What follows belongs to an exercise in optimizing a design on an open flow for small area; a production flow would make more cautious choices.
At most, simulation tests tie the RTL to the original design; equivalence was not proved.
The series may have gaps, and a smaller design here may also do less where the tests do not look.
The RTL of runs 3 and 11 was laid out without a check of its function.
The clock port is modelled as an ideal driver; clocking choices that lean on that would not hold on a real chip.

Fig. 1: run 1, clock network drawn from the DEF
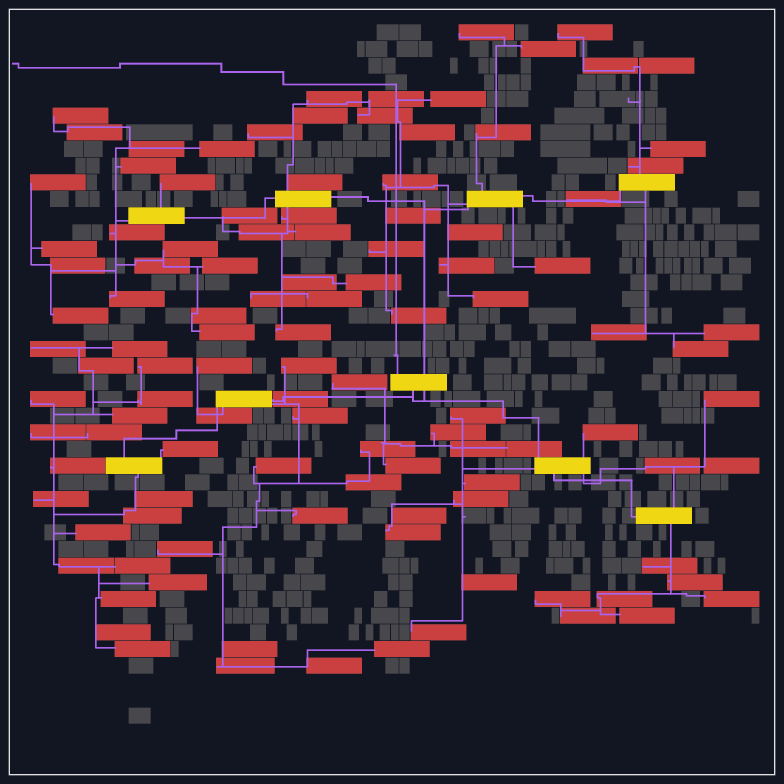
Fig. 2: run 1, I/O pins on the die edge
Scale bar: 20 um. Pins as bars across the die edge, other pins in gray.
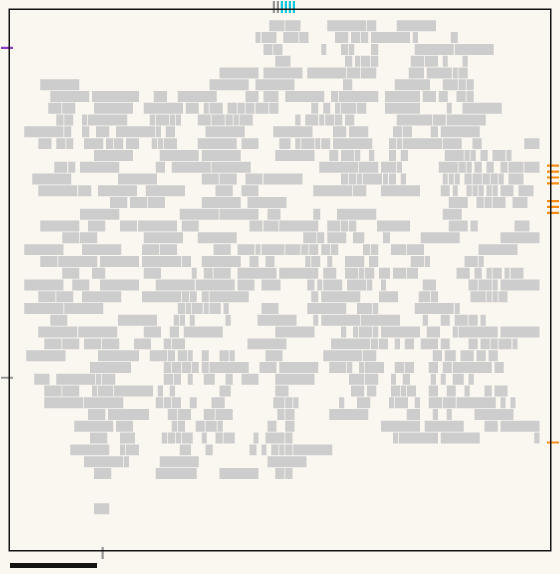
Fig. 3: run 1, where the registers sit
Scale bar: 20 um. Other sequential cells in the stronger gray, the rest of the logic in the fainter gray.
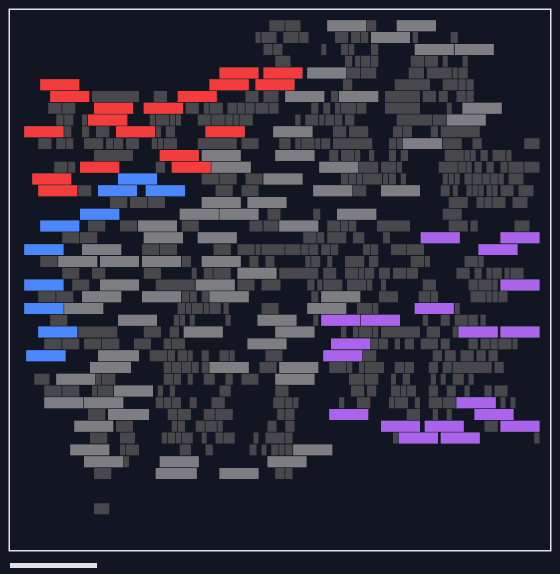
Fig. 4: run 1, worst path highlighted
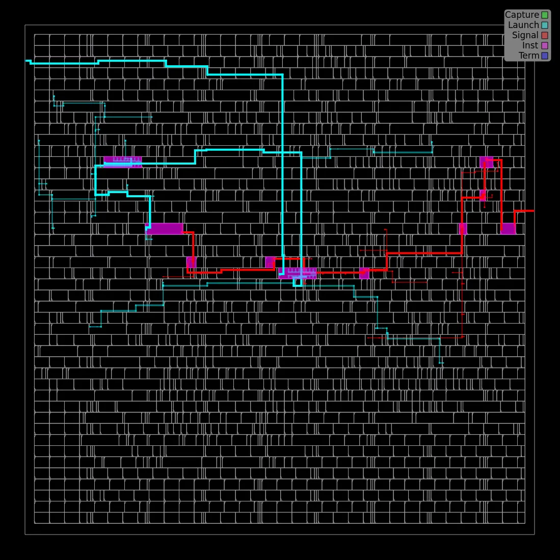
$ cat flow/design.v
`timescale 1ns / 1ps
module clkdiv(
    input wire clk,
    input wire clr,
    output wire ce25
    );
	 reg [24:0] count;
	 always @(posedge clk or posedge clr)
		begin
			if(clr == 1)
				count <= 0;
			else
				count <= count + 1;
		end
	assign ce25 = ~count[0];
endmodule
`timescale 1ns / 1ps
module key_ctrl(
    input wire clk,
    input wire ce25,
    input wire clr,
    input wire kbClk,
    input wire kbData,
    output reg [7:0] val1,
    output reg [7:0] val2
		);
	 reg kbClkF, kbDataF;
	 reg [3:0] kbClk_filter, kbData_filter;
	 reg [10:0] sh1, sh2, sh3;
	 reg [3:0] bCount;
	 reg [4:0] state;
	 reg [7:0]  val3;
	 parameter 	start = 	4'b0000,		 
					clk1Lo = 4'b0001,
					clk1Hi = 4'b0010,
					clk2Lo = 4'b0100,
					clk2Hi = 4'b0101,
					clk3Lo = 4'b1000,
					clk3Hi = 4'b1001,
					getK1  = 4'b0011,
					getK2  = 4'b0110,
					getK3  = 4'b1010,
					upKey  = 4'b0111,
					bitMax = 4'b1011;
	 always @(posedge clk or posedge clr)
		begin 
			if(clr == 1)
				begin
					kbClk_filter <= 1;
					kbData_filter <= 1;
					kbClkF <= 1;
					kbDataF <= 1;
				end
			else if (ce25)
				begin
					kbClk_filter[3] <= kbClk;	 
					kbClk_filter[2:0] <= kbClk_filter[3:1];
					kbData_filter[3] <= kbData; 
					kbData_filter[2:0] <= kbData_filter[3:1];
					if(kbClk_filter == 4'b1111)	 
						kbClkF <= 1;
					else
						if(kbClk_filter == 4'b0000)
							kbClkF <= 0;
					if(kbData_filter == 4'b1111)  
						kbDataF <= 1;
					else
						if(kbData_filter == 4'b0000)
							kbDataF <= 0;
		end
	end
always @(posedge clk or posedge clr)
	begin
		if(clr == 1)	 
			begin
				state <= start;
				bCount <= 0;
				sh1 <= 0;
				sh2 <= 0;
				sh3 <= 0;
				val1 <= 0;
				val2 <= 0;
				val3 <= 0;
			end
		else if (ce25)
			case(state)
				start:
					if (kbDataF == 1) 
						state <= start;
					else
						state <= clk1Lo;
				clk1Lo: 
					if (bCount < bitMax)
						if (kbClkF == 1)	 
							state <= clk1Lo;
						else
							begin
								state <= clk1Hi;
								sh1 <= {kbDataF, sh1[10:1]};	 
							end
					else
						state <= getK1;
				clk1Hi:
					if (kbClkF == 0)	 
						state <= clk1Hi;
					else
						begin
							state <= clk1Lo;
							bCount <= bCount + 1;
						end
				getK1:
					begin
						val1 <= sh1[8:1];	 
						state <= clk2Lo;	 
						bCount <= 0;
					end
				clk2Lo:
					if (bCount < bitMax)
						if (kbClkF == 1)	 
							state <= clk2Lo;
						else
							begin
								state <= clk2Hi;
								sh2 <= {kbDataF, sh2[10:1]};	 
							end
					else
						state <= getK2;
				clk2Hi:
					if (kbClkF == 0)	 
						state <= clk2Hi;
					else
						begin
							state <= clk2Lo;
							bCount <= bCount + 1;
						end
				getK2:
					begin
						val2 <= sh2[8:1];	 
						state <= upKey;	 
						bCount <= 0;
					end
				upKey:
					if (val2 == 8'hF0)	 
						state <= clk3Lo;	 
					else
						if(val1 == 8'hE0)
							state <= clk1Lo;
						else
							state <= clk2Lo;
				clk3Lo:
					if (bCount < bitMax)
						if (kbClkF == 1)	 
							state <= clk3Lo;
						else
							begin
								state <= clk3Hi;
								sh3 <= {kbDataF, sh3[10:1]};	 
							end 
					else
						state <= getK3;
				clk3Hi:
					if ( kbClkF == 0)	  
						state <= clk3Hi;
					else
						begin 
							state <= clk3Lo;
							bCount <= bCount + 1;
						end
				getK3:
					begin
						val3 <= sh3[8:1];	 
						state <= clk1Lo;	 
						bCount <= 0;
					end
				default ;
			endcase
		end
endmodule
`timescale 1ns / 1ps
module sev_seg(
    input clock,
    input reset,
    input [3:0] digit3,
    input [3:0] digit2,
    input [3:0] digit1,
    input [3:0] digit0,
    output [7:0] s,
    output dp,
    output [3:0] an
    );
localparam N = 18;
reg [N-1:0]count;  
always @ (posedge clock or posedge reset)	 
 begin
  if (reset)
   count <= 0;
  else
   count <= count + 1;
 end
reg [3:0]seg;  
reg [3:0]tempAnode;  
reg dec;	 
always @ (*)
 begin
  case(count[N-1:N-2])
   2'b00 :	 
    begin
     seg = digit0;
     tempAnode = 4'b1110;
     dec = 1'b1;
    end
   2'b01:	 
    begin
     seg = digit1;
     tempAnode = 4'b1101;
     dec = 1'b1;
    end
   2'b10:	 
    begin
     seg = digit2;
     tempAnode = 4'b1011;
     dec = 1'b1;
    end
   2'b11:	 
    begin
     seg = digit3;
     tempAnode = 4'b0111;
     dec = 1'b0;
    end
  endcase
 end
assign an = tempAnode;	 
reg [6:0] temp;
always @ (*)
 begin
  case(seg)
   4'd0 : temp = 7'b1000000;  
   4'd1 : temp = 7'b1111001;  
   4'd2 : temp = 7'b0100100;  
   4'd3 : temp = 7'b0110000;  
   4'd4 : temp = 7'b0011001;  
   4'd5 : temp = 7'b0010010;  
   4'd6 : temp = 7'b0000010;  
   4'd7 : temp = 7'b1111000;  
   4'd8 : temp = 7'b0000000;  
   4'd9 : temp = 7'b0010000;  
   default : temp = 7'b0111111; 
  endcase
 end
assign s = temp;
assign dp = dec;
endmodule
`timescale 1ns / 1ps
module top_control(
    input kbClk,
    input kbData,
    input clk,
    input clr,
    output [7:0] seg,
    output [3:0] anode,
    output dec
    );
wire [7:0] key,key2;
wire keyCe;
reg [3:0] d3, d2, d1, d0;
clkdiv U1 (.clk(clk),
		.clr(clr),
		.ce25(keyCe)
		);
key_ctrl U2 (.clk(clk),
		.ce25(keyCe),
		.clr(clr),
		.kbClk(kbClk),
		.kbData(kbData),
		.val1(key),
		.val2(key2)
	 );
sev_seg U3 (.clock(clk),
		.reset(clr),
		.digit0(d0),
		.digit1(d1),
		.digit2(d2),
		.digit3(d3),
		.s(seg),
		.dp(dec),
		.an(anode)
		);
	reg [3:0] count0, count1, count2, count3;  
	reg [1:0] sel, selNext;
	localparam [1:0] idle = 2'b00;			
	localparam [1:0] incrementing = 2'b01;	
   localparam [1:0] timeStart = 2'b10;		
   localparam [1:0] done = 2'b11;	
	reg [1:0] current, next;
	reg [28:0] currentCount, nextCount;
	always @ (posedge clk or posedge clr)
	begin
		if(clr)
		begin
			current <= idle;
			currentCount <= 0;
			sel <=0;
		end
		else if(key == 8'h1D)	 
		begin
			current <= idle;
			currentCount <= 0;
			sel <=0;
		end		
		else	 
		begin
			current <= next;
			currentCount <= nextCount;
			sel <= selNext;
		end
	end
	reg startTimer;
	always @ (*)
	begin
		next = current; 
		nextCount = currentCount;
		selNext = sel;
	case(current)
		idle:
		begin
		selNext = 2'b00;		 
			if(key == 8'h1C)	 
			begin
				next = timeStart;  
			end
			if(key == 8'h23 && key2 == 8'hF0)	 
			begin
				selNext = 2'b11;
				next = incrementing;  
			end
		end
		incrementing:			 
		begin
				selNext = 2'b11; 
				next = done;
		end
		timeStart:
		begin
			selNext = 2'b01;  
			next = done;    
		end
		done:		 
		begin
			if(key == 8'h1B)
			begin
				selNext = 2'b10; 
			end
			else if (key == 8'h1C)
			begin
				selNext = 2'b01;
			end
		end
	endcase
    end
	reg [18:0] ticker;  
	wire click;
	always @ (posedge clk or posedge clr)
	begin
		if(clr)
			ticker <= 0;
		else if(key == 8'h1D)
			ticker <= 0;
 		else if(ticker == 100000)
			ticker <= 0;
		else if(startTimer)
			ticker <= ticker + 1;
	end
	assign click = ((ticker == 100000) ? 1'b1 : 1'b0);  
	always @ (posedge clk or posedge clr)
	begin
		if (clr)
		begin
			count0 <= 0;
			count1 <= 0;
			count2 <= 0;
			count3 <= 0;
		end
		else if (key == 8'h1D)
		begin
			count0 <= 0;
			count1 <= 0;
			count2 <= 0;
			count3 <= 0;
		end
		else if (key == 8'h23 && key2 == 8'hF0)  
		begin
			if(count0 == 9)
			begin  
				count0 <= 0;
				if (count1 == 9)
				begin  
					count1 <= 0;
					if (count2 == 9)
					begin  
						count2 <= 0;
						if(count3 == 9 && count2 == 9 && d1 == 9 && d0 == 9)
						begin
							count3 <= 0;
						end
						else	 
							count3 <= count3 + 1;
					end
					else  
						count2 <= count2 + 1;
				end
				else  
					count1 <= count1 + 1;
			end
			else  
				count0 <= count0 + 1;
		end
		else if (click)  
		begin
			if(count0 == 9)
			begin  
				count0 <= 0;
				if (count1 == 9)
				begin  
					count1 <= 0;
					if (count2 == 9)
					begin  
						count2 <= 0;
						if(count3 == 9 && count2 == 9 && d1 == 9 && d0 == 9)
						begin
							count3 <= 0;
						end
						else	 
							count3 <= count3 + 1;
					end
					else  
						count2 <= count2 + 1;
				end
				else  
					count1 <= count1 + 1;
			end
			else  
				count0 <= count0 + 1;
		end
	end
	always@ (*)
	begin
	case(selNext) 
		2'b00:
		begin
			startTimer = 0;  
			d0 = 4'd0;	
			d1 = 4'd0;
			d2 = 4'd0;
			d3 = 4'd0;
		end
		2'b01:  
		begin
			startTimer = 1'b1;  
			d0 = count0;
			d1 = count1;
			d2 = count2;
			d3 = count3;
		end
		2'b10:  
		begin
			startTimer = 1'b0;
			d0 = count0;
			d1 = count1;
			d2 = count2;
			d3 = count3;
		end
		2'b11: 	 
		begin
			startTimer = 1'b0;
			d0 = count0;
			d1 = count1;
			d2 = count2;
			d3 = count3;
		end
		default:
		begin
			d0 = 4'd0;
			d1 = 4'd0;
			d2 = 4'd0;
			d3 = 4'd0;
			startTimer = 1'b0;
		end
	endcase  
	end
endmodule
$ cat flow/run.sh
#!/bin/bash
# synth_recipe.tcl (not shown) runs the flow's synth.tcl, then flattens the netlist and writes it again
# the make line also repeats each setting of config.mk as NAME=value (left out here)
make -C /OpenROAD-flow-scripts/flow DESIGN_CONFIG=/design/flow/config.mk WORK_HOME=/design/flow/orfs CLKGATE_MAP_FILE= SYNTH_SCRIPT=/design/flow/synth_recipe.tcl finish
$ cat flow/config.mk
export PLATFORM = sky130hd
export DESIGN_NAME = top_control
export DESIGN_NICKNAME = top_control
export VERILOG_FILES = /design/flow/design.v
export SDC_FILE = /design/flow/constraint.sdc
export NUM_CORES = 4
export LEC_CHECK = 0
export CAP_MARGIN = 20
export CORE_MARGIN = 2
export CORE_UTILIZATION = 40
export SLEW_MARGIN = 20
$ cat flow/constraint.sdc
create_clock -name core_clock -period 10.0 [get_ports {clk}]
set_input_delay 2.0000 -clock core_clock [delete_from_list [all_inputs] [get_ports {clk}]]
set_output_delay 2.0000 -clock core_clock [all_outputs]
set_load 0.01 [all_outputs]
==> impl_metrics.json, run 1 <==
{
  "status": "no timing/DRC/antenna violations",
  "synth_top_cell_by_area": "dfrtp_1",
  "rsz0062_at_grt": "false",
  "final_common_cell": "dfrtp_1",
  "synth_common_cells": "108 x dfrtp_1, 45 x nor2_1, 44 x mux2_2",
  "worst-path-buf-inv": 1,
  "die_area_um2": 15500,
  "synthSimpleGateAreaFrac_pct": 19.8,
  "grtUsageTotal_pct": 14.8,
  "tap_cells": 184,
  "hold_depth": 1,
  "crit_path_max_incr_delay_ns": 0.91,
  "reg2regPathDepth": 6,
  "synth_nets": 575,
  "grt_pass1_wl_mm": 19.3,
  "critPathTopFamily": "simple AND/OR/NAND/NOR gates",
  "drive_above_1_share_pct": 14.7,
  "clock_path_buffers": 2,
  "start_kind": "register",
  "hold_class": "register to register",
  "clkbuf_count": 9,
  "drv_cap": 0,
  "cts_buffers": 9,
  "fin_cells": 757,
  "num_antenna_cells": 0,
  "reg.largest.list": "ticker (19), U3.count (18)",
  "hold_violations": 0,
  "fillers": 1340,
  "drtPass1Iterations": 4,
  "endpoint_kind": "output port",
  "synth.top_cell.area_share_pct": 46.4,
  "buffer_area_share_pct": 2.67,
  "tightest_slew_ns": 1.03,
  "top_register": "ticker",
  "antenna_found_initial": 0,
  "relSlewSlack_pct": 30.3,
  "syn_to_final_growth_pct": 11.1,
  "ant_nets": 0,
  "synth-compound-area-share_pct": 9.60,
  "dp_hpwl_mm": 7.46,
  "cts.sinks": 112,
  "vias_per_cell": 5.43,
  "yosys_register_bits": 112,
  "initial_core_util_pct": 40.6,
  "yosysWarningCount": 4,
  "drv_slew": 0,
  "core-area_um2": 14400,
  "synth_most_common_cell": "dfrtp_1",
  "timing.fmax_mhz": 172,
  "wl_per_cell_um": 14.4,
  "synth_cell_types": 65,
  "crit_required_ns": 8.00,
  "grt_overflow": 0,
  "layout.nets": 587,
  "pre_cts_ws_ns": 4.59,
  "final.min_clock_period_ns": 5.80,
  "multiInputGateArea_um2": 2850,
  "gp_congestion": 0.772,
  "final-clk-cell-share_pct": 4.95,
  "signal_buffers": 18,
  "layout_common_cells": "108 x dfrtp_1, 45 x nor2_1, 44 x mux2_2, 42 x nand2_1, 31 x xnor2_1",
  "cts_setup_buffers": 0,
  "grt_pass1_vias": 4149,
  "post-route-period-util_pct": 58.0,
  "arrival_ns": 3.80,
  "ctsResizeCount": 0,
  "drtIter0Drc": 269,
  "synth_top_family_by_area": "simple AND/OR/NAND/NOR gates",
  "design.seq.count": 112,
  "postCtsHoldBufs": 0,
  "htreeDepth": 3,
  "cts_tree": "built"
}
-- Fig. 1 (at the start) --
yellow -> clock-net drivers  # count 9
purple -> clock wires  # length 1430 um
red -> flip-flops  # count 112
routed clock nets = 10
flops lie = spread over the die
Skew-Pair Late Insertion Delay: 0.36 ns
Worst Skew: 0.00863 ns

-- Fig. 2 (at the start) --
purple -> clk  # pins 1, direction input, edge west
cyan -> anode  # pins 4, direction output, edge north
orange -> seg  # pins 8, direction output, edge east
port buffer count: 15
Die Wd: 125 um
Die Ht: 125 um

-- Fig. 3 (at the start) --
blue -> U2.sh2  # placed flops 10, where west
purple -> ticker  # placed flops 19
red -> U3.count  # placed flops 18
not colored = 65
Sequential Area: 2810 um^2
register share of the cell area: 43.4%
final core utilization: 45.1%

-- Fig. 4 (at the start) --
TNS Setup: 0 ns
final worst slack: 4.20 ns

## run 1: routing by layer
metal  global-route usage (%)  vias up  part of all wire (%)
li1                         -     2023                     -
met1                     19.3     2034                    48
met2                     24.5       47                    48
met3                     4.42        6                   2.9
met4                     3.44        0                  0.77
met5                        0        -                     0
## run 1: through the flow
stage               area [um^2]  hold slack [ns]
floorplan                  5830            0.438
global placement           6150            0.452
detailed placement         6150            0.457
CTS                        6470            0.472
global route               6470            0.483
finish                     6470            0.468
## run 1: worst paths after layout
check	from	endpoint	slack, ns
min in group asynchronous	clr	count1[1]	2.04
max reg2reg	U2.val2[1]	ticker[18]	7.13
max	U2.val2[1]	seg[5]	4.20
min	U3.count[4]	U3.count[4]	0.47
min reg2reg	U3.count[4]	U3.count[4]	0.47
max in group asynchronous	clr	U2.sh1[6]	6.69
## run 1: cell families (layout without fill, tap and decap cells)
family                   Yosys count  count (layout)
AND/OR/NAND/NOR                  210             210
flip-flops                       112             112
AO/OA/AOI/OAI                     87              87
multiplexers                      49              49
buffers and inverters             42              59
XOR/XNOR                          40              40
adder cells (fa/ha/maj)           15              15
other                              1               1
==> run 2: a larger rewrite; changed files in full <==
==> flow/design.v <==
`timescale 1ns / 1ps
module clkdiv(
    input wire clk,
    input wire clr,
    output wire ce25
    );
	reg t;
	always @(posedge clk or posedge clr)
		if (clr)
			t <= 1'b0;
		else
			t <= ~t;
	assign ce25 = ~t;
endmodule
`timescale 1ns / 1ps
module key_ctrl(
    input wire clk,
    input wire ce25,
    input wire clr,
    input wire kbClk,
    input wire kbData,
    output reg [2:0] k1,
    output reg k2f0
    );
	reg [3:0] cfl, dfl;
	reg cF, dF;
	always @(posedge clk or posedge clr)
		if (clr) begin
			cfl <= 4'b0001;
			dfl <= 4'b0001;
			cF <= 1'b1;
			dF <= 1'b1;
		end else if (ce25) begin
			cfl <= {kbClk, cfl[3:1]};
			dfl <= {kbData, dfl[3:1]};
			if (cfl == 4'b1111) cF <= 1'b1;
			else if (cfl == 4'b0000) cF <= 1'b0;
			if (dfl == 4'b1111) dF <= 1'b1;
			else if (dfl == 4'b0000) dF <= 1'b0;
		end
	reg [1:0] fr;
	reg hi;
	reg [3:0] bc;
	reg [7:0] sh;
	always @(posedge clk)
		if (ce25 && fr != 2'd0 && !hi && !cF && bc <= 4'd8)
			sh <= {dF, sh[7:1]};
	reg [2:0] cls;
	always @(*)
		case (sh)
			8'h1D: cls = 3'd1;
			8'h1C: cls = 3'd2;
			8'h1B: cls = 3'd3;
			8'h23: cls = 3'd4;
			8'hE0: cls = 3'd5;
			default: cls = 3'd0;
		endcase
	always @(posedge clk or posedge clr)
		if (clr) begin
			fr <= 2'd0;
			hi <= 1'b0;
			bc <= 4'd0;
			k1 <= 3'd0;
			k2f0 <= 1'b0;
		end else if (ce25) begin
			if (fr == 2'd0) begin
				if (!dF) fr <= 2'd1;
			end else if (hi) begin
				if (cF) begin
					hi <= 1'b0;
					bc <= bc + 4'd1;
				end
			end else if (bc < 4'd11) begin
				if (!cF) hi <= 1'b1;
			end else if (bc == 4'd11) begin
				bc <= 4'd12;
			end else if (bc == 4'd12) begin
				if (fr == 2'd2) begin
					k2f0 <= (sh == 8'hF0);
					bc <= 4'd13;
				end else begin
					if (fr == 2'd1) k1 <= cls;
					fr <= (fr == 2'd1) ? 2'd2 : 2'd1;
					bc <= 4'd0;
				end
			end else begin
				bc <= 4'd0;
				if (k2f0) fr <= 2'd3;
				else if (k1 == 3'd5) fr <= 2'd1;
				else fr <= 2'd2;
			end
		end
endmodule
`timescale 1ns / 1ps
module sev_seg(
    input clock,
    input reset,
    input [3:0] digit3,
    input [3:0] digit2,
    input [3:0] digit1,
    input [3:0] digit0,
    input blank,             
    output [7:0] s,
    output dp,
    output [3:0] an
    );
	reg [15:0] lf;
	reg [1:0] q;
	wire z = ~|lf[14:0];
	wire fb = lf[15] ^ lf[13] ^ lf[12] ^ lf[10] ^ z;
	wire wrap = lf[15] & z;
	always @(posedge clock or posedge reset)
		if (reset) begin
			lf <= 16'd0;
			q <= 2'd0;
		end else begin
			lf <= {lf[14:0], fb};
			if (wrap) q <= q + 2'd1;
		end
	reg [3:0] dg;
	always @(*)
		case (q)
			2'd0: dg = digit0;
			2'd1: dg = digit1;
			2'd2: dg = digit2;
			default: dg = digit3;
		endcase
	wire [3:0] v = blank ? 4'd0 : dg;
	reg [6:0] temp;
	always @(*)
		case (v)
			4'd0 : temp = 7'b1000000;
			4'd1 : temp = 7'b1111001;
			4'd2 : temp = 7'b0100100;
			4'd3 : temp = 7'b0110000;
			4'd4 : temp = 7'b0011001;
			4'd5 : temp = 7'b0010010;
			4'd6 : temp = 7'b0000010;
			4'd7 : temp = 7'b1111000;
			4'd8 : temp = 7'b0000000;
			4'd9 : temp = 7'b0010000;
			default : temp = 7'b0111111;
		endcase
	assign s = {1'b0, temp};
	assign an = ~(4'b0001 << q);
	assign dp = ~(q == 2'd3);
endmodule
`timescale 1ns / 1ps
module top_control(
    input kbClk,
    input kbData,
    input clk,
    input clr,
    output [7:0] seg,
    output [3:0] anode,
    output dec
    );
wire keyCe;
wire [2:0] k1;
wire k2f0;
clkdiv U1 (.clk(clk), .clr(clr), .ce25(keyCe));
key_ctrl U2 (.clk(clk), .ce25(keyCe), .clr(clr), .kbClk(kbClk), .kbData(kbData),
		.k1(k1), .k2f0(k2f0));
	wire kW = (k1 == 3'd1);		 
	wire kA = (k1 == 3'd2);		 
	wire kS = (k1 == 3'd3);		 
	wire kD = (k1 == 3'd4) & k2f0;	 
	localparam [2:0] IDLE = 3'd0, INC = 3'd1, TSTART = 3'd2, RUN = 3'd3, STOP = 3'd4;
	reg [2:0] st, stn;
	always @(*)
		case (st)
			IDLE:    stn = kD ? INC : (kA ? TSTART : IDLE);
			INC:     stn = STOP;
			TSTART:  stn = RUN;
			RUN:     stn = kS ? STOP : RUN;
			default: stn = kA ? RUN : STOP;
		endcase
	always @(posedge clk or posedge clr)
		if (clr)
			st <= IDLE;
		else if (kW)
			st <= IDLE;
		else
			st <= stn;
	wire blank = (st == IDLE) & ~kD;
	wire run = (st == TSTART) | ((st == RUN) & ~kS) | ((st == STOP) & kA);
	localparam [16:0] TEND = 17'd43223;
	reg [16:0] tk;
	wire click = (tk == TEND);
	always @(posedge clk or posedge clr)
		if (clr)
			tk <= 17'd0;
		else if (kW | click)
			tk <= 17'd0;
		else if (run)
			tk <= {tk[15:0], ~(tk[16] ^ tk[13])};
	reg [3:0] c0, c1, c2, c3;
	wire n0 = (c0 == 4'd9);
	wire n1 = (c1 == 4'd9);
	wire n2 = (c2 == 4'd9);
	wire n3 = (c3 == 4'd9);
	always @(posedge clk or posedge clr)
		if (clr) begin
			c0 <= 4'd0; c1 <= 4'd0; c2 <= 4'd0; c3 <= 4'd0;
		end else if (kW) begin
			c0 <= 4'd0; c1 <= 4'd0; c2 <= 4'd0; c3 <= 4'd0;
		end else if (kD | click) begin
			c0 <= n0 ? 4'd0 : c0 + 4'd1;
			if (n0) begin
				c1 <= n1 ? 4'd0 : c1 + 4'd1;
				if (n1) begin
					c2 <= n2 ? 4'd0 : c2 + 4'd1;
					if (n2)
						c3 <= n3 ? 4'd0 : c3 + 4'd1;
				end
			end
		end
sev_seg U3 (.clock(clk), .reset(clr), .digit0(c0), .digit1(c1), .digit2(c2), .digit3(c3),
		.blank(blank), .s(seg), .dp(dec), .an(anode));
endmodule
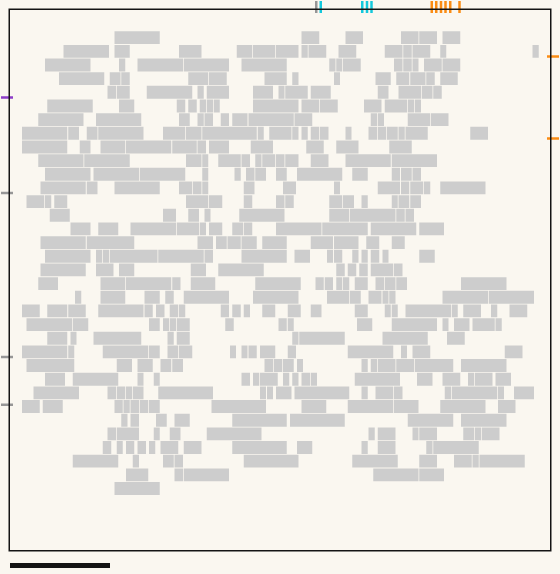
Fig. 5. I/O pins on the die edge (run 2).
Scale bar: 20 um. Pins as bars across the die edge, other pins in gray.
purple -> clk  # pins 1, direction input, edge west
cyan -> anode  # pins 4, direction output, edge north
orange -> seg  # pins 8, direction output, edge 6 north, 2 east
Die Ht: 108 um
Die Wd: 108 um

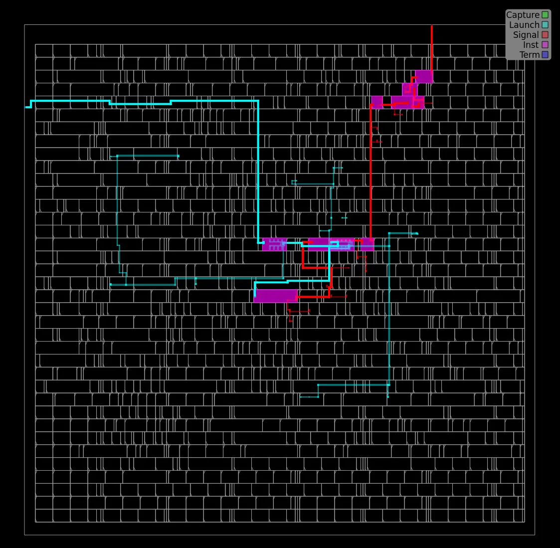
Fig. 6. Worst path highlighted (run 2).
min Tclk post-route: 5.00 ns
final non-filler cell total: 564
final core utilization: 46.0%
final worst slack: 5.00 ns

==> run 2 against run 1 <==
Effect of this change: wire length decreased by 30%; critical path depth is the same; design area fell by 26%.
==> impl_metrics.json, run 2 <==
{
  "drc": 0,
  "critPathTopFamily": "simple AND/OR/NAND/NOR gates",
  "clk_latency_ns": 0.36,
  "clock_path_buffers": 2,
  "grt_overflow": 0,
  "synthArstFlopShare_pct": 90.5,
  "layout.nets": 447,
  "num_vias": 2995,
  "hold_class": "register to register",
  "crit_path_max_incr_delay_ns": 0.56,
  "ant_nets": 0,
  "hold_depth": 0,
  "synth_nets": 432,
  "synth_edf_count": 8,
  "top_register": "tk",
  "inv_count": 23,
  "worstPathMaxFanout": 9,
  "cts_buffers": 9,
  "initial_core_util_pct": 41.3,
  "endpoint_kind": "output port",
  "num_antenna_cells": 0,
  "final-clk-cell-share_pct": 4.40,
  "grt_pass1_wl_mm": 13.3,
  "postCtsHoldBufs": 0,
  "syn_inst": 408,
  "synth_mux_area_share_pct": 8.73,
  "r2r_slack_ns": 7.61,
  "post-route-period-util_pct": 50.0,
  "hold_end": "U3.lf[9]",
  "synth_cell_types": 58,
  "rr_startpoint": "tk[8]",
  "drv_slew": 0,
  "cts_setup_buffers": 0,
  "relSlewSlack_pct": 38.7,
  "synth-xor-area-share_pct": 0.818,
  "gp_congestion": 0.798,
  "syn_area_um2": 4290,
  "crit_end": "seg[4]",
  "grtUsageTotal_pct": 14.4,
  "synthSimpleGateAreaFrac_pct": 18.0,
  "cts_tree": "built",
  "arrival_ns": 3.00,
  "drt_wl_total_mm": 7.66,
  "final_common_cell": "dfrtp_1",
  "worst-path-buf-inv": 1,
  "multiInputGateArea_um2": 1980,
  "synth_top_cell_by_area": "dfrtp_1",
  "syn_to_final_growth_pct": 11.4,
  "drtPass1Iterations": 4,
  "synth-compound-area-share_pct": 12.7,
  "worstHoldStart": "U3.lf[8]",
  "syn_avg_cell_area_um2": 10.5,
  "synth_common_cells": "72 x dfrtp_1, 35 x nand2_1, 34 x nor2_1",
  "final-setup-viol-count": 0,
  "portBuffers": 15,
  "crit_required_ns": 8.00,
  "rr_endpoint": "c3[3]",
  "signal_buffers": 18,
  "synth-seq-area-share_pct": 50.1,
  "status": "no timing/DRC/antenna violations",
  "multi_input_cells": 287,
  "clkbuf_count": 10,
  "tightest_slew_ns": 0.920,
  "die_area_um2": 11600,
  "dp_hpwl_mm": 5.27,
  "buffer_area_share_pct": 3.70,
  "synth_area_leaders": "dfrtp_1 42%, ha_1 5.8%, mux2i_1 5.8%",
  "hold_violations": 0,
  "start_kind": "register",
  "tap_cells": 136,
  "layout_common_cells": "72 x dfrtp_1, 35 x nand2_1, 34 x nor2_1, 25 x mux2i_1, 23 x o21ai_1",
  "drtIter0Drc": 106,
  "reg.largest.list": "tk (17), U3.lf (16), U2.sh (8)",
  "root_buffer": "clkbuf_8",
  "num_io_pins": 17,
  "multi_input_area_share_pct": 41.5,
  "startpoint": "U2.k1[1]",
  "htreeDepth": 3,
  "ctsResizeCount": 0,
  "yosysWarningCount": 4,
  "synth.top_cell.area_share_pct": 42.0,
  "path_cells": "and4bb_1 -> or4_1 -> nor2b_1 -> ha_1 -> or2_1 -> a32oi_1 -> clkdlybuf4s50_1",
  "std_cell_rows": 37,
  "fin_area_um2": 4770,
  "design.seq.count": 84,
  "largest_cell_class": "flip-flops and latches",
  "fin_setup_tns_ns": 0,
  "wl_per_cell_um": 13.6,
  "dpl-instance-area_um2": 4550,
  "antenna_found_initial": 0,
  "synth_top_family_by_area": "simple AND/OR/NAND/NOR gates",
  "drive_above_1_share_pct": 10.5,
  "drv_cap": 0,
  "vias_per_cell": 5.31,
  "synthAdderAreaFrac_pct": 5.84,
  "slowest_stage": "clkdlybuf4s50_1",
  "reg2regPathDepth": 6,
  "worstSetupPathType": "register to output port",
  "timing.fmax_mhz": 200,
  "rsz0062_at_grt": "false",
  "grt_start_max_net_pins": 77,
  "grt_pass1_vias": 2865,
  "cp.depth": 7,
  "core-area_um2": 10400,
  "synth_most_common_cell": "dfrtp_1",
  "path_clk_slew_ns": 0.09,
  "yosys_register_bits": 84,
  "synth_ff_type": "dfrtp_1",
  "sh_seq_area_pct": 45.0,
  "fillers": 983,
  "largest_reg_flops": 17,
  "cts.sinks": 84,
  "pre_cts_ws_ns": 5.37
}
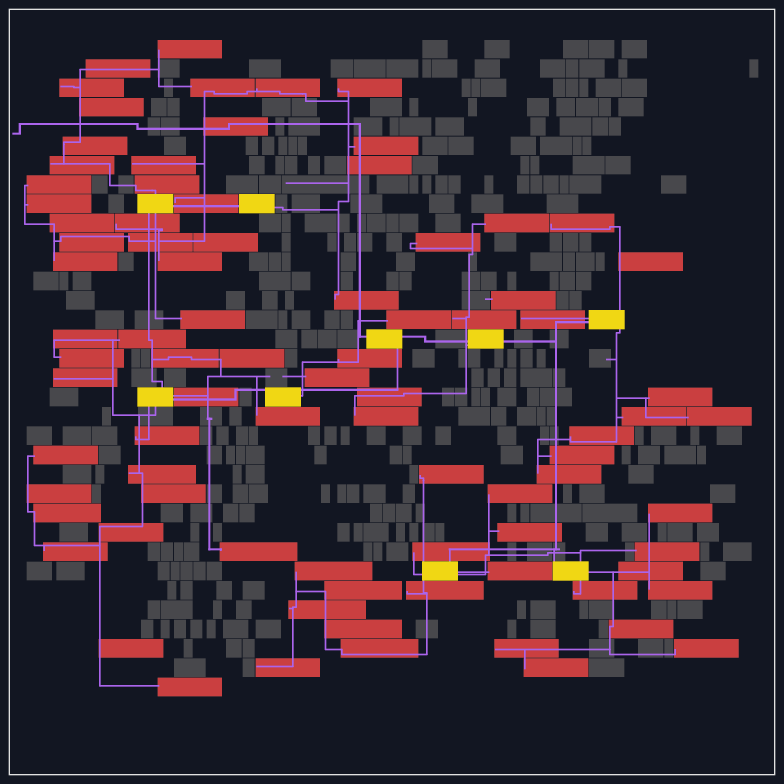
Fig. 7. Clock network drawn from the DEF (run 2).
purple -> clock wires  # length 1070 um
yellow -> clock-net drivers  # count 9
red -> flip-flops  # count 84
flops lie = spread over the die
Worst Skew: 0.0125 ns

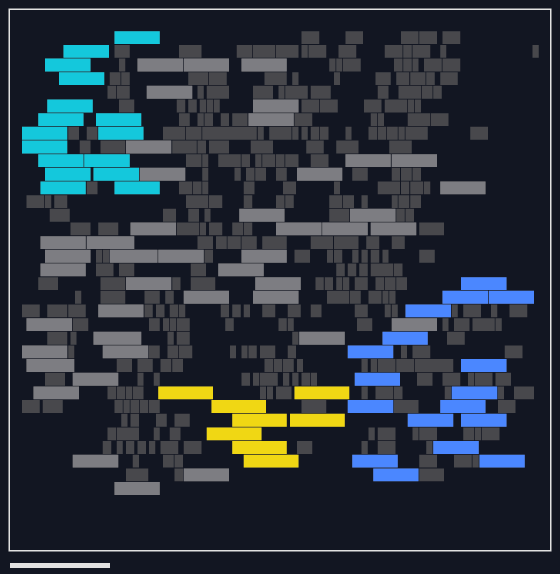
Fig. 8. Where the registers sit (run 2).
Scale bar: 20 um. Other sequential cells in the stronger gray, the rest of the logic in the fainter gray.
yellow -> U2.sh  # placed flops 8, where south
cyan -> U3.lf  # placed flops 16, where north-west
blue -> tk  # placed flops 17
not colored = 43
Sequential Area: 2150 um^2

[run 2: changes by cell type after synthesis, sizes merged, moves of 8 or more]
cell    before  now
xnor2       31    2
nor4        18    6
mux2        44   11
edfxtp       0    8
nand3       24   11
nor2        45   34
dfrtp      108   72
nand4       13    0
mux2i        1   25
[run 2: stage by stage]
step / std cells / hold slack, ns
3_5_place_dp: 547 / 0.362
3_3_place_gp: 547 / 0.363
4_1_cts: 563 / 0.389
6_report: 564 / 0.385
2_1_floorplan: 408 / 0.354
5_1_grt: 564 / 0.402
[run 2: metal layers]
layer / GRT usage (%) / routed length, um / up-vias / share of wire [%]
li1: - / - / 1493 / -
met1: 20.3 / 3920 / 1459 / 51
met2: 21.7 / 3460 / 36 / 45
met3: 3.87 / 208 / 7 / 2.7
met4: 4.40 / 80 / 0 / 1.0
met5: 0 / 0 / - / 0
==> run 3, diff against run 2 <==
--- a/flow/design.v
+++ b/flow/design.v
@@ -187,33 +187,38 @@
 	localparam [16:0] TEND = 17'd43223;
 	reg [16:0] tk;
 	wire click = (tk == TEND);
+	wire tkeep = ~kW & ~click;
+	wire tstep = tkeep & run;
+	wire thold = tkeep & ~run;
+	wire [16:0] tnx = {tk[15:0], ~(tk[16] ^ tk[13])};
 	always @(posedge clk or posedge clr)
 		if (clr)
 			tk <= 17'd0;
-		else if (kW | click)
-			tk <= 17'd0;
-		else if (run)
-			tk <= {tk[15:0], ~(tk[16] ^ tk[13])};
+		else
+			tk <= ({17{tstep}} & tnx) | ({17{thold}} & tk);
+	function [3:0] bcdnext(input [3:0] d, input ci, input w);
+		reg [3:0] t;
+		begin
+			t[0] = ci;
+			t[1] = ci & d[0] & ~d[3];
+			t[2] = ci & d[0] & d[1];
+			t[3] = ci & d[0] & (d[3] | (d[2] & d[1]));
+			bcdnext = (d ^ t) & {4{~w}};
+		end
+	endfunction
 	reg [3:0] c0, c1, c2, c3;
-	wire n0 = (c0 == 4'd9);
-	wire n1 = (c1 == 4'd9);
-	wire n2 = (c2 == 4'd9);
-	wire n3 = (c3 == 4'd9);
+	wire i0 = kD | click;
+	wire i1 = i0 & c0[3] & c0[0];
+	wire i2 = i1 & c1[3] & c1[0];
+	wire i3 = i2 & c2[3] & c2[0];
 	always @(posedge clk or posedge clr)
 		if (clr) begin
 			c0 <= 4'd0; c1 <= 4'd0; c2 <= 4'd0; c3 <= 4'd0;
-		end else if (kW) begin
-			c0 <= 4'd0; c1 <= 4'd0; c2 <= 4'd0; c3 <= 4'd0;
-		end else if (kD | click) begin
-			c0 <= n0 ? 4'd0 : c0 + 4'd1;
-			if (n0) begin
-				c1 <= n1 ? 4'd0 : c1 + 4'd1;
-				if (n1) begin
-					c2 <= n2 ? 4'd0 : c2 + 4'd1;
-					if (n2)
-						c3 <= n3 ? 4'd0 : c3 + 4'd1;
-				end
-			end
+		end else begin
+			c0 <= bcdnext(c0, i0, kW);
+			c1 <= bcdnext(c1, i1, kW);
+			c2 <= bcdnext(c2, i2, kW);
+			c3 <= bcdnext(c3, i3, kW);
 		end
 sev_seg U3 (.clock(clk), .reset(clr), .digit0(c0), .digit1(c1), .digit2(c2), .digit3(c3),
 		.blank(blank), .s(seg), .dp(dec), .an(anode));
==> flow/flow/run.sh (new file) <==
#!/bin/bash
# Standard ORFS flow with an area-oriented synthesis: no adder extraction,
# and an ABC script of our own (flow/abc_area.script). Port buffers use buf_1.
set -euo pipefail
W=$(pwd)
rm -rf "$W/scripts_mod"
cp -r "$FLOW_HOME/scripts" "$W/scripts_mod"
cp "$W/flow/abc_area.script" "$W/scripts_mod/abc_area.script"
bash standard.sh ADDER_MAP_FILE= ABC_AREA=1 SCRIPTS_DIR="$W/scripts_mod" \
  "BUFFER_PORTS_ARGS=-buffer_cell sky130_fd_sc_hd__buf_1" finish > "$W/flow_make.log" 2>&1
==> flow/flow/abc_area.script (new file) <==
&get -n
&st
&dch -f
&nf -R 1000
&put
topo
==> flow/standard.sh (new file) <==
#!/bin/bash
# synth_recipe.tcl (not shown) runs the flow's synth.tcl, then flattens the netlist and writes it again
# the make line also repeats each setting of config.mk as NAME=value (left out here)
make -C /OpenROAD-flow-scripts/flow DESIGN_CONFIG=/design/flow/config.mk WORK_HOME=/design/flow/orfs CLKGATE_MAP_FILE= SYNTH_SCRIPT=/design/flow/synth_recipe.tcl "${@:-finish}"
removed: flow/run.sh
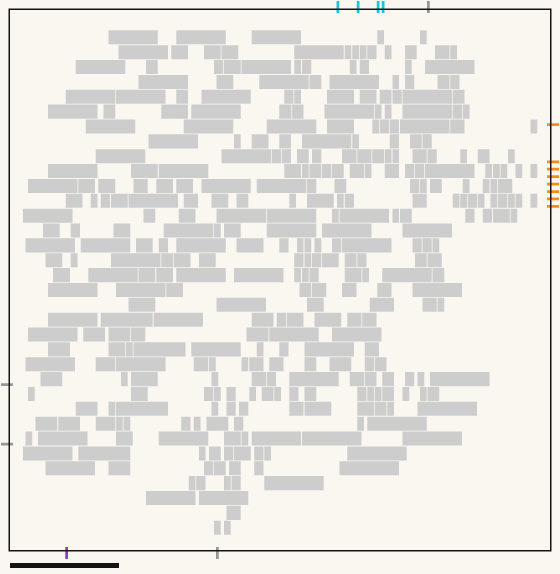
Fig. 9. I/O pins on the die edge (run 3).
Scale bar: 20 um. Pins as bars across the die edge, other pins in gray.
purple -> clk  # pins 1, direction input, edge south
cyan -> anode  # pins 4, direction output, edge north
orange -> seg  # pins 8, direction output, edge east
all pins by edge = 8 east, 5 north, 2 south, 2 west
Die Wd: 98.8 um
Die Ht: 98.8 um

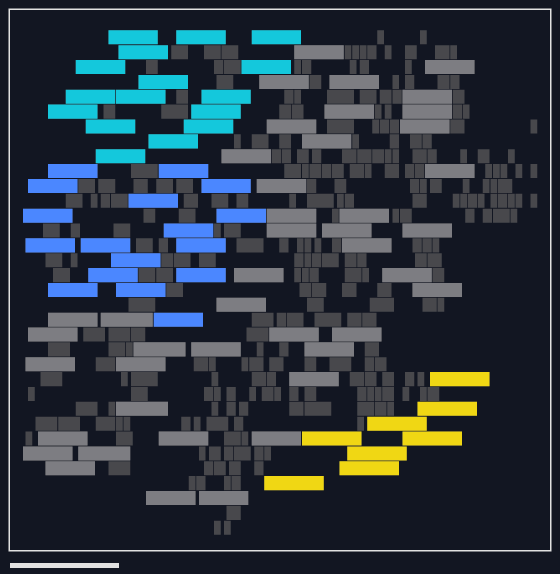
Fig. 10. Where the registers sit (run 3).
Scale bar: 20 um. Other sequential cells in the stronger gray, the rest of the logic in the fainter gray.
cyan -> U3.lf  # placed flops 16
blue -> tk  # placed flops 17, where west
yellow -> U2.sh  # placed flops 8

==> run 3 against run 2 <==
Effect of this change: still clean on timing, DRC and antenna; critical path depth grew 3; wire length shrank 18%; non-clock buffer count shrank 1.
==> impl_metrics.json, run 3 <==
{
  "root_buffer": "clkbuf_8",
  "critPathTopFamily": "simple AND/OR/NAND/NOR gates",
  "clock_path_buffers": 2,
  "signal_buffers": 17,
  "arrival_ns": 2.37,
  "synth.top_cell.area_share_pct": 50.1,
  "final_common_cell": "dfrtp_1",
  "syn_inst": 327,
  "drt_wl_total_mm": 6.31,
  "yosysWarningCount": 4,
  "worstPathMaxFanout": 6,
  "ctsResizeCount": 0,
  "sh_seq_area_pct": 53.9,
  "grt_overflow": 0,
  "synthAdderAreaFrac_pct": 0,
  "slowest_stage": "dfrtp_1",
  "synth_most_common_cell": "dfrtp_1",
  "fin_area_um2": 3980,
  "synth-compound-area-share_pct": 14.1,
  "largest_cell_class": "flip-flops and latches",
  "pre_cts_ws_ns": 6.04,
  "multiInputGateArea_um2": 1420,
  "multi_input_area_share_pct": 35.6,
  "holdWs_ns": 0.381,
  "postCtsHoldBufs": 0,
  "final-setup-viol-count": 0,
  "std_cell_rows": 34,
  "vias_per_cell": 5.35,
  "skew_ns": 0.0129,
  "synthArstFlopShare_pct": 90.5,
  "cts_tree": "built",
  "drtPass1Iterations": 4,
  "drv_cap": 0,
  "synth_top_cell_by_area": "dfrtp_1",
  "largest_reg_flops": 17,
  "start_kind": "register",
  "fin_setup_tns_ns": 0,
  "status": "no timing/DRC/antenna violations",
  "initial_core_util_pct": 41.3,
  "synth_area_leaders": "dfrtp_1 50%, edfxtp_1 6.7%, a22o_1 4.1%",
  "clk_latency_ns": 0.36,
  "wl_per_cell_um": 13.5,
  "crit_required_ns": 8.00,
  "hold_violations": 0,
  "synth_cell_types": 37,
  "antenna_found_initial": 0,
  "gp_congestion": 0.816,
  "rsz0062_at_grt": "false",
  "num_antenna_cells": 0,
  "path_clk_slew_ns": 0.09,
  "grt_start_max_net_pins": 77,
  "die_area_um2": 9770,
  "cts_buffers": 9,
  "crit_top_cell": "nand2_1",
  "portBuffers": 15,
  "drive_above_1_share_pct": 6.98,
  "num_vias": 2494,
  "post-route-period-util_pct": 43.7,
  "fillers": 826,
  "htreeDepth": 3,
  "grt_pass1_wl_mm": 11.3,
  "dpl-instance-area_um2": 3790,
  "dp_hpwl_mm": 4.18,
  "top_register": "tk",
  "tap_cells": 108,
  "synth-seq-area-share_pct": 59.7,
  "synth_edf_count": 8,
  "synth-xor-area-share_pct": 2.43,
  "syn_area_um2": 3600,
  "synth_top_family_by_area": "simple AND/OR/NAND/NOR gates",
  "multi_input_cells": 234,
  "synth_nets": 331,
  "hold_class": "register to register",
  "reg.largest.list": "tk (17), U3.lf (16), U2.sh (8)",
  "worstSetupPathType": "register to output port",
  "grt_pass1_vias": 2425,
  "grtUsageTotal_pct": 14.2,
  "syn_to_final_growth_pct": 10.7,
  "syn_avg_cell_area_um2": 11.0,
  "timing.fmax_mhz": 229,
  "path_cells": "nor2_1 -> nand3_1 -> nand2_1 -> o21ai_0 -> a21oi_1 -> clkinv_1 -> nand2_1 -> nand2b_1 -> o211ai_1 -> buf_1",
  "relSlewSlack_pct": 31.5,
  "num_io_pins": 17,
  "drv_slew": 0,
  "crit_path_max_incr_delay_ns": 0.44,
  "tightest_slew_ns": 1.02,
  "synth_common_cells": "72 x dfrtp_1, 34 x nor2_1, 31 x nand2_1",
  "cts.sinks": 84,
  "final-clk-cell-share_pct": 4.65,
  "clkbuf_count": 10,
  "synthSimpleGateAreaFrac_pct": 18.8,
  "synth_ff_type": "dfrtp_1",
  "endpoint_kind": "output port",
  "seq_area_um2": 2150,
  "ant_nets": 0,
  "core-area_um2": 8720,
  "layout_common_cells": "72 x dfrtp_1, 34 x nor2_1, 31 x nand2_1, 24 x a21oi_1, 17 x a22o_1",
  "design.seq.count": 84,
  "layout.nets": 357,
  "drc": 0,
  "buffer_area_share_pct": 1.79,
  "cts_setup_buffers": 0,
  "dp_cells": 450,
  "synth_mux_area_share_pct": 3.76,
  "worst-path-buf-inv": 2,
  "drtIter0Drc": 131,
  "yosys_register_bits": 84,
  "final.min_clock_period_ns": 4.37,
  "inv_count": 7
}
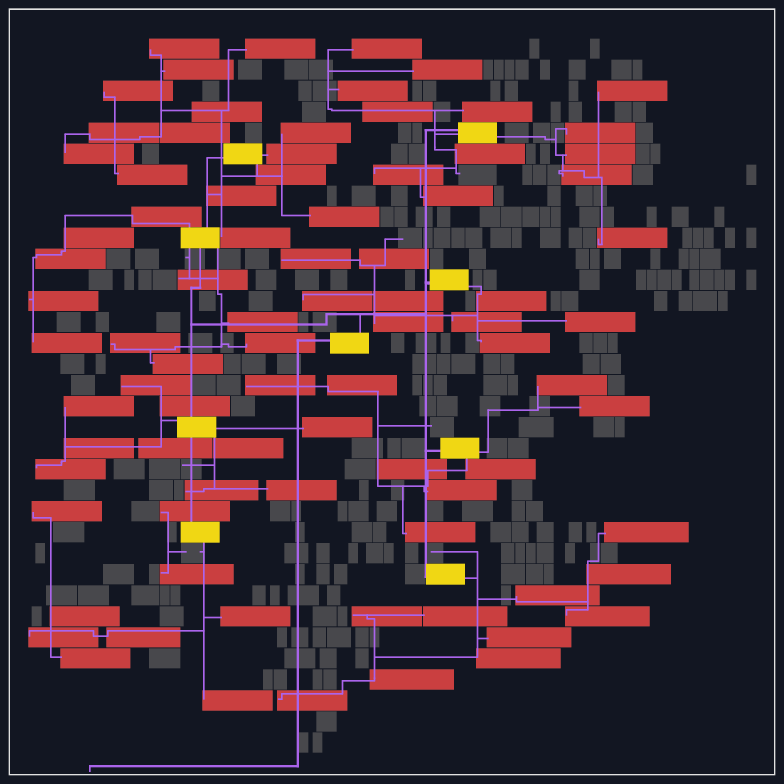
Fig. 11. Clock network drawn from the DEF (run 3).
red -> flip-flops  # count 84
purple -> clock wires  # length 988 um
yellow -> clock-net drivers  # count 9
routed clock nets = 10

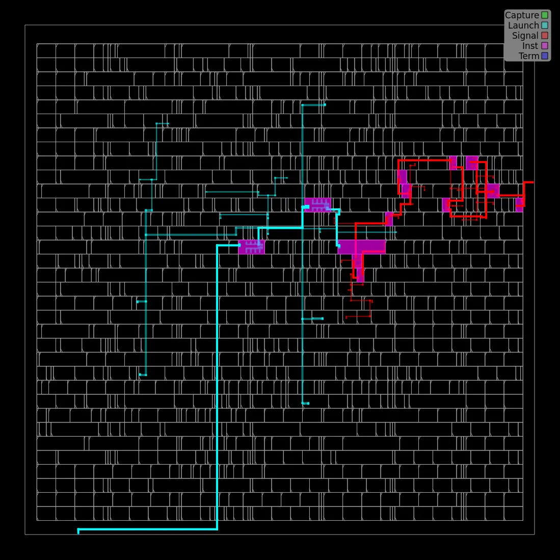
Fig. 12. Worst path highlighted (run 3).
final non-filler cell total: 466
final worst slack: 5.63 ns
final core utilization: 45.7%

[run 3: path summary, 6_finish.rpt]
kind | from | end | slack, ns | depth (start not counted)
min in group asynchronous | clr | U2.bc[2] | 1.89 | 3
setup / recovery | U2.k1[1] | seg[4] | 5.63 | 10
max in group asynchronous | clr | c0[0] | 7.49 | 3
hold / removal | U3.lf[6] | U3.lf[7] | 0.38 | 0
hold reg to reg | U3.lf[6] | U3.lf[7] | 0.38 | 0
setup reg to reg | tk[8] | c3[3] | 7.44 | 10
[run 3: cells by family after synthesis]
kind of cell    count (synthesis)
simple gates                  136
flops                          84
compound gates                 75
mux                            12
xor+xnor                       10
buf+inv                         9
other cells                     1
[run 3: layer usage]
layer  track usage, %  routed length [um]
met1             20.4                3320
met2             20.5                2710
met3             2.55                 147
met4             7.59                 144
met5                0                   0
==> run 4, diff against run 3 <==
--- a/flow/design.v
+++ b/flow/design.v
@@ -182,20 +182,18 @@
 			st <= IDLE;
 		else
 			st <= stn;
-	wire blank = (st == IDLE) & ~kD;
+	wire idle = (st == IDLE);
+	wire blank = idle & ~kD;
 	wire run = (st == TSTART) | ((st == RUN) & ~kS) | ((st == STOP) & kA);
 	localparam [16:0] TEND = 17'd43223;
 	reg [16:0] tk;
 	wire click = (tk == TEND);
-	wire tkeep = ~kW & ~click;
+	wire tkeep = ~kW & ~click & ~idle;
 	wire tstep = tkeep & run;
 	wire thold = tkeep & ~run;
 	wire [16:0] tnx = {tk[15:0], ~(tk[16] ^ tk[13])};
-	always @(posedge clk or posedge clr)
-		if (clr)
-			tk <= 17'd0;
-		else
-			tk <= ({17{tstep}} & tnx) | ({17{thold}} & tk);
+	always @(posedge clk)
+		tk <= ({17{tstep}} & tnx) | ({17{thold}} & tk);
 	function [3:0] bcdnext(input [3:0] d, input ci, input w);
 		reg [3:0] t;
 		begin
@@ -211,15 +209,13 @@
 	wire i1 = i0 & c0[3] & c0[0];
 	wire i2 = i1 & c1[3] & c1[0];
 	wire i3 = i2 & c2[3] & c2[0];
-	always @(posedge clk or posedge clr)
-		if (clr) begin
-			c0 <= 4'd0; c1 <= 4'd0; c2 <= 4'd0; c3 <= 4'd0;
-		end else begin
-			c0 <= bcdnext(c0, i0, kW);
-			c1 <= bcdnext(c1, i1, kW);
-			c2 <= bcdnext(c2, i2, kW);
-			c3 <= bcdnext(c3, i3, kW);
-		end
+	wire cw = kW | blank;
+	always @(posedge clk) begin
+		c0 <= bcdnext(c0, i0, cw);
+		c1 <= bcdnext(c1, i1, cw);
+		c2 <= bcdnext(c2, i2, cw);
+		c3 <= bcdnext(c3, i3, cw);
+	end
 sev_seg U3 (.clock(clk), .reset(clr), .digit0(c0), .digit1(c1), .digit2(c2), .digit3(c3),
 		.blank(blank), .s(seg), .dp(dec), .an(anode));
 endmodule
--- a/flow/flow/run.sh
+++ b/flow/flow/run.sh
@@ -7,4 +7,4 @@
 cp -r "$FLOW_HOME/scripts" "$W/scripts_mod"
 cp "$W/flow/abc_area.script" "$W/scripts_mod/abc_area.script"
 bash standard.sh ADDER_MAP_FILE= ABC_AREA=1 SCRIPTS_DIR="$W/scripts_mod" \
-  "BUFFER_PORTS_ARGS=-buffer_cell sky130_fd_sc_hd__buf_1" finish > "$W/flow_make.log" 2>&1
+  "BUFFER_PORTS_ARGS=-buffer_cell sky130_fd_sc_hd__buf_1"  finish > "$W/flow_make.log" 2>&1
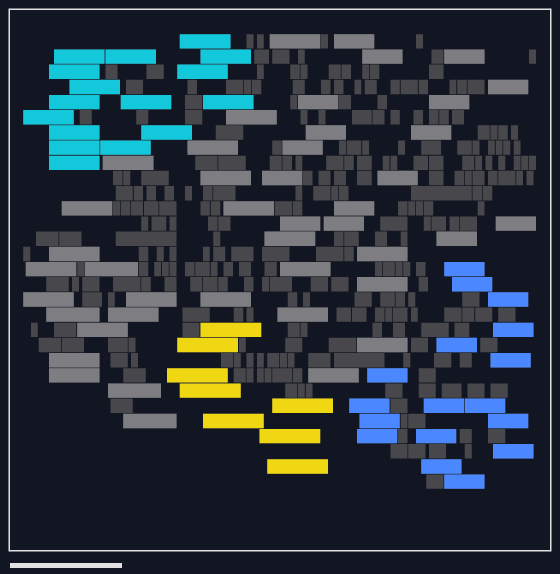
Fig. 13. Where the registers sit (run 4).
Scale bar: 20 um. Other sequential cells in the stronger gray, the rest of the logic in the fainter gray.
cyan -> U3.lf  # placed flops 16, where north-west
blue -> tk  # placed flops 17
yellow -> U2.sh  # placed flops 8, where south
register share of the cell area: 51.1%
final core utilization: 46.9%

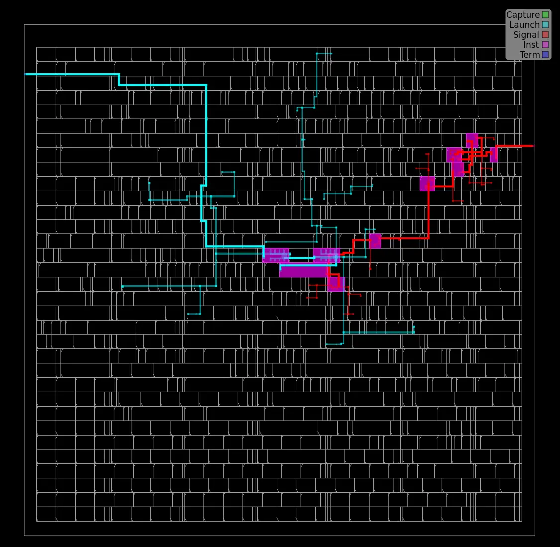
Fig. 14. Worst path highlighted (run 4).
final non-filler cell total: 460
min Tclk post-route: 4.58 ns
final worst slack: 5.42 ns

==> run 4 against run 3 <==
Effect of this change: via count is 1.3% lower; synthesized cell count is 0.92% lower; setup slack worse by 0.22 ns; clock skew about the same; sequential cell count did not move; first-iteration DRC count decreased by 26%; wire length down 7.5%; design area fell by 2.7%; critical endpoint unchanged; highest routed layer unchanged; still clean on timing, DRC and antenna.
==> impl_metrics.json, run 4 <==
{
  "start_kind": "register",
  "postCtsHoldBufs": 0,
  "synth_most_common_cell": "dfrtp_1",
  "num_antenna_cells": 0,
  "signal_buffers": 17,
  "timing.fmax_mhz": 218,
  "post-route-period-util_pct": 45.8,
  "path_clk_slew_ns": 0.08,
  "synth_area_leaders": "dfrtp_1 28%, dfxtp_1 19%, edfxtp_1 7.0%",
  "synth_top_cell_by_area": "dfrtp_1",
  "rsz0062_at_grt": "false",
  "num_vias": 2462,
  "fillers": 783,
  "synth_top_family_by_area": "simple AND/OR/NAND/NOR gates",
  "clkbuf_count": 12,
  "relSlewSlack_pct": 57.3,
  "final-clk-cell-share_pct": 6.30,
  "multi_input_area_share_pct": 36.3,
  "grtUsageMet1_pct": 18.8,
  "synth-seq-area-share_pct": 57.6,
  "grt_start_max_net_pins": 44,
  "gr-max-usage-layer": "met2",
  "die_w_um": 96.7,
  "vias_per_cell": 5.35,
  "holdWs_ns": 0.377,
  "ctsResizeCount": 0,
  "crit_required_ns": 8.00,
  "inv_count": 11,
  "die_area_um2": 9360,
  "syn_avg_cell_area_um2": 10.6,
  "synthAdderAreaFrac_pct": 0,
  "tightest_slew_ns": 0.637,
  "yosys_register_bits": 84,
  "dieHeight_um": 96.7,
  "endpoint_kind": "output port",
  "worstSetupPathType": "register to output port",
  "hold_class": "register to register",
  "use_met2_pct": 20.9,
  "cts.sinks": 84,
  "antenna_found_initial": 0,
  "top_register": "tk",
  "synth_common_cells": "39 x dfrtp_1, 33 x dfxtp_1, 33 x nand2_1",
  "syn_to_final_growth_pct": 12.6,
  "seq_area_um2": 1980,
  "tap_cells": 105,
  "synth_nets": 328,
  "dp_cells": 443,
  "largest_reg_flops": 17,
  "synth_cell_types": 46,
  "wl_met1_mm": 3.08,
  "clock_path_buffers": 2,
  "worstPathMaxFanout": 6,
  "syn_area_um2": 3440,
  "synth-xor-area-share_pct": 2.04,
  "buffer_area_share_pct": 1.84,
  "pre_cts_ws_ns": 5.77,
  "final_common_cell": "dfrtp_1",
  "layout_common_cells": "39 x dfrtp_1, 33 x nand2_1, 33 x dfxtp_1, 27 x nor2_1, 26 x a21oi_1",
  "synth-compound-area-share_pct": 16.9,
  "drv_slew": 0,
  "synthSimpleGateAreaFrac_pct": 17.5,
  "drc": 0,
  "status": "no timing/DRC/antenna violations",
  "dpl-instance-area_um2": 3620
}
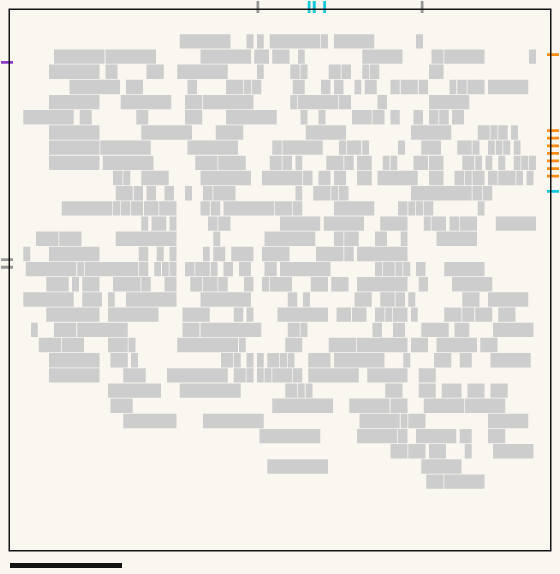
Fig. 15. I/O pins on the die edge (run 4).
Scale bar: 20 um. Pins as bars across the die edge, other pins in gray.
cyan -> anode  # pins 4, direction output, edge 3 north, 1 east
purple -> clk  # pins 1, direction input, edge west
orange -> seg  # pins 8, direction output, edge east

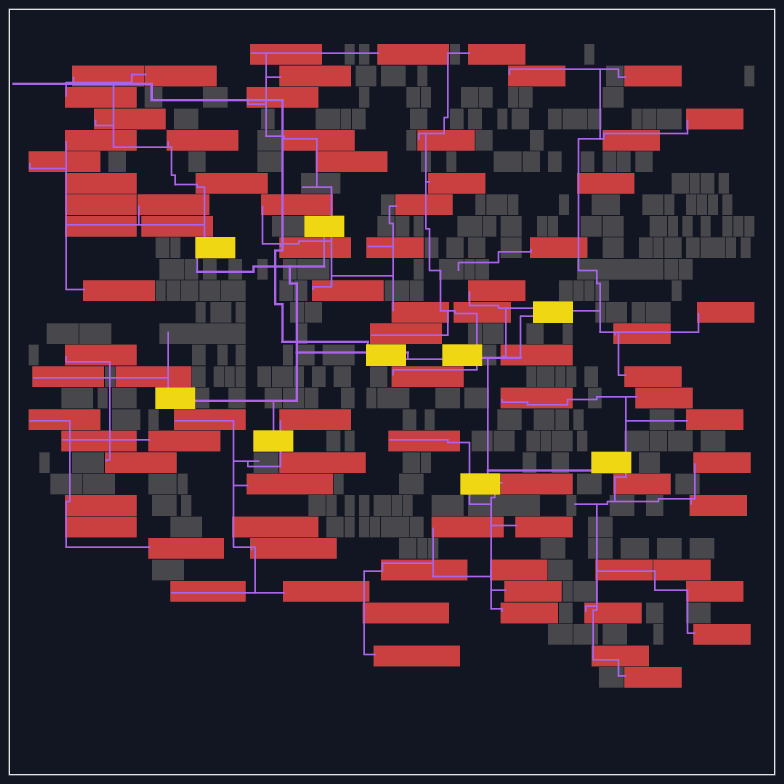
Fig. 16. Clock network drawn from the DEF (run 4).
yellow -> clock-net drivers  # count 9
red -> flip-flops  # count 84
purple -> clock wires  # length 974 um
flops lie = spread over the die
Skew-Pair Late Insertion Delay: 0.34 ns
Worst Skew: 0.0130 ns

run 4: changes by cell type in the layout (fill, tap and decap cells not counted), sizes merged, moves of 3 or more:
| cell | change |
|---|---|
| xnor2 | -3 |
| dfxtp | +33 |
| nor2b | -5 |
| a31oi | +4 |
| a211oi | -4 |
| dfrtp | -33 |
| nor2 | -7 |
| a311oi | +5 |
| nand4 | -3 |
| clkinv | +4 |
| and2 | -3 |
run 4: final timing paths:
| check | startpoint | to | cells after the start | slack, ns |
|---|---|---|---|---|
| max in group asynchronous | clr | U2.dF | 3 | 7.87 |
| worst min-delay path | U3.lf[0] | U3.lf[1] | 0 | 0.38 |
| worst min register to register | U3.lf[0] | U3.lf[1] | 0 | 0.38 |
| min in group asynchronous | clr | U3.q[0] | 3 | 1.74 |
| worst max register to register | tk[13] | c3[3] | 12 | 6.71 |
| worst max-delay path | U2.k1[1] | seg[4] | 7 | 5.42 |
run 4: critical path: stages, from the launching register on:
cell      delay, ns
dfrtp_1        0.43
nor4b_1        0.57
nand2b_1       0.27
o211ai_1       0.19
nor2b_1        0.20
or2_0          0.28
o211ai_1       0.13
buf_1          0.17
==> run 5, diff against run 4 <==
--- a/flow/flow/run.sh
+++ b/flow/flow/run.sh
@@ -7,4 +7,4 @@
 cp -r "$FLOW_HOME/scripts" "$W/scripts_mod"
 cp "$W/flow/abc_area.script" "$W/scripts_mod/abc_area.script"
 bash standard.sh ADDER_MAP_FILE= ABC_AREA=1 SCRIPTS_DIR="$W/scripts_mod" \
-  "BUFFER_PORTS_ARGS=-buffer_cell sky130_fd_sc_hd__buf_1"  finish > "$W/flow_make.log" 2>&1
+  "BUFFER_PORTS_ARGS=-buffer_cell sky130_fd_sc_hd__buf_1" "CTS_ARGS=-sink_clustering_enable -repair_clock_nets -dont_use_dummy_load -root_buf sky130_fd_sc_hd__clkbuf_8 -buf_list sky130_fd_sc_hd__clkbuf_4" finish > "$W/flow_make.log" 2>&1
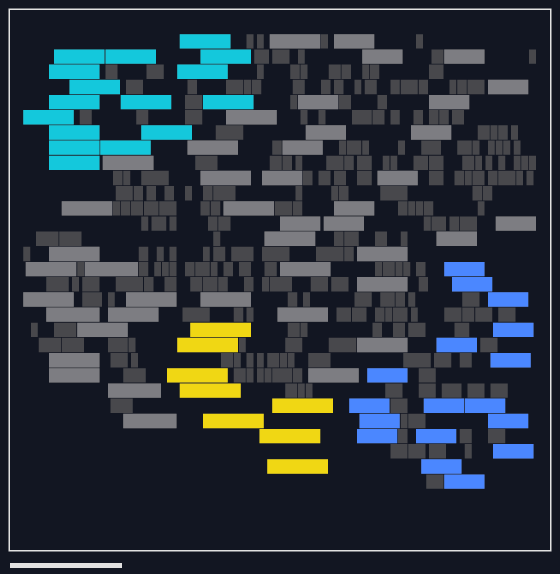
Fig. 17. Where the registers sit (run 5).
Scale bar: 20 um. Other sequential cells in the stronger gray, the rest of the logic in the fainter gray.
yellow -> U2.sh  # placed flops 8, where south
blue -> tk  # placed flops 17
cyan -> U3.lf  # placed flops 16, where north-west
final core utilization: 45.5%
Sequential Area: 1980 um^2
register share of the cell area: 52.8%

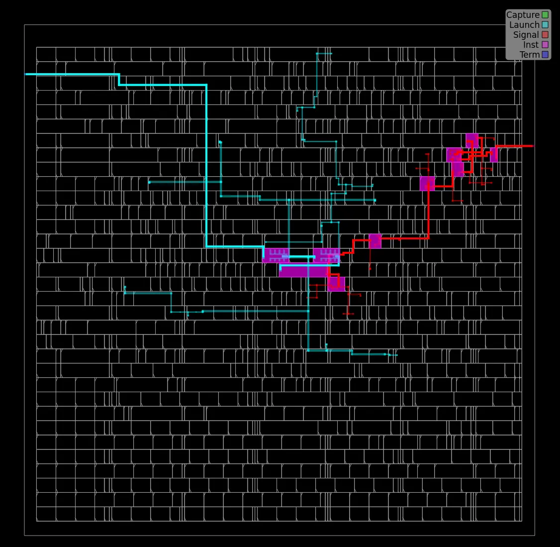
Fig. 18. Worst path highlighted (run 5).
final non-filler cell total: 453
min Tclk post-route: 4.56 ns
final worst slack: 5.44 ns

==> run 5 against run 4 <==
Effect of this change: still clean; critical path depth stayed put; design area decreased by 3.1%; setup slack improved by 0.029 ns; critical path type unchanged; critical endpoint unchanged; largest cell class unchanged.
==> impl_metrics.json, run 5 <==
{
  "start_kind": "register",
  "inv_count": 11,
  "syn_avg_cell_area_um2": 10.6,
  "clock_path_buffers": 2,
  "final-clk-cell-share_pct": 3.30,
  "worstSetupPathType": "register to output port",
  "gr-max-usage-layer": "met2",
  "grtUsageMet1_pct": 18.8,
  "top_register": "tk",
  "worstPathMaxFanout": 6,
  "worst-path-buf-inv": 1,
  "clkbuf_count": 9,
  "drv_slew": 0,
  "yosys_register_bits": 84,
  "cts.sinks": 84,
  "layout_common_cells": "39 x dfrtp_1, 33 x nand2_1, 33 x dfxtp_1, 27 x nor2_1, 26 x a21oi_1",
  "signal_buffers": 17,
  "synth-seq-area-share_pct": 57.6,
  "num_vias": 2461,
  "status": "no timing/DRC/antenna violations",
  "synth_most_common_cell": "dfrtp_1",
  "crit_top_cell": "o211ai_1",
  "syn_to_final_growth_pct": 9.13,
  "startpoint": "U2.k1[1]",
  "synth_nets": 328,
  "endpoint_kind": "output port",
  "crit_path_max_incr_delay_ns": 0.56,
  "final_common_cell": "dfrtp_1",
  "use_met2_pct": 20.7,
  "buffer_area_share_pct": 1.90,
  "rr_startpoint": "tk[13]",
  "die_area_um2": 9360,
  "grt_start_max_net_pins": 44,
  "relSlewSlack_pct": 58.4,
  "crit_required_ns": 8.00,
  "postCtsHoldBufs": 0,
  "path_clk_slew_ns": 0.08,
  "rsz0062_at_grt": "false",
  "critPathTopFamily": "simple AND/OR/NAND/NOR gates",
  "dp_cells": 443,
  "wl_met1_mm": 3.08,
  "syn_area_um2": 3440,
  "timing.fmax_mhz": 220,
  "synth_cell_types": 46,
  "synth_top_cell_by_area": "dfrtp_1",
  "synth_common_cells": "39 x dfrtp_1, 33 x dfxtp_1, 33 x nand2_1",
  "vias_per_cell": 5.43,
  "post-route-period-util_pct": 45.6,
  "antenna_found_initial": 0,
  "multi_input_area_share_pct": 37.4,
  "worstHoldStart": "U3.lf[0]",
  "clk_latency_ns": 0.34,
  "slowest_stage": "nor4b_1",
  "synth_area_leaders": "dfrtp_1 28%, dfxtp_1 19%, edfxtp_1 7.0%",
  "initial_core_util_pct": 41.7
}
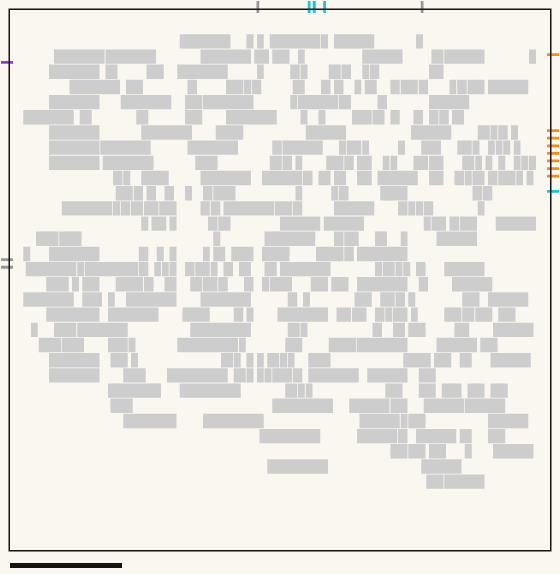
Fig. 19. I/O pins on the die edge (run 5).
Scale bar: 20 um. Pins as bars across the die edge, other pins in gray.
orange -> seg  # pins 8, direction output, edge east
purple -> clk  # pins 1, direction input, edge west
cyan -> anode  # pins 4, direction output, edge 3 north, 1 east
Die Wd: 96.7 um
Die Ht: 96.7 um

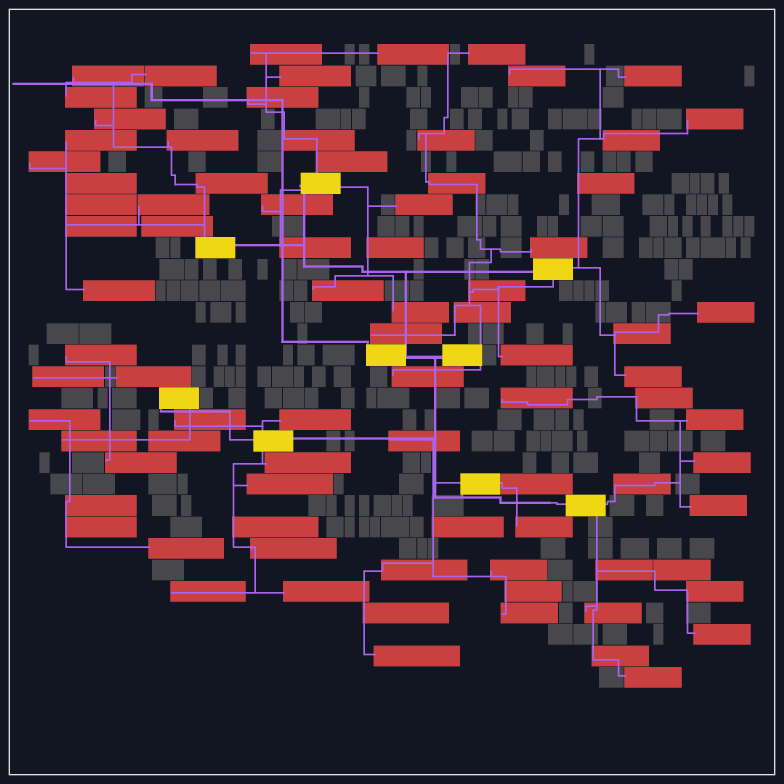
Fig. 20. Clock network drawn from the DEF (run 5).
red -> flip-flops  # count 84
purple -> clock wires  # length 963 um
yellow -> clock-net drivers  # count 9
routed clock nets = 10
flops lie = spread over the die
Worst Skew: 0.0203 ns

-- run 5: cell count changes in the layout (fill, tap and decap cells not counted) --
cell	change
bufinv_16	-2
inv_6	-1
clkbuf_8	-1
clkbuf_1	-1
clkbuf_16	-1
clkinv_4	-1
-- run 5: worst paths after layout --
kind                                 end  slack (ns)  cells after the start
worst max-delay path              seg[4]        5.44                      7
worst min-delay path            U3.lf[1]        0.38                      0
worst max register to register     c3[3]        6.69                     12
worst min register to register  U3.lf[1]        0.38                      0
max in group asynchronous          U2.dF        7.85                      3
min in group asynchronous        U3.q[0]        1.75                      3
-- run 5: metrics by stage --
stage	util (%)	setup WS [ns]	instance area, um^2	hold WS (ns)
floorplan	-	6.15	3440	0.354
global placement	43.8	5.84	3620	0.356
detailed placement	43.8	5.77	3620	0.362
CTS	45.3	5.40	3740	0.380
global route	45.5	5.12	3750	0.386
finish	45.5	5.44	3750	0.377
-- run 5: logic make-up after synthesis --
logic type      Yosys count  share of synthesized area (%)
simple gates            120                           17.5
buf+inv                  13                           1.64
other cells               1                          0.109
flops                    84                           57.6
mux                      13                           4.25
xor+xnor                  8                           2.04
compound gates           85                           16.9
==> run 6, diff against run 5 <==
==> flow/flow/run.sh (replaced) <==
#!/bin/bash
# Standard ORFS flow with an area-oriented synthesis: no adder extraction,
# and an ABC script of our own (flow/abc_area.script). Port buffers use buf_1.
set -euo pipefail
W=$(pwd)
rm -rf "$W/scripts_mod"
cp -r "$FLOW_HOME/scripts" "$W/scripts_mod"
cp "$W/flow/abc_area.script" "$W/scripts_mod/abc_area.script"
bash standard.sh ADDER_MAP_FILE= ABC_AREA=1 SCRIPTS_DIR="$W/scripts_mod" \
  "BUFFER_PORTS_ARGS=-buffer_cell sky130_fd_sc_hd__buf_1" "CTS_ARGS=-sink_clustering_enable -repair_clock_nets -dont_use_dummy_load -buf_list sky130_fd_sc_hd__clkbuf_2 sky130_fd_sc_hd__clkbuf_4 sky130_fd_sc_hd__clkbuf_8" finish > "$W/flow_make.log" 2>&1
==> run 6 against run 5 <==
Effect of this change: the run now fails in 4_1_cts; synthesized cell count is the same; area after synthesis unchanged.
==> impl_metrics.json, run 6 <==
{
  "status": "stopped before the end",
  "stop_stage": "4_1_cts",
  "error_line": "[ERROR STA-0564] clock_tree_synthesis positional arguments not supported.",
  "synth_cell_types": 46,
  "synth_most_common_cell": "dfrtp_1",
  "dp_hpwl_mm": 4.00,
  "die_w_um": 96.7,
  "synth_nets": 328,
  "syn_avg_cell_area_um2": 10.6,
  "synthArstFlopShare_pct": 51.2,
  "synth_ff_type": "dfrtp_1",
  "synth_edf_count": 8,
  "syn_area_um2": 3440,
  "std_cell_rows": 33,
  "initial_core_util_pct": 41.7,
  "yosysWarningCount": 4,
  "synth_common_cells": "39 x dfrtp_1, 33 x dfxtp_1, 33 x nand2_1",
  "synth_top_cell_by_area": "dfrtp_1",
  "yosys_register_bits": 84,
  "num_io_pins": 17,
  "dieHeight_um": 96.7,
  "portBuffers": 15,
  "pre_cts_ws_ns": 5.77,
  "synth-seq-area-share_pct": 57.6,
  "gp_congestion": 0.786,
  "synth_area_leaders": "dfrtp_1 28%, dfxtp_1 19%, edfxtp_1 7.0%",
  "synth.top_cell.area_share_pct": 28.4,
  "syn_inst": 324
}
run 6: cell families after synthesis:
kind of cell,Yosys count,share of synthesized area (%)
and+or+nand+nor,120,17.5
AOI/OAI and AO/OA,85,16.9
DFF,84,57.6
muxes,13,4.25
buffers and inverters,13,1.64
xor gates and xnor gates,8,2.04
other,1,0.109
run 6: how the worst min path moves through the flow:
stage / cells after the start / start / end
2_1_floorplan: 0 / U3.lf[9] / U3.lf[10]
3_3_place_gp: 0 / U3.lf[9] / U3.lf[10]
3_5_place_dp: 0 / U3.lf[1] / U3.lf[2]
run 6: metrics by stage:
| step | instance area [um^2] | util, % | hold slack, ns | instances |
|---|---|---|---|---|
| 2_1_floorplan | 3440 | - | 0.354 | 324 |
| 3_3_place_gp | 3620 | 43.8 | 0.356 | 443 |
| 3_5_place_dp | 3620 | 43.8 | 0.362 | 443 |
==> run 7, diff against run 6 <==
==> flow/flow/run.sh (replaced) <==
#!/bin/bash
# Standard ORFS flow with an area-oriented synthesis: no adder extraction,
# and an ABC script of our own (flow/abc_area.script). Port buffers use buf_1.
set -euo pipefail
W=$(pwd)
rm -rf "$W/scripts_mod"
cp -r "$FLOW_HOME/scripts" "$W/scripts_mod"
cp "$W/flow/abc_area.script" "$W/scripts_mod/abc_area.script"
bash standard.sh ADDER_MAP_FILE= ABC_AREA=1 SCRIPTS_DIR="$W/scripts_mod" \
  "BUFFER_PORTS_ARGS=-buffer_cell sky130_fd_sc_hd__buf_1" "CTS_ARGS=-sink_clustering_enable -repair_clock_nets -dont_use_dummy_load -buf_list {sky130_fd_sc_hd__clkbuf_4 sky130_fd_sc_hd__clkbuf_8} -sink_clustering_size 20" finish > "$W/flow_make.log" 2>&1
==> flow/flow/abc_area.script (replaced) <==
&get -n
&st
&deepsyn -T 20
&dch -f
&nf -R 1000
&put
topo
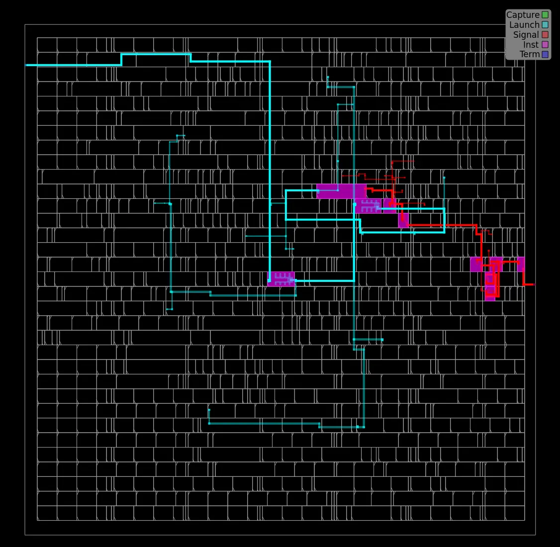
Fig. 21. Worst path highlighted (run 7).
min Tclk post-route: 4.37 ns
final non-filler cell total: 442

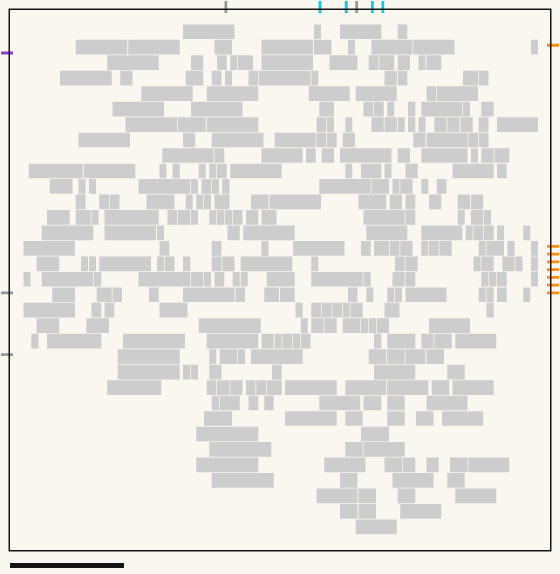
Fig. 22. I/O pins on the die edge (run 7).
Scale bar: 20 um. Pins as bars across the die edge, other pins in gray.
orange -> seg  # pins 8, direction output, edge east
purple -> clk  # pins 1, direction input, edge west
cyan -> anode  # pins 4, direction output, edge north
all pins by edge = 8 east, 6 north, 3 west

==> run 7 against run 6 <==
Effect of this change: the run now finishes clean; synthesized cell count is 3.4% lower; area after synthesis is 3.9% lower.
==> impl_metrics.json, run 7 <==
{
  "wl_met3_um": 185,
  "yosys_register_bits": 84,
  "portBuffers": 15,
  "dr.max_layer_used": "met4",
  "core-area_um2": 8130,
  "grt_pass1_wl_mm": 9.64,
  "slowest_stage": "dfrtp_1",
  "synth_cell_types": 40,
  "hold_class": "register to register",
  "std_cell_rows": 33,
  "use_met2_pct": 20.2,
  "reg.largest.list": "tk (17), U3.lf (16), U2.sh (8)",
  "synth_nets": 317,
  "yosysWarningCount": 4,
  "fillers": 770,
  "synth.top_cell.area_share_pct": 29.5,
  "num_antenna_cells": 0,
  "synth-seq-area-share_pct": 59.9,
  "seq_area_um2": 1980,
  "syn_inst": 313,
  "fin_setup_tns_ns": 0,
  "synth_top_cell_by_area": "dfrtp_1",
  "rr_endpoint": "c3[3]",
  "num_vias": 2305,
  "synth_ff_type": "dfrtp_1",
  "rr_startpoint": "tk[8]",
  "cts_setup_buffers": 0,
  "critPathTopFamily": "simple AND/OR/NAND/NOR gates",
  "die_w_um": 94.9,
  "status": "no timing/DRC/antenna violations",
  "syn_avg_cell_area_um2": 10.6,
  "worstSetupPathType": "register to output port",
  "worstPathMaxFanout": 8,
  "syn_to_final_growth_pct": 9.42,
  "relSlewSlack_pct": 60.9,
  "dpl-instance-area_um2": 3490,
  "initial_core_util_pct": 40.7,
  "hold_end": "U3.lf[9]",
  "drc": 0,
  "ant_nets": 0,
  "dp_cells": 432,
  "holdWs_ns": 0.384,
  "dp_hpwl_mm": 3.90,
  "endpoint_kind": "output port",
  "fin_area_um2": 3620,
  "synth_area_leaders": "dfrtp_1 30%, dfxtp_1 20%, edfxtp_1 7.3%",
  "syn_area_um2": 3310,
  "clock_path_buffers": 2,
  "tightest_slew_ns": 0.586,
  "start_kind": "register",
  "multiInputGateArea_um2": 1280,
  "grt_start_max_net_pins": 44,
  "num_io_pins": 17,
  "post-route-period-util_pct": 43.7,
  "synth_edf_count": 8,
  "gp_congestion": 0.779,
  "synth_common_cells": "39 x dfrtp_1, 33 x dfxtp_1, 32 x nor2_1",
  "synthArstFlopShare_pct": 51.2,
  "synth_most_common_cell": "dfrtp_1",
  "dieHeight_um": 94.9
}
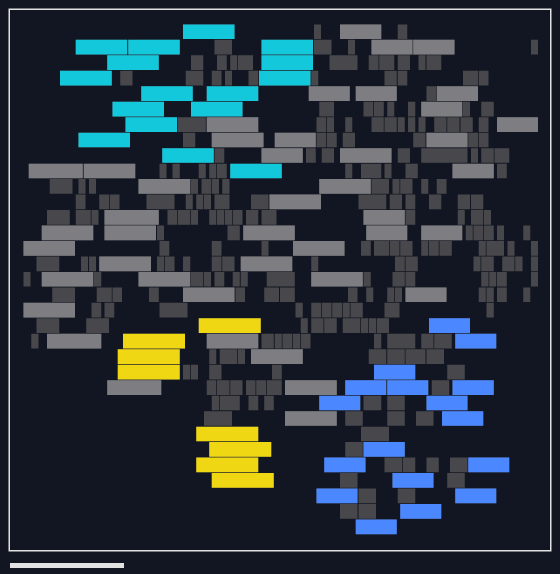
Fig. 23. Where the registers sit (run 7).
Scale bar: 20 um. Other sequential cells in the stronger gray, the rest of the logic in the fainter gray.
yellow -> U2.sh  # placed flops 8, where south
blue -> tk  # placed flops 17, where south-east
cyan -> U3.lf  # placed flops 16
not colored = 43

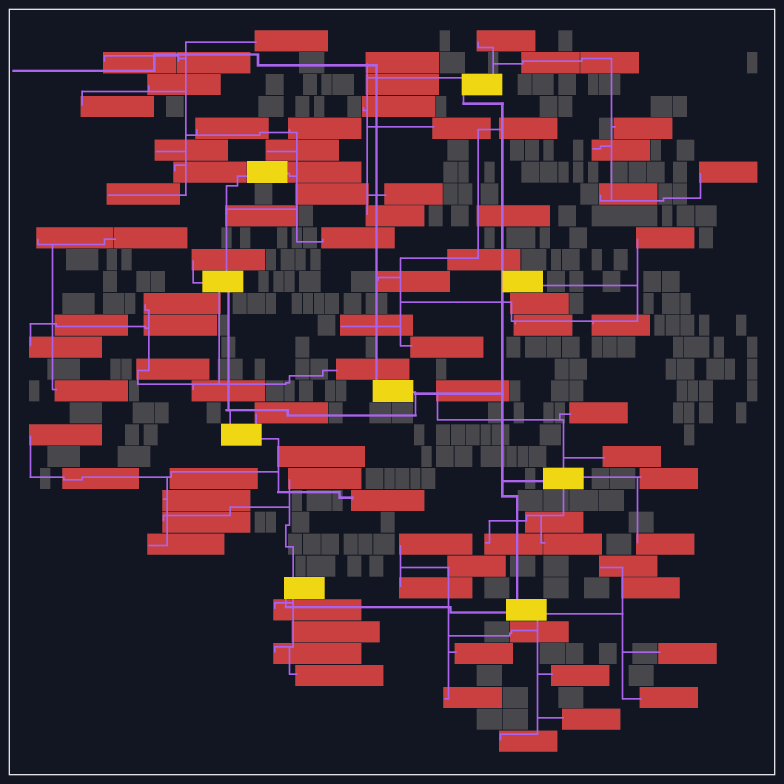
Fig. 24. Clock network drawn from the DEF (run 7).
yellow -> clock-net drivers  # count 9
red -> flip-flops  # count 84
purple -> clock wires  # length 1010 um
flops lie = spread over the die
routed clock nets = 10

run 7: layout make-up:
class	instances	area share, %
clock buffers	9	3.42
multi-input cells	220	35.5
flip-flops and latches	84	54.8
inverters	7	0.726
repair buffers	17	1.97
well taps	105	3.63
run 7: cells by family (layout without fill, tap and decap cells):
kind of cell	count (synthesis)	in the layout	share of synthesized area (%)
AOI/OAI and AO/OA	77	77	15.2
xor gates and xnor gates	5	5	1.32
buffers and inverters	9	33	1.25
DFF	84	84	59.9
muxes	7	7	2.72
other	1	1	0.113
and+or+nand+nor	130	130	19.5
run 7: worst reg2reg max path, cell delays in order, from the launching register on:
cell	delay [ns]
dfxtp_1	0.33
nor4b_1	0.37
nand4_1	0.15
nor4b_1	0.38
nand4_1	0.20
nand2_1	0.14
and3_1	0.25
and2_0	0.20
and3_1	0.29
and3_1	0.29
and3_1	0.21
nor2_1	0.05
a211oi_1	0.19
run 7: stage by stage:
stage	setup WS [ns]	util [%]
floorplan	6.10	-
global placement	6.10	42.9
detailed placement	6.01	42.9
CTS	5.61	44.4
global route	5.41	44.5
finish	5.63	44.5
==> run 8, diff against run 7 <==
==> flow/flow/run.sh (replaced) <==
#!/bin/bash
# Standard ORFS flow with an area-oriented synthesis: no adder extraction,
# and an ABC script of our own (flow/abc_area.script). Port buffers use buf_1.
set -euo pipefail
W=$(pwd)
rm -rf "$W/scripts_mod"
cp -r "$FLOW_HOME/scripts" "$W/scripts_mod"
cp "$W/flow/abc_area.script" "$W/scripts_mod/abc_area.script"
bash standard.sh ADDER_MAP_FILE= ABC_AREA=1 SCRIPTS_DIR="$W/scripts_mod" \
  "BUFFER_PORTS_ARGS=-buffer_cell sky130_fd_sc_hd__buf_1" "CTS_ARGS=-sink_clustering_enable -repair_clock_nets -dont_use_dummy_load -buf_list {sky130_fd_sc_hd__clkbuf_8} -sink_clustering_size 40 -sink_clustering_max_diameter 200" finish > "$W/flow_make.log" 2>&1
==> run 8 against run 7 <==
Effect of this change: utilization stayed put; synthesized cell count unchanged; design area stayed put; clock-buffer cell count unchanged; wire length is the same; maximum frequency did not move; die area is the same; final cell count unchanged; critical path type unchanged; highest routed layer unchanged.
==> impl_metrics.json, run 8 <==
{
  "synth_ff_type": "dfrtp_1",
  "hold_depth": 0,
  "drv_slew": 0,
  "dp_cells": 432,
  "path_cells": "or2_0 -> o21ai_0 -> and3_1 -> a21oi_1 -> a21oi_1 -> nor2b_1 -> buf_1",
  "final-setup-viol-count": 0,
  "grt_pass1_vias": 2112,
  "drtIter0Drc": 99,
  "grtUsageTotal_pct": 13.9,
  "final_common_cell": "dfrtp_1",
  "wl_per_cell_um": 13.0,
  "cts_tree": "built",
  "synth_top_family_by_area": "simple AND/OR/NAND/NOR gates",
  "path_clk_slew_ns": 0.09,
  "fin_setup_tns_ns": 0,
  "reg2regPathDepth": 12,
  "multiInputGateArea_um2": 1280,
  "core-area_um2": 8130,
  "grt_start_max_net_pins": 44,
  "largest_reg_flops": 17,
  "clock_path_buffers": 2,
  "synth_area_leaders": "dfrtp_1 30%, dfxtp_1 20%, edfxtp_1 7.3%",
  "synth-seq-area-share_pct": 59.9,
  "synthArstFlopShare_pct": 51.2,
  "post-route-util_pct": 44.5,
  "crit_path_max_incr_delay_ns": 0.47,
  "worst-path-buf-inv": 1,
  "dieHeight_um": 94.9,
  "top_register": "tk",
  "start_kind": "register",
  "grt_pass1_wl_mm": 9.64,
  "reg.largest.list": "tk (17), U3.lf (16), U2.sh (8)",
  "drive_above_1_share_pct": 4.75,
  "hold_class": "register to register",
  "die_w_um": 94.9,
  "pre_cts_ws_ns": 6.01,
  "synth_top_cell_by_area": "dfrtp_1",
  "antenna_found_initial": 0,
  "drtPass1Iterations": 4,
  "cp.depth": 7,
  "synth_edf_count": 8,
  "postCtsHoldBufs": 0,
  "std_cell_rows": 33,
  "fin_cells": 442,
  "synth_cell_types": 40,
  "hold_violations": 0,
  "syn_inst": 313,
  "seq_area_um2": 1980,
  "num_vias": 2305,
  "portBuffers": 15,
  "cts_buffers": 9,
  "dpl-instance-area_um2": 3490,
  "cts.sinks": 84,
  "initial_core_util_pct": 40.7,
  "yosysWarningCount": 4,
  "synth_nets": 317,
  "layout.nets": 343,
  "num_io_pins": 17,
  "slowest_stage": "dfrtp_1",
  "synthAdderAreaFrac_pct": 0,
  "grt_overflow": 0,
  "ctsResizeCount": 0,
  "layout_common_cells": "39 x dfrtp_1, 33 x dfxtp_1, 32 x nor2_1, 31 x nand2_1, 23 x a21oi_1",
  "ant_nets": 0,
  "gp_congestion": 0.779,
  "clk_latency_ns": 0.36,
  "synth-compound-area-share_pct": 15.2,
  "synth.top_cell.area_share_pct": 29.5,
  "syn_to_final_growth_pct": 9.42,
  "drt_wl_total_mm": 5.77,
  "crit_top_cell": "a21oi_1",
  "yosys_register_bits": 84,
  "worstSetupPathType": "register to output port",
  "arrival_ns": 2.37,
  "rsz0062_at_grt": "false",
  "tightest_slew_ns": 0.586,
  "status": "no timing/DRC/antenna violations",
  "root_buffer": "clkbuf_8",
  "timing.fmax_mhz": 229,
  "die_area_um2": 9010,
  "relSlewSlack_pct": 60.9,
  "fillers": 770,
  "skew_ns": 0.0319,
  "final.min_clock_period_ns": 4.37,
  "post-route-period-util_pct": 43.7,
  "endpoint_kind": "output port",
  "htreeDepth": 3,
  "synth-xor-area-share_pct": 1.32,
  "synthSimpleGateAreaFrac_pct": 19.5,
  "fin_area_um2": 3620,
  "synth_most_common_cell": "dfrtp_1",
  "cts_setup_buffers": 0,
  "synth_common_cells": "39 x dfrtp_1, 33 x dfxtp_1, 32 x nor2_1",
  "syn_avg_cell_area_um2": 10.6,
  "synth_mux_area_share_pct": 2.72,
  "crit_required_ns": 8.00,
  "drc": 0,
  "vias_per_cell": 5.21,
  "syn_area_um2": 3310,
  "num_antenna_cells": 0,
  "worstPathMaxFanout": 8,
  "drv_cap": 0,
  "final.setup.worst_slack_ns": 5.63,
  "dp_hpwl_mm": 3.90,
  "critPathTopFamily": "simple AND/OR/NAND/NOR gates",
  "holdWs_ns": 0.384
}
## run 8: cell counts after synthesis
Identical to the previous run, type by type.
## run 8: path summary, 6_finish.rpt
check	start	endpoint	slack, ns
worst min register to register	U3.lf[8]	U3.lf[9]	0.38
max in group asynchronous	clr	U2.dF	7.87
worst min-delay path	U3.lf[8]	U3.lf[9]	0.38
min in group asynchronous	clr	U3.lf[1]	1.73
worst max register to register	tk[8]	c3[3]	6.89
worst max-delay path	U3.q[0]	seg[2]	5.63
## run 8: final cells by class
cell class | count | area share, %
sequential | 84 | 54.8
multi-input combinational | 220 | 35.5
tap | 105 | 3.63
clock buffer | 9 | 3.42
timing repair buffer | 17 | 1.97
inverter | 7 | 0.726
## run 8: metal layers
metal	track usage, %	vias to the layer above	wire length [um]
met2	20.2	34	2510
met3	4.55	9	185
li1	-	1187	-
met5	0	-	0
met4	7.61	0	122
met1	18.4	1075	2950
==> run 9, diff against run 8 <==
--- a/flow/design.v
+++ b/flow/design.v
@@ -22,21 +22,24 @@
     output reg [2:0] k1,
     output reg k2f0
     );
-	reg [3:0] cfl, dfl;
+	reg cv, dv;
+	reg [1:0] cc, dc;
 	reg cF, dF;
 	always @(posedge clk or posedge clr)
 		if (clr) begin
-			cfl <= 4'b0001;
-			dfl <= 4'b0001;
+			cv <= 1'b0;
+			dv <= 1'b0;
+			cc <= 2'd2;
+			dc <= 2'd2;
 			cF <= 1'b1;
 			dF <= 1'b1;
 		end else if (ce25) begin
-			cfl <= {kbClk, cfl[3:1]};
-			dfl <= {kbData, dfl[3:1]};
-			if (cfl == 4'b1111) cF <= 1'b1;
-			else if (cfl == 4'b0000) cF <= 1'b0;
-			if (dfl == 4'b1111) dF <= 1'b1;
-			else if (dfl == 4'b0000) dF <= 1'b0;
+			cv <= kbClk;
+			dv <= kbData;
+			cc <= (kbClk != cv) ? 2'd0 : (cc == 2'd3) ? 2'd3 : cc + 2'd1;
+			dc <= (kbData != dv) ? 2'd0 : (dc == 2'd3) ? 2'd3 : dc + 2'd1;
+			if (cc == 2'd3) cF <= cv;
+			if (dc == 2'd3) dF <= dv;
 		end
 	reg [1:0] fr;
 	reg hi;
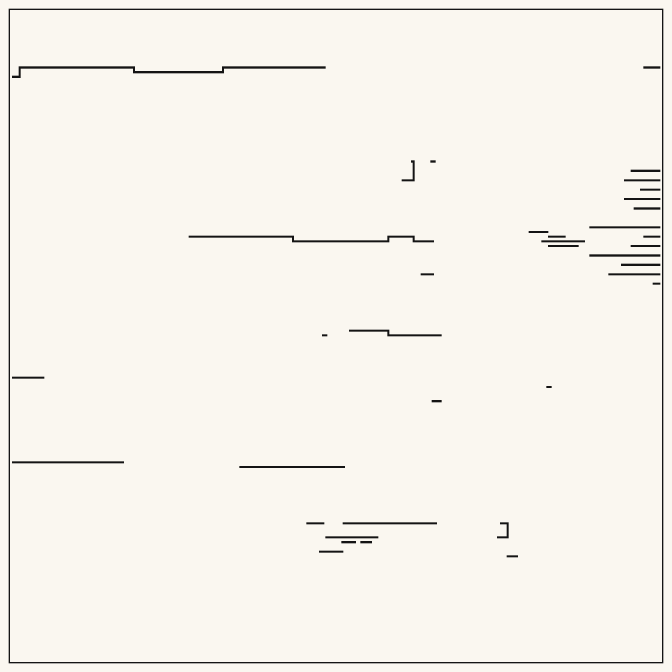
Fig. 25. Met3 routing (run 9).
wire length on this layer = 254 um
nets with wire on the layer = 29
M3 GR Usage: 4.31%
final wirelength: 5.64 mm
via count: 2333

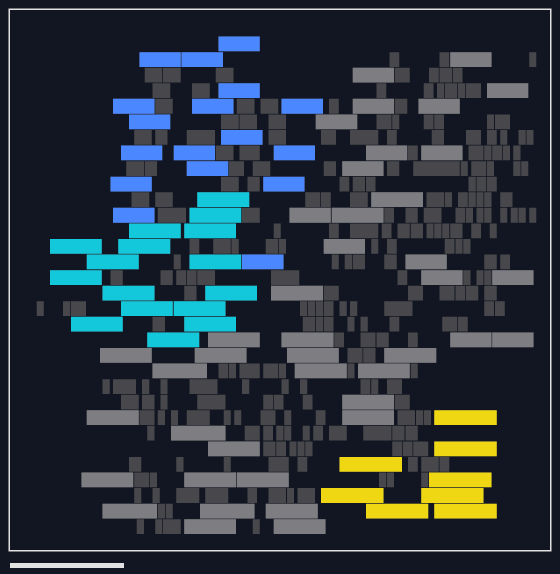
Fig. 26. Where the registers sit (run 9).
Scale bar: 20 um. Other sequential cells in the stronger gray, the rest of the logic in the fainter gray.
blue -> tk  # placed flops 17
yellow -> U2.sh  # placed flops 8, where south-east
cyan -> U3.lf  # placed flops 16
not colored = 41
Sequential Area: 1930 um^2
register share of the cell area: 54.0%
final core utilization: 45.8%

==> run 9 against run 8 <==
Effect of this change: sequential cell count is 2 lower; critical path type unchanged; hold slack worse by 0.0058 ns; synthesized cell count decreased by 0.32%; sequential share of layout area is 0.79 points lower; maximum frequency shrank 4.6%; global-route usage grew 0.091 points; utilization rose by 1.3 points; non-clock buffer count grew 1.
==> impl_metrics.json, run 9 <==
{
  "status": "no timing/DRC/antenna violations",
  "dieHeight_um": 94.3,
  "syn_area_um2": 3260,
  "synth_common_cells": "37 x dfrtp_1, 36 x nor2_1, 33 x dfxtp_1",
  "clk_latency_ns": 0.34,
  "reg2regPathDepth": 12,
  "num_antenna_cells": 0,
  "synth_mux_area_share_pct": 2.38,
  "synth_ff_type": "dfrtp_1",
  "crit_required_ns": 8.00,
  "relSlewSlack_pct": 58.0,
  "std_cell_rows": 32,
  "synth_cell_types": 42,
  "synth_edf_count": 8,
  "cts.sinks": 82,
  "final_common_cell": "dfrtp_1",
  "clock_path_buffers": 2,
  "grt_overflow": 0,
  "top_register": "tk",
  "grt_pass1_vias": 2248,
  "synth_nets": 316,
  "start_kind": "register",
  "startpoint": "U3.q[0]",
  "synth_most_common_cell": "dfrtp_1",
  "root_buffer": "clkbuf_8",
  "rr_startpoint": "tk[8]",
  "initial_core_util_pct": 41.8,
  "cts_setup_buffers": 0,
  "num_io_pins": 17,
  "skew_ns": 0.0107,
  "cp.depth": 14,
  "grtUsageTotal_pct": 14.0,
  "drtIter0Drc": 104,
  "drive_above_1_share_pct": 5.04,
  "worst-path-buf-inv": 2,
  "synth-xor-area-share_pct": 2.15,
  "antenna_found_initial": 0,
  "yosysWarningCount": 4,
  "fin_setup_tns_ns": 0,
  "tightest_slew_ns": 0.624,
  "cts_tree": "built",
  "reg.largest.list": "tk (17), U3.lf (16), U2.sh (8)",
  "dp_hpwl_mm": 3.88,
  "path_clk_slew_ns": 0.07,
  "drv_slew": 0,
  "ant_nets": 0,
  "dpl-instance-area_um2": 3450,
  "largest_reg_flops": 17,
  "portBuffers": 15,
  "slowest_stage": "dfrtp_1",
  "synth-seq-area-share_pct": 59.2,
  "syn_inst": 312,
  "drc": 0,
  "ctsResizeCount": 0,
  "crit_end": "seg[4]",
  "layout_common_cells": "37 x dfrtp_1, 36 x nor2_1, 33 x dfxtp_1, 27 x nand2_1, 22 x a21oi_1",
  "wl_per_cell_um": 12.8,
  "synth_top_cell_by_area": "dfrtp_1",
  "vias_per_cell": 5.31,
  "worstPathMaxFanout": 9,
  "postCtsHoldBufs": 0,
  "synthAdderAreaFrac_pct": 0,
  "synth_top_family_by_area": "simple AND/OR/NAND/NOR gates",
  "timing.fmax_mhz": 218,
  "post-route-period-util_pct": 45.8,
  "arrival_ns": 2.58,
  "path_cells": "nor2b_1 -> clkinv_1 -> o22ai_1 -> nor2_1 -> o21ai_0 -> nor2_1 -> nor3_1 -> nor2_1 -> nand2_1 -> nand2_1 -> o21ai_0 -> o21a_1 -> o21ai_0 -> buf_1",
  "gp_congestion": 0.774,
  "synthArstFlopShare_pct": 50.0,
  "critPathTopFamily": "simple AND/OR/NAND/NOR gates",
  "htreeDepth": 3,
  "hold_violations": 0,
  "synth.top_cell.area_share_pct": 28.4,
  "final-setup-viol-count": 0,
  "syn_to_final_growth_pct": 9.66,
  "crit_path_max_incr_delay_ns": 0.48,
  "drv_cap": 0,
  "rr_endpoint": "c3[3]",
  "endpoint_kind": "output port",
  "hold_depth": 0,
  "synthSimpleGateAreaFrac_pct": 18.6,
  "drtPass1Iterations": 5,
  "die_w_um": 94.3,
  "grt_pass1_wl_mm": 9.78,
  "syn_avg_cell_area_um2": 10.5,
  "yosys_register_bits": 82,
  "die_area_um2": 8900,
  "r2r_slack_ns": 6.78,
  "hold_class": "register to register",
  "synth-compound-area-share_pct": 15.5,
  "fin_area_um2": 3580,
  "layout.nets": 343,
  "synth_area_leaders": "dfrtp_1 28%, dfxtp_1 20%, edfxtp_1 7.4%",
  "cts_buffers": 9,
  "core-area_um2": 7810,
  "rsz0062_at_grt": "false",
  "holdWs_ns": 0.378,
  "grt_start_max_net_pins": 42,
  "worstSetupPathType": "register to output port"
}
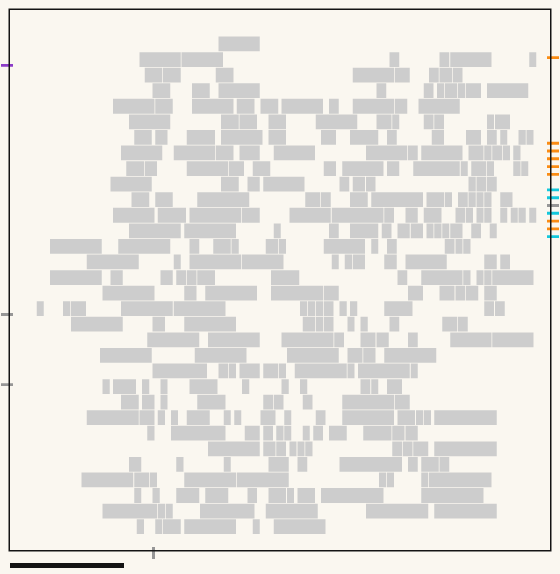
Fig. 27. I/O pins on the die edge (run 9).
Scale bar: 20 um. Pins as bars across the die edge, other pins in gray.
orange -> seg  # pins 8, direction output, edge east
cyan -> anode  # pins 4, direction output, edge east
purple -> clk  # pins 1, direction input, edge west
all pins by edge = 13 east, 3 west, 1 south

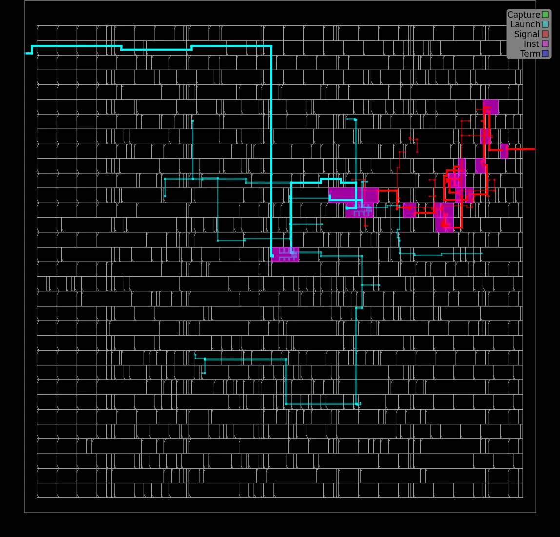
Fig. 28. Worst path highlighted (run 9).
final non-filler cell total: 439
min Tclk post-route: 4.58 ns

-- run 9: per-layer routing --
| metal | track usage (%) | vias to the layer above | routed length (um) |
|---|---|---|---|
| li1 | - | 1165 | - |
| met1 | 17.6 | 1104 | 2840 |
| met2 | 22.2 | 51 | 2420 |
| met3 | 4.31 | 13 | 253 |
| met4 | 6.64 | 0 | 116 |
| met5 | 0 | - | 0 |
-- run 9: through the flow --
stage / instances / setup slack (ns)
5_1_grt: 439 / 5.17
6_report: 439 / 5.42
3_5_place_dp: 429 / 5.82
4_1_cts: 438 / 5.44
2_1_floorplan: 312 / 6.01
3_3_place_gp: 429 / 5.93
-- run 9: worst min path at each step --
stage	start	end	slack, ns
floorplan	U3.lf[1]	U3.lf[2]	0.35
global placement	U3.lf[11]	U3.lf[12]	0.36
detailed placement	U3.lf[11]	U3.lf[12]	0.36
CTS	U3.lf[8]	U3.lf[9]	0.38
global route	U3.lf[8]	U3.lf[9]	0.40
finish	U3.lf[8]	U3.lf[9]	0.38
-- run 9: final cells by class --
cell class                 count  area (um^2)
fill                         762         4230
sequential                    82         1930
multi-input combinational    214         1260
tap                          102          128
clock buffer                   9          124
timing repair buffer          18         78.8
inverter                      14         52.6
==> run 10, diff against run 9 <==
--- a/flow/design.v
+++ b/flow/design.v
@@ -51,11 +51,11 @@
 	reg [2:0] cls;
 	always @(*)
 		case (sh)
-			8'h1D: cls = 3'd1;
-			8'h1C: cls = 3'd2;
-			8'h1B: cls = 3'd3;
-			8'h23: cls = 3'd4;
-			8'hE0: cls = 3'd5;
+			8'h1D: cls = 3'b001;
+			8'h1C: cls = 3'b010;
+			8'h1B: cls = 3'b100;
+			8'h23: cls = 3'b110;
+			8'hE0: cls = 3'b111;
 			default: cls = 3'd0;
 		endcase
 	always @(posedge clk or posedge clr)
@@ -89,7 +89,7 @@
 			end else begin
 				bc <= 4'd0;
 				if (k2f0) fr <= 2'd3;
-				else if (k1 == 3'd5) fr <= 2'd1;
+				else if (k1[1] & k1[0]) fr <= 2'd1;	 
 				else fr <= 2'd2;
 			end
 		end
@@ -164,11 +164,11 @@
 clkdiv U1 (.clk(clk), .clr(clr), .ce25(keyCe));
 key_ctrl U2 (.clk(clk), .ce25(keyCe), .clr(clr), .kbClk(kbClk), .kbData(kbData),
 		.k1(k1), .k2f0(k2f0));
-	wire kW = (k1 == 3'd1);		 
-	wire kA = (k1 == 3'd2);		 
-	wire kS = (k1 == 3'd3);		 
-	wire kD = (k1 == 3'd4) & k2f0;	 
-	localparam [2:0] IDLE = 3'd0, INC = 3'd1, TSTART = 3'd2, RUN = 3'd3, STOP = 3'd4;
+	wire kW = k1[0] & ~k1[2];		 
+	wire kA = k1[1] & ~k1[2];		 
+	wire kS = k1[2] & ~k1[1];		 
+	wire kD = k1[2] & k1[1] & ~k1[0] & k2f0;	 
+	localparam [2:0] IDLE = 3'd0, INC = 3'd4, TSTART = 3'd2, RUN = 3'd3, STOP = 3'd1;
 	reg [2:0] st, stn;
 	always @(*)
 		case (st)
@@ -176,7 +176,8 @@
 			INC:     stn = STOP;
 			TSTART:  stn = RUN;
 			RUN:     stn = kS ? STOP : RUN;
-			default: stn = kA ? RUN : STOP;
+			STOP:    stn = kA ? RUN : STOP;
+			default: stn = IDLE;
 		endcase
 	always @(posedge clk or posedge clr)
 		if (clr)
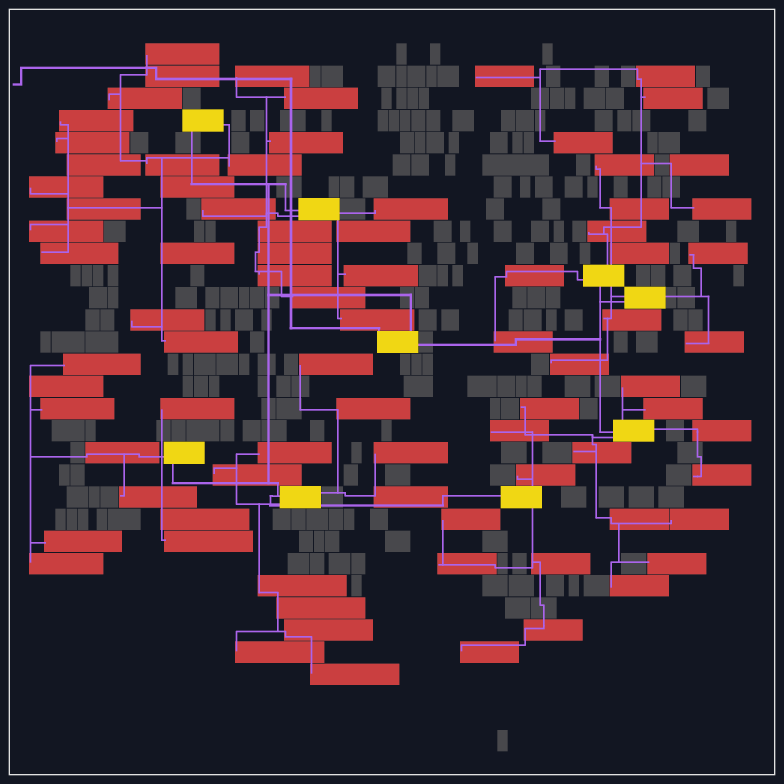
Fig. 29. Clock network drawn from the DEF (run 10).
red -> flip-flops  # count 82
purple -> clock wires  # length 924 um
yellow -> clock-net drivers  # count 9
routed clock nets = 10

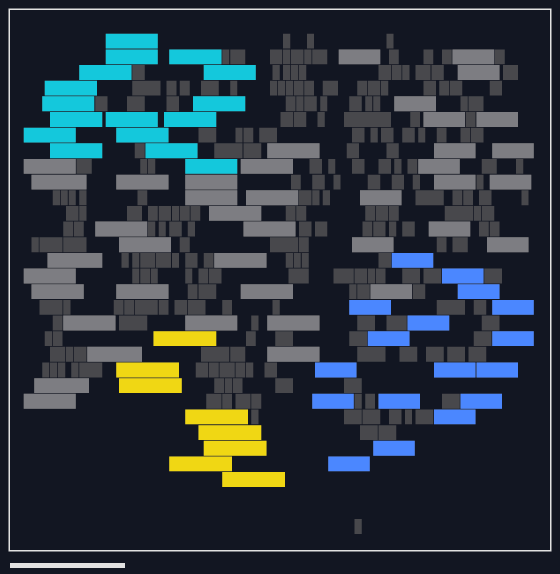
Fig. 30. Where the registers sit (run 10).
Scale bar: 20 um. Other sequential cells in the stronger gray, the rest of the logic in the fainter gray.
yellow -> U2.sh  # placed flops 8
cyan -> U3.lf  # placed flops 16, where north-west
blue -> tk  # placed flops 17
not colored = 41

==> run 10 against run 9 <==
Effect of this change: via count shrank 2.6%; critical path type unchanged; synthesized cell count shrank 3.2%; still clean; non-clock buffer count shrank 2; setup slack lost 0.11 ns.
==> impl_metrics.json, run 10 <==
{
  "clk_latency_ns": 0.36,
  "synth_nets": 306,
  "rsz0062_at_grt": "false",
  "yosysWarningCount": 4,
  "syn_avg_cell_area_um2": 10.7,
  "synthArstFlopShare_pct": 50.0,
  "postCtsHoldBufs": 0,
  "crit_required_ns": 8.00,
  "largest_reg_flops": 17,
  "grt_use_met3_pct": 4.57,
  "timing.fmax_mhz": 213,
  "worstSetupPathType": "register to output port",
  "crit_path_max_incr_delay_ns": 0.48,
  "syn_inst": 302,
  "grtUsageMet1_pct": 18.2,
  "start_kind": "register",
  "reg.largest.list": "tk (17), U3.lf (16), U2.sh (8)",
  "dieHeight_um": 93.8,
  "synth_area_leaders": "dfrtp_1 29%, dfxtp_1 20%, edfxtp_1 7.4%",
  "drive_above_1_share_pct": 4.92,
  "rr_startpoint": "tk[6]",
  "wl_met3_um": 203,
  "fin_setup_tns_ns": 0,
  "use_met2_pct": 22.5,
  "final_common_cell": "dfrtp_1",
  "hold_violations": 0,
  "die_area_um2": 8800,
  "drv_slew": 0,
  "drv_cap": 0,
  "num_antenna_cells": 0,
  "die_w_um": 93.8,
  "grtUsageTotal_pct": 14.3,
  "cts.sinks": 82,
  "synth_cell_types": 40,
  "skew_ns": 0.0217,
  "drc": 0,
  "portBuffers": 15,
  "status": "no timing/DRC/antenna violations",
  "synth_top_family_by_area": "simple AND/OR/NAND/NOR gates",
  "gp_congestion": 0.758,
  "grt_pass1_wl_mm": 9.89,
  "gr-max-usage-layer": "met2",
  "synth_top_cell_by_area": "dfrtp_1",
  "num_vias": 2273,
  "synth_ff_type": "dfrtp_1",
  "path_cells": "or2_0 -> o22ai_1 -> or3_1 -> o21a_1 -> nor2b_1 -> a21oi_1 -> nor2_1 -> or2_0 -> nor2_1 -> o22ai_1 -> buf_1",
  "grt_start_max_net_pins": 42,
  "hold_class": "register to register",
  "cts_setup_buffers": 0,
  "synth-seq-area-share_pct": 59.9,
  "layout_common_cells": "37 x dfrtp_1, 33 x dfxtp_1, 32 x nor2_1, 24 x nor3_1, 21 x a21oi_1",
  "holdWs_ns": 0.385,
  "htreeDepth": 3,
  "vias_per_cell": 5.32,
  "worst-path-buf-inv": 1,
  "synth-compound-area-share_pct": 14.5,
  "synth_common_cells": "37 x dfrtp_1, 33 x dfxtp_1, 32 x nor2_1",
  "drt_wl_total_mm": 5.57,
  "dr_wl_met2_mm": 2.60,
  "slowest_stage": "dfrtp_1",
  "synthSimpleGateAreaFrac_pct": 20.6,
  "antenna_found_initial": 0,
  "std_cell_rows": 32,
  "cts_buffers": 9,
  "layout.nets": 331,
  "grt_pass1_vias": 2211,
  "top_register": "tk",
  "final-setup-viol-count": 0,
  "worstPathMaxFanout": 7,
  "syn_area_um2": 3230,
  "syn_to_final_growth_pct": 9.46,
  "clock_path_buffers": 2,
  "synth_most_common_cell": "dfrtp_1",
  "post-route-period-util_pct": 46.9,
  "arrival_ns": 2.69,
  "path_clk_slew_ns": 0.09,
  "root_buffer": "clkbuf_8",
  "dr.max_layer_used": "met4",
  "endpoint_kind": "output port",
  "ctsResizeCount": 0,
  "core-area_um2": 7770,
  "drtPass1Iterations": 4,
  "wl_met1_mm": 2.70,
  "cts_tree": "built",
  "num_io_pins": 17,
  "tightest_slew_ns": 0.982,
  "yosys_register_bits": 82,
  "initial_core_util_pct": 41.5,
  "relSlewSlack_pct": 34.4,
  "synth_edf_count": 8,
  "startpoint": "U3.q[0]",
  "worstHoldStart": "U3.lf[8]",
  "synth.top_cell.area_share_pct": 28.7,
  "drtIter0Drc": 90,
  "synth_mux_area_share_pct": 2.44,
  "ant_nets": 0,
  "critPathTopFamily": "simple AND/OR/NAND/NOR gates",
  "grt_overflow": 0,
  "synthAdderAreaFrac_pct": 0,
  "wl_per_cell_um": 13.0
}
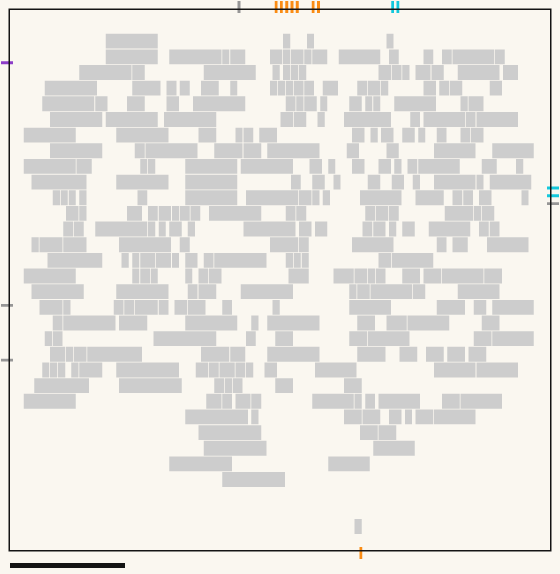
Fig. 31. I/O pins on the die edge (run 10).
Scale bar: 20 um. Pins as bars across the die edge, other pins in gray.
orange -> seg  # pins 8, direction output, edge 7 north, 1 south
cyan -> anode  # pins 4, direction output, edge 2 east, 2 north
purple -> clk  # pins 1, direction input, edge west
all pins by edge = 10 north, 3 east, 3 west, 1 south

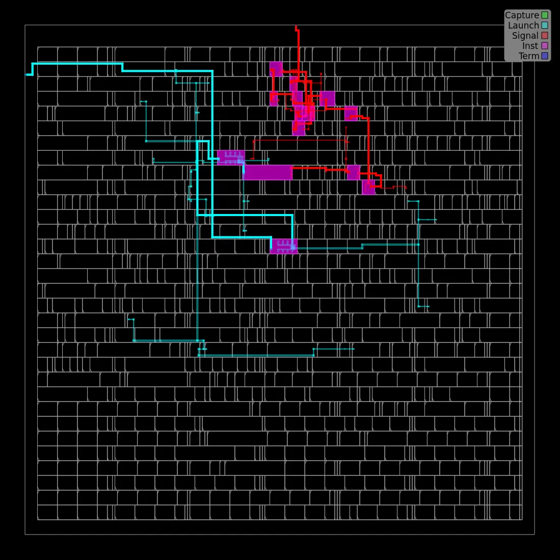
Fig. 32. Worst path highlighted (run 10).
final non-filler cell total: 427
min Tclk post-route: 4.69 ns
final worst slack: 5.31 ns
final core utilization: 45.5%

[run 10: cell type report]
cell class,count,area [um^2]
fillers,766,4240
flip-flops and latches,82,1930
multi-input cells,212,1260
well taps,102,128
clock buffers,9,124
repair buffers,16,63.8
inverters,6,22.5
[run 10: through the flow]
stage               cell area, um^2  std cells  worst slack [ns]
CTS                            3530        427              5.30
detailed placement             3410        418              5.69
floorplan                      3230        302              5.68
global placement               3410        418              5.80
finish                         3530        427              5.31
global route                   3530        427              5.08
[run 10: final timing paths]
| check | depth (start not counted) | slack [ns] | endpoint |
|---|---|---|---|
| setup / recovery | 11 | 5.31 | seg[5] |
| hold / removal | 0 | 0.38 | U3.lf[9] |
| setup reg to reg | 13 | 6.63 | c3[3] |
| hold reg to reg | 0 | 0.38 | U3.lf[9] |
| max in group asynchronous | 3 | 7.89 | U2.dF |
| min in group asynchronous | 3 | 1.71 | U3.lf[3] |
==> run 11, diff against run 10 <==
--- a/flow/design.v
+++ b/flow/design.v
@@ -142,7 +142,12 @@
 			4'd7 : temp = 7'b1111000;
 			4'd8 : temp = 7'b0000000;
 			4'd9 : temp = 7'b0010000;
-			default : temp = 7'b0111111;
+			4'd10 : temp = 7'b0001100;
+			4'd11 : temp = 7'b0111000;
+			4'd12 : temp = 7'b0010000;
+			4'd13 : temp = 7'b0010010;
+			4'd14 : temp = 7'b0001010;
+			default : temp = 7'b1111000;
 		endcase
 	assign s = {1'b0, temp};
 	assign an = ~(4'b0001 << q);
==> flow/flow/run.sh (replaced) <==
#!/bin/bash
# Standard ORFS flow with an area-oriented synthesis: no adder extraction,
# and an ABC script of our own (flow/abc_area.script). Port buffers use buf_1.
# CTS without dummy loads; afterwards flow/post_cts.tcl downsizes clock
# buffers that have slew to spare.
set -euo pipefail
W=$(pwd)
rm -rf "$W/scripts_mod"
cp -r "$FLOW_HOME/scripts" "$W/scripts_mod"
cp "$W/flow/abc_area.script" "$W/scripts_mod/abc_area.script"
bash standard.sh ADDER_MAP_FILE= ABC_AREA=1 SCRIPTS_DIR="$W/scripts_mod" \
  "BUFFER_PORTS_ARGS=-buffer_cell sky130_fd_sc_hd__buf_1" POST_CTS_TCL="$W/flow/post_cts.tcl" "CTS_ARGS=-sink_clustering_enable -repair_clock_nets -dont_use_dummy_load -buf_list {sky130_fd_sc_hd__clkbuf_8} -sink_clustering_size 40 -sink_clustering_max_diameter 200" finish > "$W/flow_make.log" 2>&1
==> flow/flow/post_cts.tcl (new file) <==
# Downsize clock-tree buffers where the flip-flop clock pins still see a
# small slew. Each buffer is tried with smaller clkbuf cells and kept at the
# smallest one that leaves every clock-pin slew under the limit.
set pc_limit 0.110
proc pc_max_clk_slew {} {
  set a 0
  foreach p [get_pins -hierarchical */CLK] {
    set s [get_property $p slew_max]
    if {$s > $a} { set a $s }
  }
  return $a
}
estimate_parasitics -placement
puts "post_cts: max clock-pin slew before [pc_max_clk_slew]"
foreach inst [get_cells clkbuf_*] {
  set orig [get_property [get_property $inst liberty_cell] name]
  foreach c {sky130_fd_sc_hd__clkbuf_2 sky130_fd_sc_hd__clkbuf_4} {
    if {$c == $orig} { break }
    replace_cell $inst $c
    estimate_parasitics -placement
    set s [pc_max_clk_slew]
    if {$s <= $pc_limit} {
      puts "post_cts: [get_full_name $inst] $orig -> $c (max clock-pin slew $s)"
      set orig ""
      break
    }
    replace_cell $inst $orig
  }
  if {$orig != ""} { estimate_parasitics -placement }
}
puts "post_cts: max clock-pin slew after [pc_max_clk_slew]"
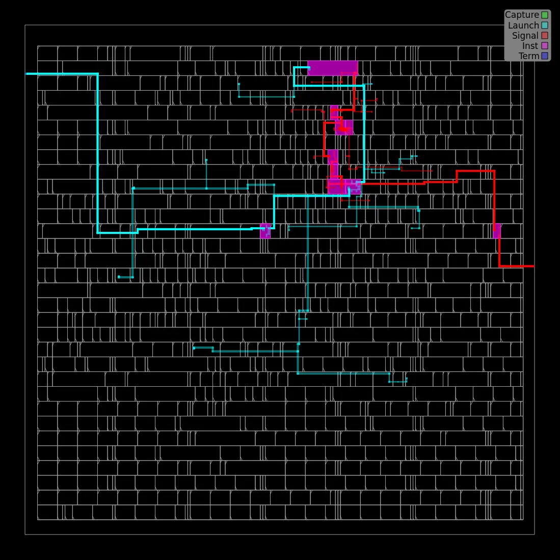
Fig. 33. Worst path highlighted (run 11).
final core utilization: 44.9%
min Tclk post-route: 4.40 ns
final non-filler cell total: 433

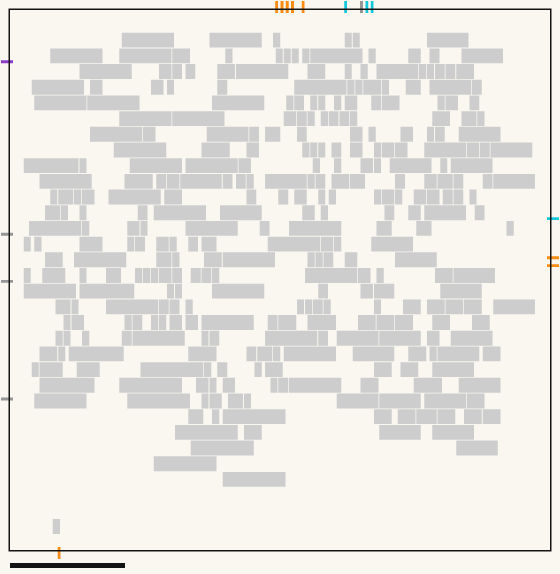
Fig. 34. I/O pins on the die edge (run 11).
Scale bar: 20 um. Pins as bars across the die edge, other pins in gray.
cyan -> anode  # pins 4, direction output, edge 3 north, 1 east
purple -> clk  # pins 1, direction input, edge west
orange -> seg  # pins 8, direction output, edge 5 north, 2 east, 1 south
Die Wd: 93.6 um
Die Ht: 93.6 um

==> run 11 against run 10 <==
Effect of this change: largest cell class unchanged; sequential cell count unchanged; sequential share of layout area up 0.65 points; critical endpoint is now seg[3]; clock-buffer cell count unchanged; maximum frequency up 6.6%; die area down 0.40%; hold slack worse by 0.0048 ns; first-iteration DRC count down 11%; register-to-register slack better by 0.20 ns; via count up 0.92%; utilization down 0.53 points.
==> impl_metrics.json, run 11 <==
{
  "status": "no timing/DRC/antenna violations",
  "tightest_slew_ns": 0.929,
  "rsz0062_at_grt": "false",
  "synth_cell_types": 43,
  "top_register": "tk",
  "yosysWarningCount": 4,
  "final-setup-viol-count": 0,
  "hold_class": "register to register",
  "arrival_ns": 2.40,
  "synth_edf_count": 8,
  "syn_avg_cell_area_um2": 10.4,
  "std_cell_rows": 32,
  "synthArstFlopShare_pct": 50.0,
  "synth_common_cells": "41 x nor2_1, 37 x dfrtp_1, 33 x dfxtp_1",
  "wl_per_cell_um": 13.1,
  "relSlewSlack_pct": 37.8,
  "path_clk_slew_ns": 0.10,
  "largest_reg_flops": 17,
  "fin_area_um2": 3490,
  "drv_cap": 0,
  "synth_top_cell_by_area": "dfrtp_1",
  "synth_nets": 312,
  "synth.top_cell.area_share_pct": 28.8,
  "dpl-instance-area_um2": 3390,
  "grtUsageTotal_pct": 14.7,
  "cts.sinks": 82,
  "drive_above_1_share_pct": 4.53,
  "slowest_stage": "dfrtp_1",
  "syn_to_final_growth_pct": 8.64,
  "fin_setup_tns_ns": 0,
  "num_io_pins": 17,
  "dp_cells": 424,
  "drv_slew": 0,
  "synth_area_leaders": "dfrtp_1 29%, dfxtp_1 21%, edfxtp_1 7.5%",
  "critPathTopFamily": "compound AO/OA/AOI/OAI gates",
  "core-area_um2": 7770,
  "syn_inst": 308,
  "crit_path_max_incr_delay_ns": 0.46,
  "grt_start_max_net_pins": 42,
  "syn_area_um2": 3210,
  "grt_pass1_vias": 2260,
  "cts_tree": "built",
  "grt_pass1_wl_mm": 10.2,
  "post-route-period-util_pct": 44.0,
  "path_cells": "nor2_1 -> clkinv_1 -> o21ai_0 -> o21ai_0 -> nor2_1 -> a31o_1 -> buf_1",
  "pre_cts_ws_ns": 6.15,
  "num_vias": 2294,
  "synth-seq-area-share_pct": 60.1,
  "final.setup.worst_slack_ns": 5.60,
  "endpoint_kind": "output port",
  "drc": 0,
  "drtPass1Iterations": 4,
  "worstPathMaxFanout": 7,
  "layout_common_cells": "41 x nor2_1, 37 x dfrtp_1, 33 x dfxtp_1, 25 x nand2_1, 24 x a21oi_1",
  "final_common_cell": "nor2_1",
  "portBuffers": 15,
  "drt_wl_total_mm": 5.69,
  "worstSetupPathType": "register to output port",
  "synth_ff_type": "dfrtp_1",
  "yosys_register_bits": 82,
  "crit_required_ns": 8.00,
  "hold_violations": 0,
  "drtIter0Drc": 80,
  "dp_hpwl_mm": 3.90,
  "start_kind": "register",
  "timing.fmax_mhz": 227,
  "layout.nets": 337,
  "holdWs_ns": 0.380,
  "antenna_found_initial": 0,
  "gp_congestion": 0.780,
  "num_antenna_cells": 0,
  "grt_overflow": 0,
  "worst-path-buf-inv": 2,
  "synth_most_common_cell": "nor2_1",
  "vias_per_cell": 5.30,
  "initial_core_util_pct": 41.4,
  "die_area_um2": 8770,
  "reg.largest.list": "tk (17), U3.lf (16), U2.sh (8)",
  "ant_nets": 0
}
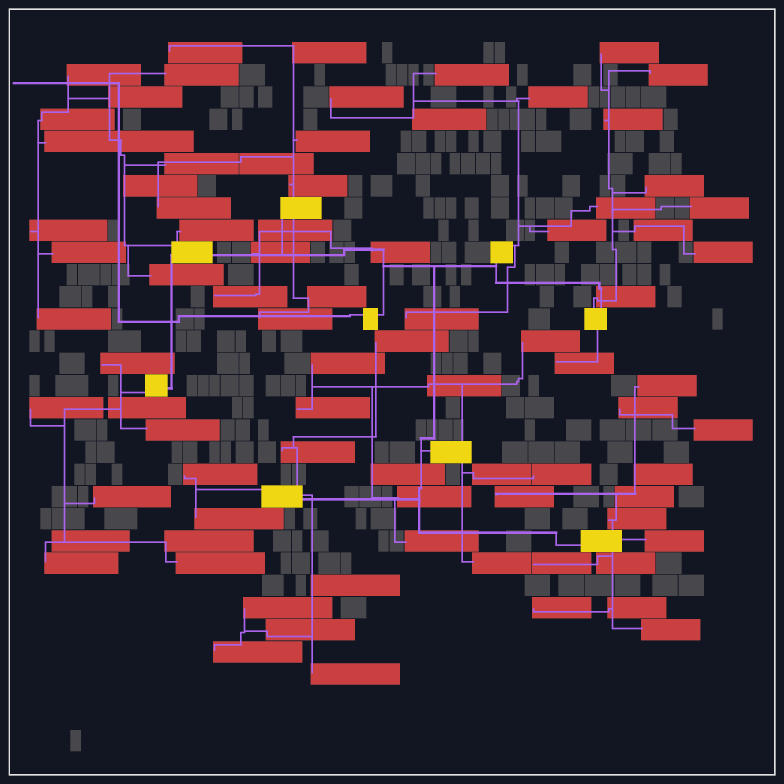
Fig. 35. Clock network drawn from the DEF (run 11).
yellow -> clock-net drivers  # count 9
red -> flip-flops  # count 82
purple -> clock wires  # length 980 um
flops lie = spread over the die
routed clock nets = 10
Worst Skew: 0.0372 ns
Skew-Pair Late Insertion Delay: 0.52 ns

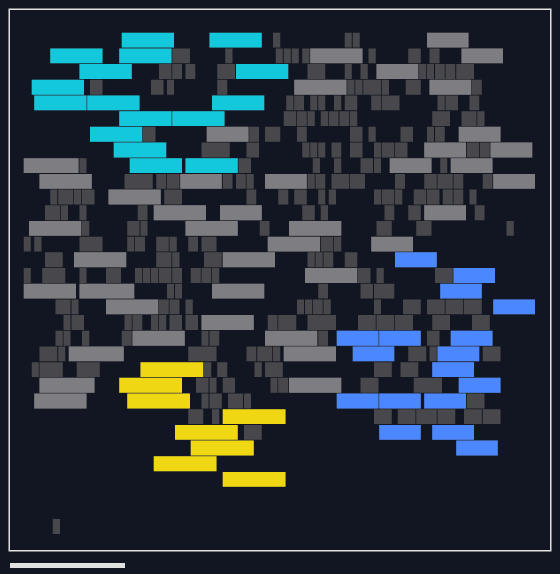
Fig. 36. Where the registers sit (run 11).
Scale bar: 20 um. Other sequential cells in the stronger gray, the rest of the logic in the fainter gray.
yellow -> U2.sh  # placed flops 8
blue -> tk  # placed flops 17
cyan -> U3.lf  # placed flops 16
register share of the cell area: 55.3%

[run 11: path summary, 6_finish.rpt]
check	startpoint	to	slack, ns	cells after the start
min reg2reg	U3.lf[9]	U3.lf[10]	0.38	0
min in group asynchronous	clr	U1.t	1.57	3
max in group asynchronous	clr	U2.fr[1]	8.05	3
max reg2reg	tk[8]	c3[3]	6.83	12
max	U3.q[0]	seg[3]	5.60	7
min	U3.lf[9]	U3.lf[10]	0.38	0
[run 11: kinds of logic (layout without fill, tap and decap cells)]
group	count (synthesis)	after routing	share of synthesized area (%)
AOI/OAI and AO/OA	71	71	14.9
xor gates and xnor gates	7	7	1.91
buffers and inverters	15	38	1.99
DFF	82	82	60.1
muxes	4	4	1.40
other	1	1	0.117
and+or+nand+nor	128	128	19.5
[run 11: layer usage]
layer  part of all wire, %  track usage [%]  vias up
li1                      -                -     1165
met1                    51             20.1     1092
met2                    45             22.1       29
met3                   3.5             5.32        8
met4                   1.2             4.35        0
met5                     0                0        -
[run 11: area by class of cell]
type | count | area (um^2)
inverter | 13 | 48.8
fill | 741 | 4280
clock buffer | 9 | 96.3
timing repair buffer | 16 | 63.8
multi-input combinational | 211 | 1220
sequential | 82 | 1930
tap | 102 | 128

re-timing with driven ports:
The results above use ideal ports. As a check the final layouts listed here were re-extracted and re-timed, cells and wires unchanged.
Step 1 sets driving cells, clkbuf_16 on the clock port and buf_2 on the other inputs (assumed; they add their load-dependent delay and slew).
Step 2 also shifts input and output timing later by t, the mid clock arrival at the registers, as if the neighbouring blocks saw the same clock.
Three values: ideal ports, drivers, drivers and shift; two values: the first two.
run	t (ns)	setup slack, ns	worst setup path after step 2	worst register clock-pin slew, ns
run 1	0.394	4.198 / 4.159 / 4.553	register to output	0.08 / 0.08
run 2	0.382	5.000 / 4.970 / 5.351	register to output	0.09 / 0.09
run 3	0.380	5.634 / 5.604 / 5.984	register to output	0.09 / 0.09
run 4	0.368	5.416 / 5.384 / 5.753	register to output	0.09 / 0.09
run 5	0.360	5.445 / 5.413 / 5.773	register to output	0.08 / 0.08
run 7	0.372	5.630 / 5.598 / 5.970	register to output	0.09 / 0.09
run 8	0.372	5.630 / 5.598 / 5.970	register to output	0.09 / 0.09
run 9	0.366	5.418 / 5.387 / 5.753	register to output	0.07 / 0.07
run 10	0.372	5.309 / 5.279 / 5.652	register to output	0.09 / 0.09
run 11	0.532	5.599 / 5.572 / 6.104	register to output	0.10 / 0.10
After both steps setup and hold are still met in every run listed.
